This is an optimization exercise on Yosys and OpenROAD, whose aim is small area and a short achievable clock period, not a production implementation. The RTL was checked by simulation tests, not by an equivalence proof against the original design. Not every run is shown, and edits may drop behaviour that the tests do not exercise. Power figures rest on the tool's default switching activity, not on a simulated workload.

`flow/config.mk`:
```
export PLATFORM = sky130hd
export DESIGN_NAME = tensor_unit_64bit
export DESIGN_NICKNAME = tensor_unit_64bit
export VERILOG_FILES = /design/flow/design.v
export SDC_FILE = /design/flow/constraint.sdc
export NUM_CORES = 4
export LEC_CHECK = 0
export CAP_MARGIN = 20
export CORE_MARGIN = 2
export CORE_UTILIZATION = 40
export SETUP_SLACK_MARGIN = 3.2
export SLEW_MARGIN = 20
```
`flow/constraint.sdc`:
```
create_clock -name core_clock -period 7.0 [get_ports {clk}]
set_input_delay 1.4000 -clock core_clock [delete_from_list [all_inputs] [get_ports {clk}]]
set_output_delay 1.4000 -clock core_clock [all_outputs]
set_load 0.01 [all_outputs]
```
`flow/design.v`:
```
`timescale 1ns / 100ps
module bf16_mul_tree (
    input  wire [6:0]  ma,
    input  wire [6:0]  mb,
    output wire [15:0] ps,
    output wire [15:0] pc
);
  wire t_1 = (ma[0] & mb[6]) ^ (ma[1] & mb[5]);
  wire t_2 = (ma[0] & mb[6]) & (ma[1] & mb[5]);
  wire t_3 = (ma[1] & mb[6]) ^ (ma[2] & mb[5]);
  wire t_4 = t_3 ^ (ma[3] & mb[4]);
  wire t_5 = ((ma[1] & mb[6]) & (ma[2] & mb[5])) | (t_3 & (ma[3] & mb[4]));
  wire t_6 = (ma[4] & mb[3]) ^ (ma[5] & mb[2]);
  wire t_7 = (ma[4] & mb[3]) & (ma[5] & mb[2]);
  wire t_8 = (ma[2] & mb[6]) ^ (ma[3] & mb[5]);
  wire t_9 = t_8 ^ (ma[4] & mb[4]);
  wire t_10 = ((ma[2] & mb[6]) & (ma[3] & mb[5])) | (t_8 & (ma[4] & mb[4]));
  wire t_11 = (ma[5] & mb[3]) ^ (ma[6] & mb[2]);
  wire t_12 = (ma[5] & mb[3]) & (ma[6] & mb[2]);
  wire t_13 = (ma[3] & mb[6]) ^ (ma[4] & mb[5]);
  wire t_14 = t_13 ^ (ma[5] & mb[4]);
  wire t_15 = ((ma[3] & mb[6]) & (ma[4] & mb[5])) | (t_13 & (ma[5] & mb[4]));
  wire t_16 = (ma[0] & mb[4]) ^ (ma[1] & mb[3]);
  wire t_17 = (ma[0] & mb[4]) & (ma[1] & mb[3]);
  wire t_18 = (ma[0] & mb[5]) ^ (ma[1] & mb[4]);
  wire t_19 = t_18 ^ (ma[2] & mb[3]);
  wire t_20 = ((ma[0] & mb[5]) & (ma[1] & mb[4])) | (t_18 & (ma[2] & mb[3]));
  wire t_21 = (ma[3] & mb[2]) ^ (ma[4] & mb[1]);
  wire t_22 = (ma[3] & mb[2]) & (ma[4] & mb[1]);
  wire t_23 = (ma[2] & mb[4]) ^ (ma[3] & mb[3]);
  wire t_24 = t_23 ^ (ma[4] & mb[2]);
  wire t_25 = ((ma[2] & mb[4]) & (ma[3] & mb[3])) | (t_23 & (ma[4] & mb[2]));
  wire t_26 = (ma[5] & mb[1]) ^ (ma[6] & mb[0]);
  wire t_27 = t_26 ^ t_1;
  wire t_28 = ((ma[5] & mb[1]) & (ma[6] & mb[0])) | (t_26 & t_1);
  wire t_29 = (ma[6] & mb[1]) ^ ma[0];
  wire t_30 = t_29 ^ mb[0];
  wire t_31 = ((ma[6] & mb[1]) & ma[0]) | (t_29 & mb[0]);
  wire t_32 = t_2 ^ t_4;
  wire t_33 = t_32 ^ t_6;
  wire t_34 = (t_2 & t_4) | (t_32 & t_6);
  wire t_35 = ma[1] ^ mb[1];
  wire t_36 = t_35 ^ t_5;
  wire t_37 = (ma[1] & mb[1]) | (t_35 & t_5);
  wire t_38 = t_7 ^ t_9;
  wire t_39 = t_38 ^ t_11;
  wire t_40 = (t_7 & t_9) | (t_38 & t_11);
  wire t_41 = (ma[6] & mb[3]) ^ ma[2];
  wire t_42 = t_41 ^ mb[2];
  wire t_43 = ((ma[6] & mb[3]) & ma[2]) | (t_41 & mb[2]);
  wire t_44 = t_10 ^ t_12;
  wire t_45 = t_44 ^ t_14;
  wire t_46 = (t_10 & t_12) | (t_44 & t_14);
  wire t_47 = (ma[4] & mb[6]) ^ (ma[5] & mb[5]);
  wire t_48 = t_47 ^ (ma[6] & mb[4]);
  wire t_49 = ((ma[4] & mb[6]) & (ma[5] & mb[5])) | (t_47 & (ma[6] & mb[4]));
  wire t_50 = ma[3] ^ mb[3];
  wire t_51 = t_50 ^ t_15;
  wire t_52 = (ma[3] & mb[3]) | (t_50 & t_15);
  wire t_53 = (ma[5] & mb[6]) ^ (ma[6] & mb[5]);
  wire t_54 = t_53 ^ ma[4];
  wire t_55 = ((ma[5] & mb[6]) & (ma[6] & mb[5])) | (t_53 & ma[4]);
  wire t_56 = (ma[0] & mb[3]) ^ (ma[1] & mb[2]);
  wire t_57 = (ma[0] & mb[3]) & (ma[1] & mb[2]);
  wire t_58 = (ma[2] & mb[2]) ^ (ma[3] & mb[1]);
  wire t_59 = t_58 ^ (ma[4] & mb[0]);
  wire t_60 = ((ma[2] & mb[2]) & (ma[3] & mb[1])) | (t_58 & (ma[4] & mb[0]));
  wire t_61 = (ma[5] & mb[0]) ^ t_17;
  wire t_62 = t_61 ^ t_19;
  wire t_63 = ((ma[5] & mb[0]) & t_17) | (t_61 & t_19);
  wire t_64 = t_20 ^ t_22;
  wire t_65 = t_64 ^ t_24;
  wire t_66 = (t_20 & t_22) | (t_64 & t_24);
  wire t_67 = t_25 ^ t_28;
  wire t_68 = t_67 ^ t_30;
  wire t_69 = (t_25 & t_28) | (t_67 & t_30);
  wire t_70 = t_31 ^ t_34;
  wire t_71 = t_70 ^ t_36;
  wire t_72 = (t_31 & t_34) | (t_70 & t_36);
  wire t_73 = t_37 ^ t_40;
  wire t_74 = t_73 ^ t_42;
  wire t_75 = (t_37 & t_40) | (t_73 & t_42);
  wire t_76 = t_43 ^ t_46;
  wire t_77 = t_76 ^ t_48;
  wire t_78 = (t_43 & t_46) | (t_76 & t_48);
  wire t_79 = mb[4] ^ t_49;
  wire t_80 = t_79 ^ t_52;
  wire t_81 = (mb[4] & t_49) | (t_79 & t_52);
  wire t_82 = (ma[6] & mb[6]) ^ ma[5];
  wire t_83 = t_82 ^ mb[5];
  wire t_84 = ((ma[6] & mb[6]) & ma[5]) | (t_82 & mb[5]);
  wire t_85 = (ma[0] & mb[2]) ^ (ma[1] & mb[1]);
  wire t_86 = (ma[0] & mb[2]) & (ma[1] & mb[1]);
  wire t_87 = (ma[2] & mb[1]) ^ (ma[3] & mb[0]);
  wire t_88 = t_87 ^ t_56;
  wire t_89 = ((ma[2] & mb[1]) & (ma[3] & mb[0])) | (t_87 & t_56);
  wire t_90 = t_16 ^ t_57;
  wire t_91 = t_90 ^ t_59;
  wire t_92 = (t_16 & t_57) | (t_90 & t_59);
  wire t_93 = t_21 ^ t_60;
  wire t_94 = t_93 ^ t_62;
  wire t_95 = (t_21 & t_60) | (t_93 & t_62);
  wire t_96 = t_27 ^ t_63;
  wire t_97 = t_96 ^ t_65;
  wire t_98 = (t_27 & t_63) | (t_96 & t_65);
  wire t_99 = t_33 ^ t_66;
  wire t_100 = t_99 ^ t_68;
  wire t_101 = (t_33 & t_66) | (t_99 & t_68);
  wire t_102 = t_39 ^ t_69;
  wire t_103 = t_102 ^ t_71;
  wire t_104 = (t_39 & t_69) | (t_102 & t_71);
  wire t_105 = t_45 ^ t_72;
  wire t_106 = t_105 ^ t_74;
  wire t_107 = (t_45 & t_72) | (t_105 & t_74);
  wire t_108 = t_51 ^ t_75;
  wire t_109 = t_108 ^ t_77;
  wire t_110 = (t_51 & t_75) | (t_108 & t_77);
  wire t_111 = t_54 ^ t_78;
  wire t_112 = t_111 ^ t_80;
  wire t_113 = (t_54 & t_78) | (t_111 & t_80);
  wire t_114 = t_55 ^ t_81;
  wire t_115 = t_114 ^ t_83;
  wire t_116 = (t_55 & t_81) | (t_114 & t_83);
  wire t_117 = ma[6] ^ mb[6];
  wire t_118 = t_117 ^ t_84;
  wire t_119 = (ma[6] & mb[6]) | (t_117 & t_84);
  assign ps = {1'b0, 1'b1, t_116, t_113, t_110, t_107, t_104, t_101, t_98, t_95, t_92, t_89, t_86, (ma[2] & mb[0]), (ma[0] & mb[1]), (ma[0] & mb[0])};
  assign pc = {1'b0, t_119, t_118, t_115, t_112, t_109, t_106, t_103, t_100, t_97, t_94, t_91, t_88, t_85, (ma[1] & mb[0]), 1'b0};
endmodule
module bf16_mul_cpa (
    input  wire [15:0] ps,
    input  wire [15:0] pc,
    output wire [15:0] p
);
  wire c_1 = ps[0] ^ pc[0];
  wire c_2 = ps[0] & pc[0];
  wire c_3 = ps[1] ^ pc[1];
  wire c_4 = ps[1] & pc[1];
  wire c_5 = ps[2] ^ pc[2];
  wire c_6 = ps[2] & pc[2];
  wire c_7 = ps[3] ^ pc[3];
  wire c_8 = ps[3] & pc[3];
  wire c_9 = ps[4] ^ pc[4];
  wire c_10 = ps[4] & pc[4];
  wire c_11 = ps[5] ^ pc[5];
  wire c_12 = ps[5] & pc[5];
  wire c_13 = ps[6] ^ pc[6];
  wire c_14 = ps[6] & pc[6];
  wire c_15 = ps[7] ^ pc[7];
  wire c_16 = ps[7] & pc[7];
  wire c_17 = ps[8] ^ pc[8];
  wire c_18 = ps[8] & pc[8];
  wire c_19 = ps[9] ^ pc[9];
  wire c_20 = ps[9] & pc[9];
  wire c_21 = ps[10] ^ pc[10];
  wire c_22 = ps[10] & pc[10];
  wire c_23 = ps[11] ^ pc[11];
  wire c_24 = ps[11] & pc[11];
  wire c_25 = ps[12] ^ pc[12];
  wire c_26 = ps[12] & pc[12];
  wire c_27 = ps[13] ^ pc[13];
  wire c_28 = ps[13] & pc[13];
  wire c_29 = ps[14] ^ pc[14];
  wire c_30 = ps[14] & pc[14];
  wire c_31 = ps[15] ^ pc[15];
  wire c_32 = ps[15] & pc[15];
  wire c_33 = c_4 | (c_3 & c_2);
  wire c_34 = c_3 & c_1;
  wire c_35 = c_8 | (c_7 & c_6);
  wire c_36 = c_7 & c_5;
  wire c_37 = c_12 | (c_11 & c_10);
  wire c_38 = c_11 & c_9;
  wire c_39 = c_16 | (c_15 & c_14);
  wire c_40 = c_15 & c_13;
  wire c_41 = c_20 | (c_19 & c_18);
  wire c_42 = c_19 & c_17;
  wire c_43 = c_24 | (c_23 & c_22);
  wire c_44 = c_23 & c_21;
  wire c_45 = c_28 | (c_27 & c_26);
  wire c_46 = c_27 & c_25;
  wire c_47 = c_32 | (c_31 & c_30);
  wire c_48 = c_31 & c_29;
  wire c_49 = c_6 | (c_5 & c_33);
  wire c_50 = c_5 & c_34;
  wire c_51 = c_35 | (c_36 & c_33);
  wire c_52 = c_36 & c_34;
  wire c_53 = c_14 | (c_13 & c_37);
  wire c_54 = c_13 & c_38;
  wire c_55 = c_39 | (c_40 & c_37);
  wire c_56 = c_40 & c_38;
  wire c_57 = c_22 | (c_21 & c_41);
  wire c_58 = c_21 & c_42;
  wire c_59 = c_43 | (c_44 & c_41);
  wire c_60 = c_44 & c_42;
  wire c_61 = c_30 | (c_29 & c_45);
  wire c_62 = c_29 & c_46;
  wire c_63 = c_47 | (c_48 & c_45);
  wire c_64 = c_48 & c_46;
  wire c_65 = c_10 | (c_9 & c_51);
  wire c_66 = c_9 & c_52;
  wire c_67 = c_37 | (c_38 & c_51);
  wire c_68 = c_38 & c_52;
  wire c_69 = c_53 | (c_54 & c_51);
  wire c_70 = c_54 & c_52;
  wire c_71 = c_55 | (c_56 & c_51);
  wire c_72 = c_56 & c_52;
  wire c_73 = c_26 | (c_25 & c_59);
  wire c_74 = c_25 & c_60;
  wire c_75 = c_45 | (c_46 & c_59);
  wire c_76 = c_46 & c_60;
  wire c_77 = c_61 | (c_62 & c_59);
  wire c_78 = c_62 & c_60;
  wire c_79 = c_63 | (c_64 & c_59);
  wire c_80 = c_64 & c_60;
  wire c_81 = c_18 | (c_17 & c_71);
  wire c_82 = c_17 & c_72;
  wire c_83 = c_41 | (c_42 & c_71);
  wire c_84 = c_42 & c_72;
  wire c_85 = c_57 | (c_58 & c_71);
  wire c_86 = c_58 & c_72;
  wire c_87 = c_59 | (c_60 & c_71);
  wire c_88 = c_60 & c_72;
  wire c_89 = c_73 | (c_74 & c_71);
  wire c_90 = c_74 & c_72;
  wire c_91 = c_75 | (c_76 & c_71);
  wire c_92 = c_76 & c_72;
  wire c_93 = c_77 | (c_78 & c_71);
  wire c_94 = c_78 & c_72;
  wire c_95 = c_79 | (c_80 & c_71);
  wire c_96 = c_80 & c_72;
  wire c_97 = c_3 ^ c_2;
  wire c_98 = c_5 ^ c_33;
  wire c_99 = c_7 ^ c_49;
  wire c_100 = c_9 ^ c_51;
  wire c_101 = c_11 ^ c_65;
  wire c_102 = c_13 ^ c_67;
  wire c_103 = c_15 ^ c_69;
  wire c_104 = c_17 ^ c_71;
  wire c_105 = c_19 ^ c_81;
  wire c_106 = c_21 ^ c_83;
  wire c_107 = c_23 ^ c_85;
  wire c_108 = c_25 ^ c_87;
  wire c_109 = c_27 ^ c_89;
  wire c_110 = c_29 ^ c_91;
  wire c_111 = c_31 ^ c_93;
  assign p = {c_111, c_110, c_109, c_108, c_107, c_106, c_105, c_104, c_103, c_102, c_101, c_100, c_99, c_98, c_97, c_1};
endmodule
module bf16_exp_diff (
    input  wire [7:0] ea,
    input  wire [7:0] eb,
    input  wire [7:0] ec,
    output wire [9:0] xm,
    output wire [8:0] t
);
  wire e_1 = ea[0] ^ eb[0];
  wire e_2 = ea[0] & eb[0];
  wire e_3 = ea[1] ^ eb[1];
  wire e_4 = ea[1] & eb[1];
  wire e_5 = ea[2] ^ eb[2];
  wire e_6 = ea[2] & eb[2];
  wire e_7 = ea[3] ^ eb[3];
  wire e_8 = ea[3] & eb[3];
  wire e_9 = ea[4] ^ eb[4];
  wire e_10 = ea[4] & eb[4];
  wire e_11 = ea[5] ^ eb[5];
  wire e_12 = ea[5] & eb[5];
  wire e_13 = ea[6] ^ eb[6];
  wire e_14 = ea[6] & eb[6];
  wire e_15 = ea[7] ^ eb[7];
  wire e_16 = e_15 ^ ~ec[7];
  wire e_17 = (ea[7] & eb[7]) | (e_15 & ~ec[7]);
  wire e_18 = ~ec[0] ^ 1'b1;
  wire e_19 = ~ec[0] & 1'b1;
  wire e_20 = ~ec[1] ^ e_2;
  wire e_21 = e_20 ^ e_3;
  wire e_22 = (~ec[1] & e_2) | (e_20 & e_3);
  wire e_23 = ~ec[2] ^ e_4;
  wire e_24 = e_23 ^ e_5;
  wire e_25 = (~ec[2] & e_4) | (e_23 & e_5);
  wire e_26 = ~ec[3] ^ e_6;
  wire e_27 = e_26 ^ e_7;
  wire e_28 = (~ec[3] & e_6) | (e_26 & e_7);
  wire e_29 = ~ec[4] ^ e_8;
  wire e_30 = e_29 ^ e_9;
  wire e_31 = (~ec[4] & e_8) | (e_29 & e_9);
  wire e_32 = ~ec[5] ^ e_10;
  wire e_33 = e_32 ^ e_11;
  wire e_34 = (~ec[5] & e_10) | (e_32 & e_11);
  wire e_35 = ~ec[6] ^ e_12;
  wire e_36 = e_35 ^ e_13;
  wire e_37 = (~ec[6] & e_12) | (e_35 & e_13);
  wire e_38 = 1'b1 ^ e_14;
  wire e_39 = e_38 ^ e_16;
  wire e_40 = (1'b1 & e_14) | (e_38 & e_16);
  wire e_41 = e_1 ^ e_18;
  wire e_42 = e_1 & e_18;
  wire e_43 = e_19 ^ e_21;
  wire e_44 = e_19 & e_21;
  wire e_45 = e_22 ^ e_24;
  wire e_46 = e_22 & e_24;
  wire e_47 = e_25 ^ e_27;
  wire e_48 = e_25 & e_27;
  wire e_49 = e_28 ^ e_30;
  wire e_50 = e_28 & e_30;
  wire e_51 = e_31 ^ e_33;
  wire e_52 = e_31 & e_33;
  wire e_53 = e_34 ^ e_36;
  wire e_54 = e_34 & e_36;
  wire e_55 = e_37 ^ e_39;
  wire e_56 = e_37 & e_39;
  wire e_57 = e_17 ^ e_40;
  wire e_58 = e_17 & e_40;
  wire e_59 = 1'b1 ^ 1'b0;
  wire e_60 = 1'b1 & 1'b0;
  wire e_61 = e_44 | (e_43 & e_42);
  wire e_62 = e_43 & e_41;
  wire e_63 = e_46 | (e_45 & e_44);
  wire e_64 = e_45 & e_43;
  wire e_65 = e_48 | (e_47 & e_46);
  wire e_66 = e_47 & e_45;
  wire e_67 = e_50 | (e_49 & e_48);
  wire e_68 = e_49 & e_47;
  wire e_69 = e_52 | (e_51 & e_50);
  wire e_70 = e_51 & e_49;
  wire e_71 = e_54 | (e_53 & e_52);
  wire e_72 = e_53 & e_51;
  wire e_73 = e_56 | (e_55 & e_54);
  wire e_74 = e_55 & e_53;
  wire e_75 = e_58 | (e_57 & e_56);
  wire e_76 = e_57 & e_55;
  wire e_77 = e_60 | (e_59 & e_58);
  wire e_78 = e_59 & e_57;
  wire e_79 = e_63 | (e_64 & e_42);
  wire e_80 = e_64 & e_41;
  wire e_81 = e_65 | (e_66 & e_61);
  wire e_82 = e_66 & e_62;
  wire e_83 = e_67 | (e_68 & e_63);
  wire e_84 = e_68 & e_64;
  wire e_85 = e_69 | (e_70 & e_65);
  wire e_86 = e_70 & e_66;
  wire e_87 = e_71 | (e_72 & e_67);
  wire e_88 = e_72 & e_68;
  wire e_89 = e_73 | (e_74 & e_69);
  wire e_90 = e_74 & e_70;
  wire e_91 = e_75 | (e_76 & e_71);
  wire e_92 = e_76 & e_72;
  wire e_93 = e_77 | (e_78 & e_73);
  wire e_94 = e_78 & e_74;
  wire e_95 = e_83 | (e_84 & e_42);
  wire e_96 = e_84 & e_41;
  wire e_97 = e_85 | (e_86 & e_61);
  wire e_98 = e_86 & e_62;
  wire e_99 = e_87 | (e_88 & e_79);
  wire e_100 = e_88 & e_80;
  wire e_101 = e_89 | (e_90 & e_81);
  wire e_102 = e_90 & e_82;
  wire e_103 = e_91 | (e_92 & e_83);
  wire e_104 = e_92 & e_84;
  wire e_105 = e_93 | (e_94 & e_85);
  wire e_106 = e_94 & e_86;
  wire e_107 = e_103 | (e_104 & e_42);
  wire e_108 = e_104 & e_41;
  wire e_109 = e_105 | (e_106 & e_61);
  wire e_110 = e_106 & e_62;
  wire e_111 = e_43 ^ e_42;
  wire e_112 = e_45 ^ e_61;
  wire e_113 = e_47 ^ e_79;
  wire e_114 = e_49 ^ e_81;
  wire e_115 = e_51 ^ e_95;
  wire e_116 = e_53 ^ e_97;
  wire e_117 = e_55 ^ e_99;
  wire e_118 = e_57 ^ e_101;
  wire e_119 = e_59 ^ e_107;
  wire e_120 = ea[0] ^ eb[0];
  wire e_121 = ea[0] & eb[0];
  wire e_122 = ea[1] ^ eb[1];
  wire e_123 = ea[1] & eb[1];
  wire e_124 = ea[2] ^ eb[2];
  wire e_125 = ea[2] & eb[2];
  wire e_126 = ea[3] ^ eb[3];
  wire e_127 = ea[3] & eb[3];
  wire e_128 = ea[4] ^ eb[4];
  wire e_129 = ea[4] & eb[4];
  wire e_130 = ea[5] ^ eb[5];
  wire e_131 = ea[5] & eb[5];
  wire e_132 = ea[6] ^ eb[6];
  wire e_133 = ea[6] & eb[6];
  wire e_134 = ea[7] ^ eb[7];
  wire e_135 = ea[7] & eb[7];
  wire e_136 = e_121 | (e_120 & 1'b1);
  wire e_137 = e_123 | (e_122 & e_136);
  wire e_138 = e_122 & e_120;
  wire e_139 = e_125 | (e_124 & e_123);
  wire e_140 = e_124 & e_122;
  wire e_141 = e_127 | (e_126 & e_125);
  wire e_142 = e_126 & e_124;
  wire e_143 = e_129 | (e_128 & e_127);
  wire e_144 = e_128 & e_126;
  wire e_145 = e_131 | (e_130 & e_129);
  wire e_146 = e_130 & e_128;
  wire e_147 = e_133 | (e_132 & e_131);
  wire e_148 = e_132 & e_130;
  wire e_149 = e_135 | (e_134 & e_133);
  wire e_150 = e_134 & e_132;
  wire e_151 = e_139 | (e_140 & e_136);
  wire e_152 = e_140 & e_120;
  wire e_153 = e_141 | (e_142 & e_137);
  wire e_154 = e_142 & e_138;
  wire e_155 = e_143 | (e_144 & e_139);
  wire e_156 = e_144 & e_140;
  wire e_157 = e_145 | (e_146 & e_141);
  wire e_158 = e_146 & e_142;
  wire e_159 = e_147 | (e_148 & e_143);
  wire e_160 = e_148 & e_144;
  wire e_161 = e_149 | (e_150 & e_145);
  wire e_162 = e_150 & e_146;
  wire e_163 = e_155 | (e_156 & e_136);
  wire e_164 = e_156 & e_120;
  wire e_165 = e_157 | (e_158 & e_137);
  wire e_166 = e_158 & e_138;
  wire e_167 = e_159 | (e_160 & e_151);
  wire e_168 = e_160 & e_152;
  wire e_169 = e_161 | (e_162 & e_153);
  wire e_170 = e_162 & e_154;
  wire e_171 = e_120 ^ 1'b1;
  wire e_172 = e_122 ^ e_136;
  wire e_173 = e_124 ^ e_137;
  wire e_174 = e_126 ^ e_151;
  wire e_175 = e_128 ^ e_153;
  wire e_176 = e_130 ^ e_163;
  wire e_177 = e_132 ^ e_165;
  wire e_178 = e_134 ^ e_167;
  assign xm = {e_119, e_118, e_117, e_116, e_115, e_114, e_113, e_112, e_111, e_41};
  assign t = {e_169, e_178, e_177, e_176, e_175, e_174, e_173, e_172, e_171};
endmodule
module bf16_exp_norm (
    input  wire [7:0] e,
    input  wire [4:0] lz,
    input  wire       cy,
    output wire [7:0] ne
);
  wire n_1 = ~lz[0];
  wire n_2 = ~lz[1];
  wire n_3 = ~lz[2];
  wire n_4 = ~lz[3];
  wire n_5 = ~lz[4];
  wire n_6 = e[0] & n_1;
  wire n_7 = e[1] & n_2;
  wire n_8 = e[2] & n_3;
  wire n_9 = e[3] & n_4;
  wire n_10 = e[4] & n_5;
  wire n_11 = e[0] | n_1;
  wire n_12 = e[1] | n_2;
  wire n_13 = e[2] | n_3;
  wire n_14 = e[3] | n_4;
  wire n_15 = e[4] | n_5;
  wire n_16 = e[0] ^ n_1;
  wire n_17 = e[1] ^ n_2;
  wire n_18 = e[2] ^ n_3;
  wire n_19 = e[3] ^ n_4;
  wire n_20 = e[4] ^ n_5;
  wire n_21 = (n_6) | (n_11);
  wire n_22 = (n_7) | (n_12 & n_6) | (n_12 & n_11);
  wire n_23 = (n_8) | (n_13 & n_7) | (n_13 & n_12 & n_6) | (n_13 & n_12 & n_11);
  wire n_24 = (n_9) | (n_14 & n_8) | (n_14 & n_13 & n_7) | (n_14 & n_13 & n_12 & n_6) | (n_14 & n_13 & n_12 & n_11);
  wire n_25 = n_16 ^ 1'b1;
  wire n_26 = n_17 ^ n_21;
  wire n_27 = n_18 ^ n_22;
  wire n_28 = n_19 ^ n_23;
  wire n_29 = n_20 ^ n_24;
  wire [2:0] eh1 = e[7:5] - 3'd1;
  assign ne = {cy ? e[7:5] : eh1, {n_29, n_28, n_27, n_26, n_25}};
endmodule
module bf16_addsub (
    input  wire [15:0] p,
    input  wire [15:0] g,
    output wire [15:0] s0,
    output wire [15:0] s1,
    output wire        c0
);
  wire a_1 = g[1] | (p[1] & g[0]);
  wire a_2 = p[1] & p[0];
  wire a_3 = g[2] | (p[2] & g[1]);
  wire a_4 = p[2] & p[1];
  wire a_5 = g[3] | (p[3] & g[2]);
  wire a_6 = p[3] & p[2];
  wire a_7 = g[4] | (p[4] & g[3]);
  wire a_8 = p[4] & p[3];
  wire a_9 = g[5] | (p[5] & g[4]);
  wire a_10 = p[5] & p[4];
  wire a_11 = g[6] | (p[6] & g[5]);
  wire a_12 = p[6] & p[5];
  wire a_13 = g[7] | (p[7] & g[6]);
  wire a_14 = p[7] & p[6];
  wire a_15 = g[8] | (p[8] & g[7]);
  wire a_16 = p[8] & p[7];
  wire a_17 = g[9] | (p[9] & g[8]);
  wire a_18 = p[9] & p[8];
  wire a_19 = g[10] | (p[10] & g[9]);
  wire a_20 = p[10] & p[9];
  wire a_21 = g[11] | (p[11] & g[10]);
  wire a_22 = p[11] & p[10];
  wire a_23 = g[12] | (p[12] & g[11]);
  wire a_24 = p[12] & p[11];
  wire a_25 = g[13] | (p[13] & g[12]);
  wire a_26 = p[13] & p[12];
  wire a_27 = g[14] | (p[14] & g[13]);
  wire a_28 = p[14] & p[13];
  wire a_29 = g[15] | (p[15] & g[14]);
  wire a_30 = p[15] & p[14];
  wire a_31 = a_3 | (a_4 & g[0]);
  wire a_32 = a_4 & p[0];
  wire a_33 = a_5 | (a_6 & a_1);
  wire a_34 = a_6 & a_2;
  wire a_35 = a_7 | (a_8 & a_3);
  wire a_36 = a_8 & a_4;
  wire a_37 = a_9 | (a_10 & a_5);
  wire a_38 = a_10 & a_6;
  wire a_39 = a_11 | (a_12 & a_7);
  wire a_40 = a_12 & a_8;
  wire a_41 = a_13 | (a_14 & a_9);
  wire a_42 = a_14 & a_10;
  wire a_43 = a_15 | (a_16 & a_11);
  wire a_44 = a_16 & a_12;
  wire a_45 = a_17 | (a_18 & a_13);
  wire a_46 = a_18 & a_14;
  wire a_47 = a_19 | (a_20 & a_15);
  wire a_48 = a_20 & a_16;
  wire a_49 = a_21 | (a_22 & a_17);
  wire a_50 = a_22 & a_18;
  wire a_51 = a_23 | (a_24 & a_19);
  wire a_52 = a_24 & a_20;
  wire a_53 = a_25 | (a_26 & a_21);
  wire a_54 = a_26 & a_22;
  wire a_55 = a_27 | (a_28 & a_23);
  wire a_56 = a_28 & a_24;
  wire a_57 = a_29 | (a_30 & a_25);
  wire a_58 = a_30 & a_26;
  wire a_59 = a_35 | (a_36 & g[0]);
  wire a_60 = a_36 & p[0];
  wire a_61 = a_37 | (a_38 & a_1);
  wire a_62 = a_38 & a_2;
  wire a_63 = a_39 | (a_40 & a_31);
  wire a_64 = a_40 & a_32;
  wire a_65 = a_41 | (a_42 & a_33);
  wire a_66 = a_42 & a_34;
  wire a_67 = a_43 | (a_44 & a_35);
  wire a_68 = a_44 & a_36;
  wire a_69 = a_45 | (a_46 & a_37);
  wire a_70 = a_46 & a_38;
  wire a_71 = a_47 | (a_48 & a_39);
  wire a_72 = a_48 & a_40;
  wire a_73 = a_49 | (a_50 & a_41);
  wire a_74 = a_50 & a_42;
  wire a_75 = a_51 | (a_52 & a_43);
  wire a_76 = a_52 & a_44;
  wire a_77 = a_53 | (a_54 & a_45);
  wire a_78 = a_54 & a_46;
  wire a_79 = a_55 | (a_56 & a_47);
  wire a_80 = a_56 & a_48;
  wire a_81 = a_57 | (a_58 & a_49);
  wire a_82 = a_58 & a_50;
  wire a_83 = a_67 | (a_68 & g[0]);
  wire a_84 = a_68 & p[0];
  wire a_85 = a_69 | (a_70 & a_1);
  wire a_86 = a_70 & a_2;
  wire a_87 = a_71 | (a_72 & a_31);
  wire a_88 = a_72 & a_32;
  wire a_89 = a_73 | (a_74 & a_33);
  wire a_90 = a_74 & a_34;
  wire a_91 = a_75 | (a_76 & a_59);
  wire a_92 = a_76 & a_60;
  wire a_93 = a_77 | (a_78 & a_61);
  wire a_94 = a_78 & a_62;
  wire a_95 = a_79 | (a_80 & a_63);
  wire a_96 = a_80 & a_64;
  wire a_97 = a_81 | (a_82 & a_65);
  wire a_98 = a_82 & a_66;
  wire a_99 = ~p[0];
  wire a_100 = p[1] ^ g[0];
  wire a_101 = p[1] ^ (g[0] | p[0]);
  wire a_102 = p[2] ^ a_1;
  wire a_103 = p[2] ^ (a_1 | a_2);
  wire a_104 = p[3] ^ a_31;
  wire a_105 = p[3] ^ (a_31 | a_32);
  wire a_106 = p[4] ^ a_33;
  wire a_107 = p[4] ^ (a_33 | a_34);
  wire a_108 = p[5] ^ a_59;
  wire a_109 = p[5] ^ (a_59 | a_60);
  wire a_110 = p[6] ^ a_61;
  wire a_111 = p[6] ^ (a_61 | a_62);
  wire a_112 = p[7] ^ a_63;
  wire a_113 = p[7] ^ (a_63 | a_64);
  wire a_114 = p[8] ^ a_65;
  wire a_115 = p[8] ^ (a_65 | a_66);
  wire a_116 = p[9] ^ a_83;
  wire a_117 = p[9] ^ (a_83 | a_84);
  wire a_118 = p[10] ^ a_85;
  wire a_119 = p[10] ^ (a_85 | a_86);
  wire a_120 = p[11] ^ a_87;
  wire a_121 = p[11] ^ (a_87 | a_88);
  wire a_122 = p[12] ^ a_89;
  wire a_123 = p[12] ^ (a_89 | a_90);
  wire a_124 = p[13] ^ a_91;
  wire a_125 = p[13] ^ (a_91 | a_92);
  wire a_126 = p[14] ^ a_93;
  wire a_127 = p[14] ^ (a_93 | a_94);
  wire a_128 = p[15] ^ a_95;
  wire a_129 = p[15] ^ (a_95 | a_96);
  wire a_130 = a_97 | a_98;
  assign s0 = {a_128, a_126, a_124, a_122, a_120, a_118, a_116, a_114, a_112, a_110, a_108, a_106, a_104, a_102, a_100, p[0]};
  assign s1 = {a_129, a_127, a_125, a_123, a_121, a_119, a_117, a_115, a_113, a_111, a_109, a_107, a_105, a_103, a_101, a_99};
  assign c0 = a_97;
endmodule
module bf16_mac_lane (
    input  wire        clk,
    input  wire [15:0] a,
    input  wire [15:0] b,
    input  wire [15:0] c,
    input  wire        relu1,     
    output wire [15:0] d
);
    wire [15:0] ps0, pc0;
    bf16_mul_tree u_tree (.ma(a[6:0]), .mb(b[6:0]), .ps(ps0), .pc(pc0));
    wire [9:0] xm;
    wire [8:0] t;
    bf16_exp_diff u_exp (.ea(a[14:7]), .eb(b[14:7]), .ec(c[14:7]), .xm(xm), .t(t));
    wire       wrap = (t[8:7] == 2'b00);           
    wire       gt0  = wrap | ~xm[9];               
    reg [15:0] r0_ps, r0_pc;
    reg  [6:0] r0_mc;
    reg  [8:0] r0_xm;
    reg        r0_wrap, r0_gt;
    reg  [7:0] r0_ep, r0_ec;
    reg        r0_sp, r0_sub;
    always @(posedge clk) begin
        r0_ps  <= ps0;
        r0_pc  <= pc0;
        r0_mc  <= c[6:0];
        r0_xm  <= xm[8:0];
        r0_wrap <= wrap;
        r0_gt  <= gt0;
        r0_ep  <= {~t[7], t[6:0]};
        r0_ec  <= c[14:7];
        r0_sp  <= a[15] ^ b[15];
        r0_sub <= a[15] ^ b[15] ^ c[15];
    end
    wire [8:0] dd     = r0_gt ? r0_xm : ~r0_xm;
    wire       r0_big = r0_wrap | (dd[8:4] != 5'd0);    
    wire [3:0] r0_sh  = dd[3:0];
    wire [15:0] prod;
    bf16_mul_cpa u_cpa (.ps(r0_ps), .pc(r0_pc), .p(prod));
    wire [15:0] cm  = {1'b1, r0_mc, 8'b0};
    wire [15:0] x1  = r0_gt ? prod : (r0_big ? 16'd0 : (prod >> r0_sh));
    wire [15:0] y1  = r0_gt ? (r0_big ? 16'd0 : ({1'b0, cm[15:1]} >> r0_sh)) : cm;
    wire        sub1 = r0_sub;
    wire [15:0] yb1  = sub1 ? ~y1 : y1;
    reg [15:0] r1_p, r1_g;
    reg  [7:0] r1_e;
    reg        r1_sp, r1_sub;
    always @(posedge clk) begin
        r1_p   <= x1 ^ yb1;
        r1_g   <= x1 & yb1;
        r1_e   <= r0_gt ? r0_ep : r0_ec;
        r1_sp  <= r0_sp;
        r1_sub <= sub1;
    end
    wire [15:0] s0, s1;
    wire        c0;
    bf16_addsub u_add (.p(r1_p), .g(r1_g), .s0(s0), .s1(s1), .c0(c0));
    wire [16:0] sum = ~r1_sub ? {c0, s0} : (c0 ? {1'b0, s1} : {1'b0, ~s0});
    wire        sg2 = r1_sp ^ (r1_sub & ~c0);    
    reg [4:0] lz;
    integer i;
    always @(*) begin
        lz = 5'd16;
        for (i = 0; i < 17; i = i + 1)
            if (sum[i]) lz = 16 - i;
    end
    wire zero2 = (sum == 17'd0);
    reg [16:0] emask;
    always @(*)
        for (i = 0; i < 17; i = i + 1)
            emask[i] = ({1'b0, r1_e[4:0]} >= 6'd16 - i);
    wire cy2 = r1_e[4] | (|(sum & emask));
    reg [15:2] r2_s;
    reg  [4:0] r2_lz;
    reg  [7:0] r2_e;
    reg        r2_sg, r2_kill, r2_cy;
    always @(posedge clk) begin
        r2_s    <= lz[4] ? 14'd0 : (lz[3] ? {sum[7:0], 6'd0} : sum[15:2]);
        r2_lz   <= lz;
        r2_e    <= r1_e;
        r2_sg   <= sg2;
        r2_kill <= zero2 | (relu1 & sg2);
        r2_cy   <= cy2;
    end
    wire [15:2] nm = r2_s << r2_lz[2:0];
    wire  [7:0] ne;
    bf16_exp_norm u_enorm (.e(r2_e), .lz(r2_lz), .cy(r2_cy), .ne(ne));
    assign d = r2_kill ? 16'd0 : {r2_sg, ne, nm[15:9]};
endmodule
module tensor_unit_64bit (
    input  wire        clk,
    input  wire        rst_n,
    input  wire        en,
    input  wire [63:0] vector_a,
    input  wire [63:0] vector_b,
    input  wire [63:0] vector_c,
    input  wire        do_relu,
    output wire [63:0] vector_out,
    output wire        valid_out
);
    reg v0, v1, v2;
    always @(posedge clk or negedge rst_n) begin
        if (!rst_n) begin
            v0 <= 1'b0;
            v1 <= 1'b0;
            v2 <= 1'b0;
        end else begin
            v0 <= en;
            v1 <= v0;
            v2 <= v1;
        end
    end
    assign valid_out = v2;
    reg relu0, relu1;
    always @(posedge clk) begin
        relu0 <= do_relu;
        relu1 <= relu0;
    end
    genvar g;
    generate
        for (g = 0; g < 4; g = g + 1) begin : lane
            bf16_mac_lane u (
                .clk(clk), .relu1(relu1),
                .a(vector_a[16*g +: 16]), .b(vector_b[16*g +: 16]), .c(vector_c[16*g +: 16]),
                .d(vector_out[16*g +: 16])
            );
        end
    endgenerate
endmodule
```
`flow/flow/run.sh`:
```
#!/bin/bash
# The standard layout, with plain sky130_fd_sc_hd__buf_1 cells as the input and output
# port buffers instead of the delay buffers the resizer picks by default.
set -euo pipefail
bash standard.sh synth > synth.log 2>&1
bash standard.sh "BUFFER_PORTS_ARGS=-buffer_cell sky130_fd_sc_hd__buf_1" finish > layout.log 2>&1
```
`flow/standard.sh`:
```
#!/bin/bash
# synth_recipe.tcl (not shown) runs the flow's synth.tcl, then flattens the netlist and writes it again
# the make line also repeats each setting of config.mk as NAME=value (left out here)
make -C /OpenROAD-flow-scripts/flow DESIGN_CONFIG=/design/flow/config.mk WORK_HOME=/design/flow/orfs CLKGATE_MAP_FILE= SYNTH_SCRIPT=/design/flow/synth_recipe.tcl "${@:-finish}"
```
==> reports/summary.txt, run 1 <==
====================================================================
Overall track demand over capacity in global routing           0.203
Clock buffer and inverter area fraction after layout          0.0492
Initial core utilization                                       0.403
Syn-to-layout area delta                                       12.4%
Syn Std Cell Area                                        40300 sq um
Source of the critical timing path                      lane[3].u.r2_lz[0]$_SDFF_PP0_
FMAX                                                         257 MHz
Arrival time at the worst endpoint                           2.50 ns
Die width                                                     321 um
Num ports                                                        261
Outcome                                                 finished clean
Vias in the first global route                                 33001
Most instantiated cells after synthesis                 sky130_fd_sc_hd__dfxtp_1, sky130_fd_sc_hd__inv_1, sky130_fd_sc_hd__nor2_1
Headroom to the max-slew limit                                 0.359
# H-tree levels                                                    2
Top cell type's share of synthesized area                      0.271
Worst clock skew on the final layout                       0.0782 ns
Number of maximum-capacitance violations                           0
Instance count along the most critical hold path                   0
# hold bufs at CTS                                                 0
Wire length of the first global-routing pass               173000 um
Worst Setup Slack post-DPL                                   2.81 ns
Flip-flop and latch share of the layout cell area              0.244
RSZ-0062 raised after global routing                             yes
Largest stage delay, worst path                              0.39 ns
Non-Clock Buffer Area Fraction                                0.0327
Flip-flop cell with the highest count after synthesis   sky130_fd_sc_hd__dfxtp_1
Register-to-register setup slack                             3.35 ns
Worst Tran Pin Value                                        0.961 ns
Root buf cell                                           sky130_fd_sc_hd__clkbuf_16
Maximum vdd drop                                            0.238 mV
Element type at the critical path start                         flop
DRT iter0 DRCs                                                  2599
Later-pin clock latency in the skew report                   0.70 ns
DRC                                                                0
Post-Synth XOR/XNOR Area                                      0.0583
Via density per instance                                        5.49
Areal power density over the cells                       479 nW/um^2
Critical path buffer and inverter count                            1
CTS tree                                                         yes
====================================================================
run 1: kinds of logic after synthesis:
| family | count (synthesis) |
|---|---|
| flops | 549 |
| buf+inv | 697 |
| mux | 155 |
| simple gates | 1371 |
| compound gates | 1180 |
| xor+xnor | 268 |
| fa+ha+maj | 461 |
run 1: worst reg2reg max path, delay by kind of cell (launching register included):
kind,cells,cell delay [ns]
AND/OR/NAND/NOR,3,0.35
buffers and inverters,1,0.16
flip-flops,1,0.33
AO/OA/AOI/OAI,6,2.06
adder cells (fa/ha/maj),2,0.61
run 1: state kept, by name, indices dropped and copies added (netlist names), 20 cells and up:
name and count:
lane.u.r0_ec 32, lane.u.r0_ep 32, lane.u.r0_mc 28, lane.u.r0_pc 56
lane.u.r0_ps 56, lane.u.r0_xm 36, lane.u.r1_e 32, lane.u.r1_g 64
lane.u.r1_p 64, lane.u.r2_e 32, lane.u.r2_lz 20, lane.u.r2_s 56
run 1: metal layers:
metal	part of all wire	up-vias	global-route usage
li1	-	16783	-
met3	0.053	186	0.0303
met5	0	-	0
met4	0.028	0	0.0639
met1	0.46	16236	0.275
met2	0.46	996	0.332
run 1: cell usage in the layout (no fill, tap or decap), types with 60 or more instances in the layout:
cell,count
sky130_fd_sc_hd__a21oi_1,269
sky130_fd_sc_hd__and2_1,179
sky130_fd_sc_hd__buf_1,253
sky130_fd_sc_hd__buf_4,62
sky130_fd_sc_hd__clkbuf_16,60
sky130_fd_sc_hd__dfxtp_1,525
sky130_fd_sc_hd__fa_1,186
sky130_fd_sc_hd__ha_1,266
sky130_fd_sc_hd__inv_1,492
sky130_fd_sc_hd__mux2i_1,67
sky130_fd_sc_hd__nand2_1,328
sky130_fd_sc_hd__nand3_1,84
sky130_fd_sc_hd__nor2_1,373
sky130_fd_sc_hd__nor3_1,96
sky130_fd_sc_hd__o21ai_0,204
sky130_fd_sc_hd__xnor2_1,131
sky130_fd_sc_hd__xor2_1,117
run 1: repair_timing:
| item | CTS | global route |
|---|---|---|
| endpoints found under the setup margin | 80 | 114 |
| pin swaps | 18 | 34 |
| resized for setup | 49 | 71 |
| buffers inserted | 18 | 16 |
run 1: where the power goes:
part / internal [mW] / switching (mW)
clock network: 2.09 / 1.36
registers: 4.18 / 1.28
logic: 5.13 / 7.64
Run 1, supply network:
Pins as bars on the die edge.
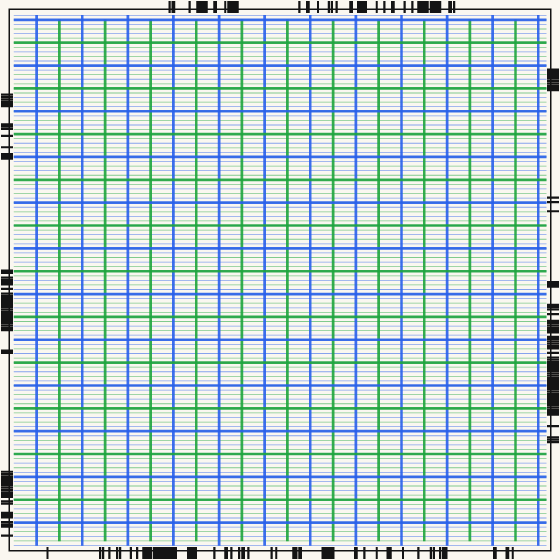
color	net
green	VDD
blue	VSS
met5 straps	23
rows	116
met4 straps	23

Run 1, cells colored by class:
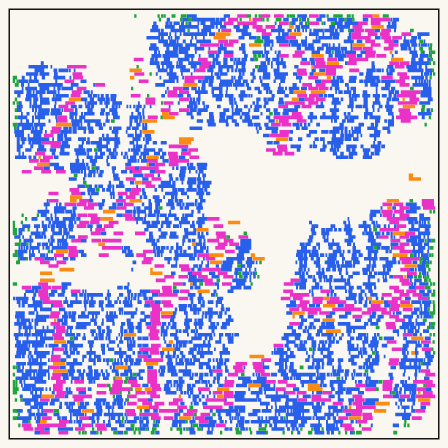
color	class	cells
orange	clock drivers and dummy loads	113
magenta	flops	549
green	other buffers and delay cells	324
blue	combinational and other logic	3940

Run 1, clock distribution:
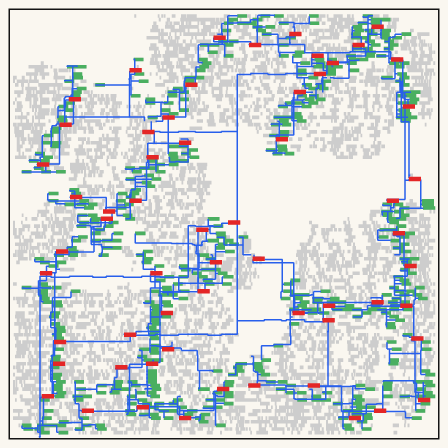
[green] flip-flops | count: 549
[red] clock drivers | count: 60
[blue] clock wires | length: 7300 um
routed clock nets	61

==> run 2, diff against run 1 <==
--- a/flow/design.v
+++ b/flow/design.v
@@ -166,84 +166,118 @@
   wire c_32 = ps[15] & pc[15];
   wire c_33 = c_4 | (c_3 & c_2);
   wire c_34 = c_3 & c_1;
-  wire c_35 = c_8 | (c_7 & c_6);
-  wire c_36 = c_7 & c_5;
-  wire c_37 = c_12 | (c_11 & c_10);
-  wire c_38 = c_11 & c_9;
-  wire c_39 = c_16 | (c_15 & c_14);
-  wire c_40 = c_15 & c_13;
-  wire c_41 = c_20 | (c_19 & c_18);
-  wire c_42 = c_19 & c_17;
-  wire c_43 = c_24 | (c_23 & c_22);
-  wire c_44 = c_23 & c_21;
-  wire c_45 = c_28 | (c_27 & c_26);
-  wire c_46 = c_27 & c_25;
-  wire c_47 = c_32 | (c_31 & c_30);
-  wire c_48 = c_31 & c_29;
-  wire c_49 = c_6 | (c_5 & c_33);
-  wire c_50 = c_5 & c_34;
-  wire c_51 = c_35 | (c_36 & c_33);
-  wire c_52 = c_36 & c_34;
-  wire c_53 = c_14 | (c_13 & c_37);
-  wire c_54 = c_13 & c_38;
-  wire c_55 = c_39 | (c_40 & c_37);
-  wire c_56 = c_40 & c_38;
-  wire c_57 = c_22 | (c_21 & c_41);
-  wire c_58 = c_21 & c_42;
-  wire c_59 = c_43 | (c_44 & c_41);
-  wire c_60 = c_44 & c_42;
-  wire c_61 = c_30 | (c_29 & c_45);
-  wire c_62 = c_29 & c_46;
-  wire c_63 = c_47 | (c_48 & c_45);
-  wire c_64 = c_48 & c_46;
-  wire c_65 = c_10 | (c_9 & c_51);
-  wire c_66 = c_9 & c_52;
-  wire c_67 = c_37 | (c_38 & c_51);
-  wire c_68 = c_38 & c_52;
-  wire c_69 = c_53 | (c_54 & c_51);
-  wire c_70 = c_54 & c_52;
-  wire c_71 = c_55 | (c_56 & c_51);
-  wire c_72 = c_56 & c_52;
-  wire c_73 = c_26 | (c_25 & c_59);
-  wire c_74 = c_25 & c_60;
-  wire c_75 = c_45 | (c_46 & c_59);
-  wire c_76 = c_46 & c_60;
-  wire c_77 = c_61 | (c_62 & c_59);
-  wire c_78 = c_62 & c_60;
-  wire c_79 = c_63 | (c_64 & c_59);
-  wire c_80 = c_64 & c_60;
-  wire c_81 = c_18 | (c_17 & c_71);
-  wire c_82 = c_17 & c_72;
-  wire c_83 = c_41 | (c_42 & c_71);
-  wire c_84 = c_42 & c_72;
-  wire c_85 = c_57 | (c_58 & c_71);
-  wire c_86 = c_58 & c_72;
-  wire c_87 = c_59 | (c_60 & c_71);
-  wire c_88 = c_60 & c_72;
-  wire c_89 = c_73 | (c_74 & c_71);
-  wire c_90 = c_74 & c_72;
-  wire c_91 = c_75 | (c_76 & c_71);
-  wire c_92 = c_76 & c_72;
-  wire c_93 = c_77 | (c_78 & c_71);
-  wire c_94 = c_78 & c_72;
-  wire c_95 = c_79 | (c_80 & c_71);
-  wire c_96 = c_80 & c_72;
-  wire c_97 = c_3 ^ c_2;
-  wire c_98 = c_5 ^ c_33;
-  wire c_99 = c_7 ^ c_49;
-  wire c_100 = c_9 ^ c_51;
-  wire c_101 = c_11 ^ c_65;
-  wire c_102 = c_13 ^ c_67;
-  wire c_103 = c_15 ^ c_69;
-  wire c_104 = c_17 ^ c_71;
-  wire c_105 = c_19 ^ c_81;
-  wire c_106 = c_21 ^ c_83;
-  wire c_107 = c_23 ^ c_85;
-  wire c_108 = c_25 ^ c_87;
-  wire c_109 = c_27 ^ c_89;
-  wire c_110 = c_29 ^ c_91;
-  wire c_111 = c_31 ^ c_93;
-  assign p = {c_111, c_110, c_109, c_108, c_107, c_106, c_105, c_104, c_103, c_102, c_101, c_100, c_99, c_98, c_97, c_1};
+  wire c_35 = c_6 | (c_5 & c_4);
+  wire c_36 = c_5 & c_3;
+  wire c_37 = c_8 | (c_7 & c_6);
+  wire c_38 = c_7 & c_5;
+  wire c_39 = c_10 | (c_9 & c_8);
+  wire c_40 = c_9 & c_7;
+  wire c_41 = c_12 | (c_11 & c_10);
+  wire c_42 = c_11 & c_9;
+  wire c_43 = c_14 | (c_13 & c_12);
+  wire c_44 = c_13 & c_11;
+  wire c_45 = c_16 | (c_15 & c_14);
+  wire c_46 = c_15 & c_13;
+  wire c_47 = c_18 | (c_17 & c_16);
+  wire c_48 = c_17 & c_15;
+  wire c_49 = c_20 | (c_19 & c_18);
+  wire c_50 = c_19 & c_17;
+  wire c_51 = c_22 | (c_21 & c_20);
+  wire c_52 = c_21 & c_19;
+  wire c_53 = c_24 | (c_23 & c_22);
+  wire c_54 = c_23 & c_21;
+  wire c_55 = c_26 | (c_25 & c_24);
+  wire c_56 = c_25 & c_23;
+  wire c_57 = c_28 | (c_27 & c_26);
+  wire c_58 = c_27 & c_25;
+  wire c_59 = c_30 | (c_29 & c_28);
+  wire c_60 = c_29 & c_27;
+  wire c_61 = c_32 | (c_31 & c_30);
+  wire c_62 = c_31 & c_29;
+  wire c_63 = c_35 | (c_36 & c_2);
+  wire c_64 = c_36 & c_1;
+  wire c_65 = c_37 | (c_38 & c_33);
+  wire c_66 = c_38 & c_34;
+  wire c_67 = c_39 | (c_40 & c_35);
+  wire c_68 = c_40 & c_36;
+  wire c_69 = c_41 | (c_42 & c_37);
+  wire c_70 = c_42 & c_38;
+  wire c_71 = c_43 | (c_44 & c_39);
+  wire c_72 = c_44 & c_40;
+  wire c_73 = c_45 | (c_46 & c_41);
+  wire c_74 = c_46 & c_42;
+  wire c_75 = c_47 | (c_48 & c_43);
+  wire c_76 = c_48 & c_44;
+  wire c_77 = c_49 | (c_50 & c_45);
+  wire c_78 = c_50 & c_46;
+  wire c_79 = c_51 | (c_52 & c_47);
+  wire c_80 = c_52 & c_48;
+  wire c_81 = c_53 | (c_54 & c_49);
+  wire c_82 = c_54 & c_50;
+  wire c_83 = c_55 | (c_56 & c_51);
+  wire c_84 = c_56 & c_52;
+  wire c_85 = c_57 | (c_58 & c_53);
+  wire c_86 = c_58 & c_54;
+  wire c_87 = c_59 | (c_60 & c_55);
+  wire c_88 = c_60 & c_56;
+  wire c_89 = c_61 | (c_62 & c_57);
+  wire c_90 = c_62 & c_58;
+  wire c_91 = c_67 | (c_68 & c_2);
+  wire c_92 = c_68 & c_1;
+  wire c_93 = c_69 | (c_70 & c_33);
+  wire c_94 = c_70 & c_34;
+  wire c_95 = c_71 | (c_72 & c_63);
+  wire c_96 = c_72 & c_64;
+  wire c_97 = c_73 | (c_74 & c_65);
+  wire c_98 = c_74 & c_66;
+  wire c_99 = c_75 | (c_76 & c_67);
+  wire c_100 = c_76 & c_68;
+  wire c_101 = c_77 | (c_78 & c_69);
+  wire c_102 = c_78 & c_70;
+  wire c_103 = c_79 | (c_80 & c_71);
+  wire c_104 = c_80 & c_72;
+  wire c_105 = c_81 | (c_82 & c_73);
+  wire c_106 = c_82 & c_74;
+  wire c_107 = c_83 | (c_84 & c_75);
+  wire c_108 = c_84 & c_76;
+  wire c_109 = c_85 | (c_86 & c_77);
+  wire c_110 = c_86 & c_78;
+  wire c_111 = c_87 | (c_88 & c_79);
+  wire c_112 = c_88 & c_80;
+  wire c_113 = c_89 | (c_90 & c_81);
+  wire c_114 = c_90 & c_82;
+  wire c_115 = c_99 | (c_100 & c_2);
+  wire c_116 = c_100 & c_1;
+  wire c_117 = c_101 | (c_102 & c_33);
+  wire c_118 = c_102 & c_34;
+  wire c_119 = c_103 | (c_104 & c_63);
+  wire c_120 = c_104 & c_64;
+  wire c_121 = c_105 | (c_106 & c_65);
+  wire c_122 = c_106 & c_66;
+  wire c_123 = c_107 | (c_108 & c_91);
+  wire c_124 = c_108 & c_92;
+  wire c_125 = c_109 | (c_110 & c_93);
+  wire c_126 = c_110 & c_94;
+  wire c_127 = c_111 | (c_112 & c_95);
+  wire c_128 = c_112 & c_96;
+  wire c_129 = c_113 | (c_114 & c_97);
+  wire c_130 = c_114 & c_98;
+  wire c_131 = c_3 ^ c_2;
+  wire c_132 = c_5 ^ c_33;
+  wire c_133 = c_7 ^ c_63;
+  wire c_134 = c_9 ^ c_65;
+  wire c_135 = c_11 ^ c_91;
+  wire c_136 = c_13 ^ c_93;
+  wire c_137 = c_15 ^ c_95;
+  wire c_138 = c_17 ^ c_97;
+  wire c_139 = c_19 ^ c_115;
+  wire c_140 = c_21 ^ c_117;
+  wire c_141 = c_23 ^ c_119;
+  wire c_142 = c_25 ^ c_121;
+  wire c_143 = c_27 ^ c_123;
+  wire c_144 = c_29 ^ c_125;
+  wire c_145 = c_31 ^ c_127;
+  assign p = {c_145, c_144, c_143, c_142, c_141, c_140, c_139, c_138, c_137, c_136, c_135, c_134, c_133, c_132, c_131, c_1};
 endmodule
 module bf16_exp_diff (
     input  wire [7:0] ea,
@@ -433,44 +467,6 @@
   assign xm = {e_119, e_118, e_117, e_116, e_115, e_114, e_113, e_112, e_111, e_41};
   assign t = {e_169, e_178, e_177, e_176, e_175, e_174, e_173, e_172, e_171};
 endmodule
-module bf16_exp_norm (
-    input  wire [7:0] e,
-    input  wire [4:0] lz,
-    input  wire       cy,
-    output wire [7:0] ne
-);
-  wire n_1 = ~lz[0];
-  wire n_2 = ~lz[1];
-  wire n_3 = ~lz[2];
-  wire n_4 = ~lz[3];
-  wire n_5 = ~lz[4];
-  wire n_6 = e[0] & n_1;
-  wire n_7 = e[1] & n_2;
-  wire n_8 = e[2] & n_3;
-  wire n_9 = e[3] & n_4;
-  wire n_10 = e[4] & n_5;
-  wire n_11 = e[0] | n_1;
-  wire n_12 = e[1] | n_2;
-  wire n_13 = e[2] | n_3;
-  wire n_14 = e[3] | n_4;
-  wire n_15 = e[4] | n_5;
-  wire n_16 = e[0] ^ n_1;
-  wire n_17 = e[1] ^ n_2;
-  wire n_18 = e[2] ^ n_3;
-  wire n_19 = e[3] ^ n_4;
-  wire n_20 = e[4] ^ n_5;
-  wire n_21 = (n_6) | (n_11);
-  wire n_22 = (n_7) | (n_12 & n_6) | (n_12 & n_11);
-  wire n_23 = (n_8) | (n_13 & n_7) | (n_13 & n_12 & n_6) | (n_13 & n_12 & n_11);
-  wire n_24 = (n_9) | (n_14 & n_8) | (n_14 & n_13 & n_7) | (n_14 & n_13 & n_12 & n_6) | (n_14 & n_13 & n_12 & n_11);
-  wire n_25 = n_16 ^ 1'b1;
-  wire n_26 = n_17 ^ n_21;
-  wire n_27 = n_18 ^ n_22;
-  wire n_28 = n_19 ^ n_23;
-  wire n_29 = n_20 ^ n_24;
-  wire [2:0] eh1 = e[7:5] - 3'd1;
-  assign ne = {cy ? e[7:5] : eh1, {n_29, n_28, n_27, n_26, n_25}};
-endmodule
 module bf16_addsub (
     input  wire [15:0] p,
     input  wire [15:0] g,
@@ -678,26 +674,25 @@
             if (sum[i]) lz = 16 - i;
     end
     wire zero2 = (sum == 17'd0);
-    reg [16:0] emask;
-    always @(*)
-        for (i = 0; i < 17; i = i + 1)
-            emask[i] = ({1'b0, r1_e[4:0]} >= 6'd16 - i);
-    wire cy2 = r1_e[4] | (|(sum & emask));
+    wire [4:0] eh1 = r1_e[7:3] - 5'd1;
+    wire [4:0] eh2 = r1_e[7:3] - 5'd2;
+    wire [7:0] ec2 = {lz[4] ? eh2 : (lz[3] ? eh1 : r1_e[7:3]), r1_e[2:0]};
     reg [15:2] r2_s;
-    reg  [4:0] r2_lz;
+    reg  [2:0] r2_f;
     reg  [7:0] r2_e;
-    reg        r2_sg, r2_kill, r2_cy;
+    reg        r2_sg, r2_kill;
     always @(posedge clk) begin
         r2_s    <= lz[4] ? 14'd0 : (lz[3] ? {sum[7:0], 6'd0} : sum[15:2]);
-        r2_lz   <= lz;
-        r2_e    <= r1_e;
+        r2_f    <= lz[2:0];
+        r2_e    <= ec2;
         r2_sg   <= sg2;
         r2_kill <= zero2 | (relu1 & sg2);
-        r2_cy   <= cy2;
     end
-    wire [15:2] nm = r2_s << r2_lz[2:0];
-    wire  [7:0] ne;
-    bf16_exp_norm u_enorm (.e(r2_e), .lz(r2_lz), .cy(r2_cy), .ne(ne));
+    wire [15:2] nm  = r2_s << r2_f;
+    wire        bw  = r2_e[2:0] < r2_f;
+    wire  [2:0] nlo = r2_e[2:0] - r2_f;
+    wire  [4:0] nhi = bw ? (r2_e[7:3] - 5'd1) : r2_e[7:3];
+    wire  [7:0] ne  = {nhi, nlo};
     assign d = r2_kill ? 16'd0 : {r2_sg, ne, nm[15:9]};
 endmodule
 module tensor_unit_64bit (
==> run 2 against run 1 <==
Against the previous run: final cell count decreased by 2.2%; cell area decreased by 1.5%; largest power group unchanged; fmax increased by 3.2%; synthesized cell count decreased by 3.1%; clock power decreased by 2%; sequential power decreased by 2%; flip-flop and latch count decreased by 12; critical endpoint is now vector_out[62]; die area decreased by 2.3%; worst hold slack about the same.
==> reports/summary.txt, run 2 <==
====================================================================================
Outcome                                                                 finished clean
Largest stage delay, worst path                                              0.36 ns   -0.03 ns
Power share of the combinational group                                         0.587   -0.002
Pins Over Slew Limit                                                               0
Final hold vios                                                                    0
Switching Fraction                                                             0.469   -0.00544
Weighted congestion at the end of routability-driven global placement          0.950
Most instantiated cells after synthesis                                 sky130_fd_sc_hd__dfxtp_1, sky130_fd_sc_hd__inv_1, sky130_fd_sc_hd__nor2_1
Wire length of the first global-routing pass                               169000 um   -2.7%
Area taken by flip-flops and latches                                     10800 sq um
Placed cell areas                                                        41600 sq um
Worst hold slack after final layout                                         0.326 ns
# hold bufs at CTS                                                                 0   unchanged
Via Count                                                                      32867
Number of nets produced by synthesis                                            5180
GRT overflow                                                                       0
Vias in the first global route                                                 31648   -4.1%
Category of the worst setup path capture point                            output pin
Via density per instance                                                        5.40   -1.7%
# H-tree levels                                                                    2   unchanged
Number of maximum-capacitance violations                                           0   unchanged
Headroom to the max-slew limit                                                 0.326   -0.0325
Largest fanout on the critical path                                                4
Initial DRT Pass Iterations                                                        8
Maximum vdd drop                                                            0.229 mV   -3.6%
Die Y                                                                         318 um
Final setup violation count                                                        0
Power share of the clock group                                                 0.160   about the same
Leading cell types by total area after synthesis                        sky130_fd_sc_hd__dfxtp_1, sky130_fd_sc_hd__fa_1, sky130_fd_sc_hd__ha_1
CTS clock-pin slew for the worst setup and hold paths                        0.06 ns
Synthesized instance count                                                      4536
Most common cell after layout, fill and taps aside                      sky130_fd_sc_hd__dfxtp_1
Top cell type's share of synthesized area                                      0.272   +0.000398
Source of the critical timing path                                      lane[3].u.r2_e[1]$_DFF_P_
Number of unique standard cell types used by synthesis                           124
Element type at the critical path start                                         flop
Initial core utilization                                                       0.402   -0.00135
Die area                                                                101000 sq um
Series of cell instances along the critical path                        ha_4 > a21o_1 > a21oi_4 > nand2_2 > nor3_2 > xnor2_1 > nor2_2 > buf_2
Worst Tran Pin Value                                                         1.01 ns   +0.0487 ns
Lkg Pwr                                                                      19.3 nW
Top flop regs                                                           lane.u.r1_g x64, lane.u.r1_p x64
Category of the most critical setup path                                     reg2out
Count of standard-cell rows                                                      115
Dominant cell type by area after synthesis                              sky130_fd_sc_hd__dfxtp_1
Total of flip-flops plus latches after synthesis                                 537
Power in the clock group                                                     3.38 mW   -2%
FMAX                                                                         265 MHz   +3.2%
Core occupancy in the finished layout                                          0.455
Synth async-reset ratio                                                      0.00559
Arrival time at the worst endpoint                                           2.37 ns   -0.13 ns
Power of the sequential group                                                5.36 mW   -2%
DRC                                                                                0   unchanged
Number of synthesized flops with an enable pin                                     0
Number of sinks driven by the clock tree                                         537
Final non-filler cell area                                               44600 sq um
Internal power                                                               11.3 mW   -1.3%
Top Consumer                                                            combinational cells
CTS tree                                                                         yes
Areal power density over the cells                                       475 nW/um^2   -0.81%
Overall track demand over capacity in global routing                           0.203   -0.000292
Logic power comb                                                             12.4 mW   -3%
Fin crit period                                                              3.77 ns
Die width                                                                     318 um   -1.2%
Later-pin clock latency in the skew report                                   0.69 ns   about the same
Layout Nets                                                                     5378
Psw                                                                          9.93 mW   -3.5%
Beginning of the worst hold path                                        lane[3].u.r0_sp$_DFF_P_
Required time of the critical path                                           5.60 ns
PortBufs                                                                         260
Half-perimeter wire length after detailed placement                         80800 um
Core Area                                                                98000 sq um
Num ports                                                                        261   unchanged
Period Utilization, post-route                                                 0.539
Setup TNS Final                                                                 0 ns
Number of antenna violations at the first check in global routing                 21
Detailed-route wire length per cell                                          17.1 um
DRT iter0 DRCs                                                                  2474   -4.8%
Count leader, synth                                                     sky130_fd_sc_hd__dfxtp_1
Leading cell types in the layout, fill and taps excluded                sky130_fd_sc_hd__dfxtp_1, sky130_fd_sc_hd__inv_1, sky130_fd_sc_hd__nor2_1
Total of warnings raised by yosys                                                  2
RSZ-0062 raised after global routing                                             yes
Fraction of final layout cells with drive strength greater than 1              0.101
Flip-flop cell with the highest count after synthesis                   sky130_fd_sc_hd__dfxtp_1
Total area of multi-input combinational cells                            26700 sq um
Root buf cell                                                           sky130_fd_sc_hd__clkbuf_16
# fillers                                                                       9588
Fraction of power consumed by sequential logic                                 0.253   about the same
Clk buf depth                                                                      3
Syn-to-layout area delta                                                       13.3%
Reg2Reg Launch Point                                                    lane[0].u.r0_pc[2]$_DFF_P_
Syn Area/Cell                                                             8.68 sq um
Slowest library cell on the worst path                                  sky130_fd_sc_hd__dfxtp_4
Syn Std Cell Area                                                        39400 sq um   -2.3%
Routed Antenna Nets                                                                0
HP Class                                                                     reg2reg
Register area share after synthesis                                            0.274
====================================================================================
-- run 2: changes by cell type after synthesis, sizes merged, moves of 19 or more --
cell | before | now
inv | 502 | 474
xnor2 | 141 | 165
mux2i | 67 | 90
o21ai | 222 | 202
o22ai | 44 | 25
-- run 2: layer usage --
metal,vias up,global-route usage,wire [um]
met2,966,0.320,46500
li1,16253,-,-
met1,15382,0.277,47200
met4,22,0.0689,3460
met5,-,0,141
met3,244,0.0399,6910
-- run 2: final timing paths --
kind	cells after the start	end	slack, ns
max in group asynchronous	1	v2$_DFF_PN0_	6.31
min reg2reg	0	lane[3].u.r1_sp$_DFF_P_	0.33
max	8	vector_out[62]	3.23
min	0	lane[3].u.r1_sp$_DFF_P_	0.33
min in group asynchronous	1	v0$_DFF_PN0_	0.55
max reg2reg	11	lane[0].u.r1_p[4]$_DFF_P_	3.31
-- run 2: area by class of cell --
cell class              instances  area share
diodes                         13    0.000730
clock buffers                  76      0.0366
clock inverters                39      0.0119
inverters                     475      0.0402
multi-input cells            3331       0.598
flip-flops and latches        537       0.243
well taps                    1287      0.0361
repair buffers                328      0.0336
-- run 2: kinds of logic (layout without fill, tap and decap cells) --
logic type | Yosys count | after routing | share of synthesized area
AO/OA/AOI/OAI | 1068 | 1068 | 0.185
XOR/XNOR | 278 | 278 | 0.0623
adder cells (fa/ha/maj) | 448 | 448 | 0.178
buffers and inverters | 668 | 918 | 0.0660
flip-flops | 537 | 537 | 0.274
multiplexers | 186 | 186 | 0.0641
other | 0 | 13 | 0
AND/OR/NAND/NOR | 1351 | 1351 | 0.171
-- run 2: repair_timing --
item                                    4_1_cts  5_1_grt
endpoints found under the setup margin       86       91
pin swaps                                    13       27
resized for setup                            64       77
buffers inserted                             15       17
-- run 2: worst max-delay path: cells and delay by family (launching register included) --
family,cells,cell delay (ns)
and+or+nand+nor,3,0.44
AOI/OAI and AO/OA,2,0.38
DFF,1,0.36
adders and majority gates,1,0.23
buffers and inverters,1,0.16
xor gates and xnor gates,1,0.11
-- run 2: metrics by stage --
| step | cells | setup WS, ns | power [mW] |
|---|---|---|---|
| finish | 6086 | 3.23 | 21.2 |
| global route | 6080 | 3.09 | 23.0 |
| CTS | 6056 | 3.14 | 20.9 |
| detailed placement | 5926 | 2.62 | 17.2 |
| global placement | 5926 | 2.66 | 17.1 |
| floorplan | 4536 | 2.98 | 14.2 |
Run 2, clock nets:
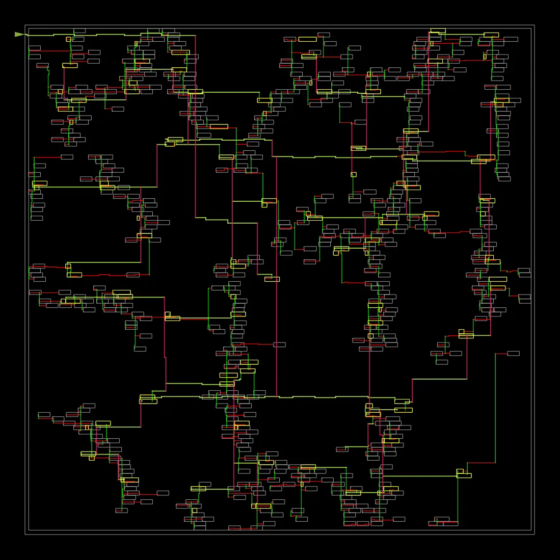
clock buffer count in the final layout: 76
worst clock skew on the final layout: 0.0648 ns
Num CTS Buffers: 61

Run 2, supply network:
Pins as bars on the die edge.
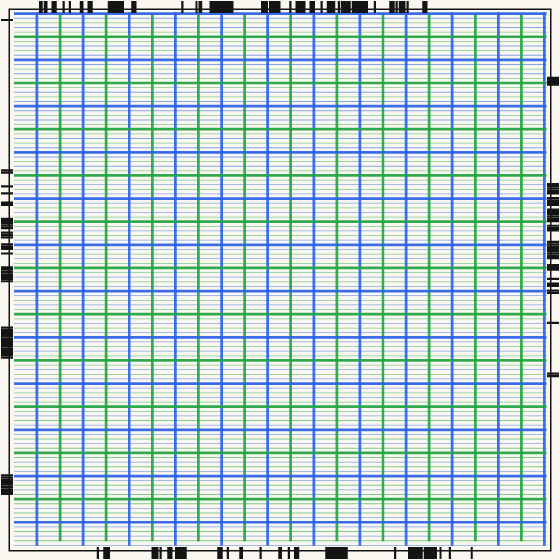
color	net
blue	VSS
green	VDD
met1 rails	116
signal pins	261
met5 straps	23

==> run 3, diff against run 2 <==
--- a/flow/design.v
+++ b/flow/design.v
@@ -625,25 +625,25 @@
     wire       gt0  = wrap | ~xm[9];               
     reg [15:0] r0_ps, r0_pc;
     reg  [6:0] r0_mc;
-    reg  [8:0] r0_xm;
-    reg        r0_wrap, r0_gt;
+    reg  [3:0] r0_xm;
+    reg        r0_bigp, r0_bigc, r0_gt;
     reg  [7:0] r0_ep, r0_ec;
     reg        r0_sp, r0_sub;
     always @(posedge clk) begin
         r0_ps  <= ps0;
         r0_pc  <= pc0;
         r0_mc  <= c[6:0];
-        r0_xm  <= xm[8:0];
-        r0_wrap <= wrap;
+        r0_xm  <= xm[3:0];
+        r0_bigp <= wrap | (xm[8:4] != 5'd0);       
+        r0_bigc <= (xm[8:4] != 5'b11111);          
         r0_gt  <= gt0;
         r0_ep  <= {~t[7], t[6:0]};
         r0_ec  <= c[14:7];
         r0_sp  <= a[15] ^ b[15];
         r0_sub <= a[15] ^ b[15] ^ c[15];
     end
-    wire [8:0] dd     = r0_gt ? r0_xm : ~r0_xm;
-    wire       r0_big = r0_wrap | (dd[8:4] != 5'd0);    
-    wire [3:0] r0_sh  = dd[3:0];
+    wire       r0_big = r0_gt ? r0_bigp : r0_bigc;       
+    wire [3:0] r0_sh  = r0_gt ? r0_xm : ~r0_xm;
     wire [15:0] prod;
     bf16_mul_cpa u_cpa (.ps(r0_ps), .pc(r0_pc), .p(prod));
     wire [15:0] cm  = {1'b1, r0_mc, 8'b0};
==> run 3 against run 2 <==
Against the previous run: still clean on timing, DRC and antenna; synthesized cell count shrank 2.5%; die area shrank 2.2%; non-clock buffer count is 9 lower; worst setup slack gained 0.040 ns; wire length is 5.5% lower; sequential share of layout area about the same; critical path type is now reg2reg; largest power group unchanged.
==> reports/summary.txt, run 3 <==
====================================================================================
Capture point of the worst reg-to-reg path                              lane[1].u.r1_p[6]$_DFF_P_
# fillers                                                                       9425   -1.7%
Post-Synth XOR/XNOR Area                                                      0.0671   +0.00488
Clk buf depth                                                                      3   unchanged
Syn Area/Cell                                                             8.70 sq um   +0.32%
Die Y                                                                         314 um   -1.1%
Half-perimeter wire length after detailed placement                         77300 um   -4.4%
Final setup violation count                                                        0   unchanged
Fraction of the mapped netlist area in adder cells                             0.182   +0.00399
GRT overflow                                                                       0   unchanged
Instance count along the most critical hold path                                   0   unchanged
Power share of the clock group                                                 0.152   -0.008
Core Area                                                                95200 sq um   -2.9%
Number of synthesized flops with an enable pin                                     0   unchanged
Register area share after synthesis                                            0.271   -0.00218
Post-placement cell count                                                       5800   -2.1%
Element type at the critical path start                                         flop
Outcome                                                                 finished clean
Weighted congestion at the end of routability-driven global placement          0.906   -4.6%
CTS clock-pin slew for the worst setup and hold paths                        0.06 ns   about the same
Dominant cell type by area after synthesis                              sky130_fd_sc_hd__dfxtp_1
Arrival time at the worst endpoint                                           4.25 ns   +1.88 ns
Routed Antenna Nets                                                                0   unchanged
Layout Nets                                                                     5268   -2.0%
Die width                                                                     314 um   -1.1%
Required time of the critical path                                           7.52 ns   +1.92 ns
Fraction of final layout cells with drive strength greater than 1             0.0873   -0.0140
Number of antenna violations at the first check in global routing                  6   -71%
Category of the worst setup path capture point                                  flop
Overall track demand over capacity in global routing                           0.197   -0.00601
Leading cell types by total area after synthesis                        sky130_fd_sc_hd__dfxtp_1, sky130_fd_sc_hd__fa_1, sky130_fd_sc_hd__ha_1
Fin crit period                                                              3.73 ns   -0.0398 ns
Worst hold slack after final layout                                         0.323 ns   -0.00277 ns
Flip-flop cell with the highest count after synthesis                   sky130_fd_sc_hd__dfxtp_1
Final hold vios                                                                    0   unchanged
Count of standard-cell rows                                                      113   -1.7%
Min-Delay Endpoint                                                      lane[2].u.r1_sp$_DFF_P_
Number of maximum-capacitance violations                                           0   unchanged
Lkg Pwr                                                                      18.6 nW   -3.3%
Internal power                                                               10.9 mW   -2.8%
Number of nets produced by synthesis                                            5066   -2.2%
Number of unique standard cell types used by synthesis                           110   -11%
Synthesized instance count                                                      4422   -2.5%
DRC                                                                                0   unchanged
Final non-filler cell area                                               43200 sq um   -3.0%
Total of warnings raised by yosys                                                  2   unchanged
Num ports                                                                        261   unchanged
Initial DRT Pass Iterations                                                        5   -3
DRT iter0 DRCs                                                                  1971   -20%
Vias in the first global route                                                 31091   -1.8%
Family of cells with the greatest summed delay on the critical path     compound AO/OA/AOI/OAI gates
Headroom to the max-slew limit                                                 0.310   -0.0159
Critical path buffer and inverter count                                            0   -1
Num CTS Buffers                                                                   58   -4.9%
PortBufs                                                                         260   unchanged
FMAX                                                                         268 MHz   +1.1%
Via Count                                                                      31817   -3.2%
Areal power density over the cells                                       477 nW/um^2   +0.38%
Power share of the combinational group                                         0.600   +0.013
Combinational family with the most area after synthesis                  adder cells
Detailed-route wire length per cell                                          16.6 um   -3.2%
HP Class                                                                     reg2reg
Post-route non-filler standard cell count                                       5939   -2.4%
Count leader, synth                                                     sky130_fd_sc_hd__dfxtp_1
Largest stage delay, worst path                                              0.52 ns   +0.16 ns
Series of cell instances along the critical path                        ha_1 > and3_1 > a2111o_1 > a221o_1 > nand2_1 > nor4bb_1 > nor3_1 > mux2_2 > a31oi_1 > o41ai_1 > ha_1
Fraction of power consumed by sequential logic                                 0.248   -0.005
Synthesized-area fraction occupied by ao, oa, aoi and oai cells                0.181   -0.00429
Number of sinks driven by the clock tree                                         521   -3.0%
====================================================================================
[run 3: routing by layer]
metal	GRT usage	routed length, um	up-vias
met1	0.266	45300	15070
met2	0.326	45900	770
met3	0.0332	5070	145
met4	0.0473	2030	10
met5	0	69	-
li1	-	-	15822
[run 3: logic make-up after synthesis]
group                      Yosys count
and+or+nand+nor                   1306
AOI/OAI and AO/OA                 1038
buffers and inverters              609
DFF                                521
adders and majority gates          448
xor gates and xnor gates           295
muxes                              205
[run 3: area by class of cell]
| class | count | area (sq um) | share of cell area |
|---|---|---|---|
| clock buffers | 80 | 1630 | 0.0378 |
| diodes | 1 | 2.50 | 0.0000579 |
| inverters | 431 | 1630 | 0.0376 |
| multi-input cells | 3293 | 26200 | 0.605 |
| flip-flops and latches | 521 | 10500 | 0.243 |
| well taps | 1265 | 1580 | 0.0366 |
| repair buffers | 319 | 1430 | 0.0330 |
| clock inverters | 29 | 333 | 0.00770 |
[run 3: timing repair]
item,CTS,global route
cloned,0,1
hold buffers,0,0
gates resized for setup,60,62
buffers inserted,20,8
endpoints found under the setup margin,114,124
pin swaps,17,20
[run 3: worst max path at each step]
stage	startpoint	to	slack, ns	cells past startpoint
after floorplan	vector_a[56]	lane[3].u.r0_bigp$_DFF_P_	3.19	12
after global routing	lane[2].u.r1_p[1]$_DFF_P_	lane[2].u.r2_e[7]$_DFF_P_	3.02	11
after global placement	vector_a[56]	lane[3].u.r0_bigp$_DFF_P_	2.84	13
final	lane[1].u.r0_pc[4]$_DFF_P_	lane[1].u.r1_p[6]$_DFF_P_	3.27	11
after detailed placement	lane[1].u.r0_pc[1]$_DFF_P_	lane[1].u.r1_p[0]$_DFF_P_	2.80	13
after CTS	lane[2].u.r0_pc[1]$_DFF_P_	lane[2].u.r1_p[2]$_DFF_P_	3.20	13
[run 3: power groups by stage]
stage	sequential [mW]	clock [mW]	combinational, mW
6_report	5.11	3.13	12.4
5_1_grt	5.27	3.35	13.8
3_3_place_gp	5.21	0	11.7
3_5_place_dp	5.22	0	11.8
4_1_cts	5.08	3.23	12.1
2_1_floorplan	4.45	0	9.50
[run 3: per-stage QoR]
stage          total power [mW]   util
6_report                   20.6  0.454
5_1_grt                    22.4  0.454
4_1_cts                    20.4  0.450
3_5_place_dp               17.0  0.426
3_3_place_gp               16.9  0.426
2_1_floorplan              13.9      -
Run 3, supply network:
Pins as bars on the die edge.
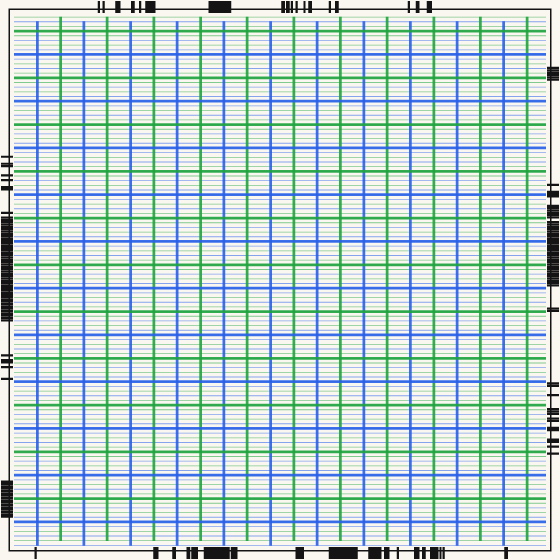
color	net
green	VDD
blue	VSS
signal pins	261
met5 straps	22
met4 straps	22
rows	113
met1 rails	114

Run 3, clock distribution:
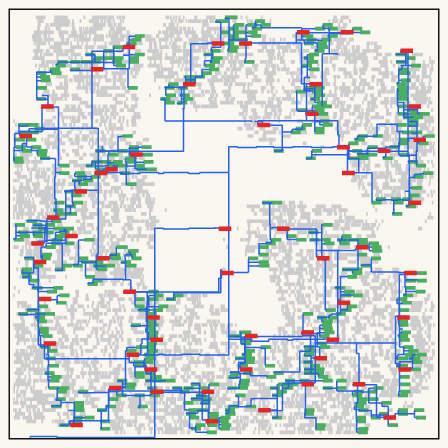
[red] clock drivers | count: 58
[blue] clock wires | length: 7380 um
[green] flip-flops | count: 521
flops lie	spread over the die

==> port drivers added, routing unchanged <==
How much do the figures lean on ideal ports? The routed layouts below were timed once more, with nothing changed but the port constraints. Step 1, drivers: a clkbuf_16 drives clk and a buf_2 each remaining input, both assumed. Step 2 times the ports against the registers' clock, not the clock port: input delays grow and output delays shrink by t, the midpoint of the rising clock arrivals with the driver on. Three values: ideal ports, drivers, drivers and shift; two values: the first two.
run | t (ns) | setup slack, ns | hold WS [ns] | worst setup path after step 2
run 1 | 0.733 | 3.104 / 3.037 / 2.818 | 0.326 / 0.326 / 0.326 | input to register
run 2 | 0.729 | 3.226 / 3.157 / 2.688 | 0.326 / 0.326 / 0.326 | input to register
run 3 | 0.706 | 3.266 / 3.266 / 2.790 | 0.323 / 0.323 / 0.323 | input to register
After both steps setup and hold are still met in every run listed. For run 2, which loses most, drivers alone change the setup slack by -0.069 ns; drivers and shift together by -0.538 ns.
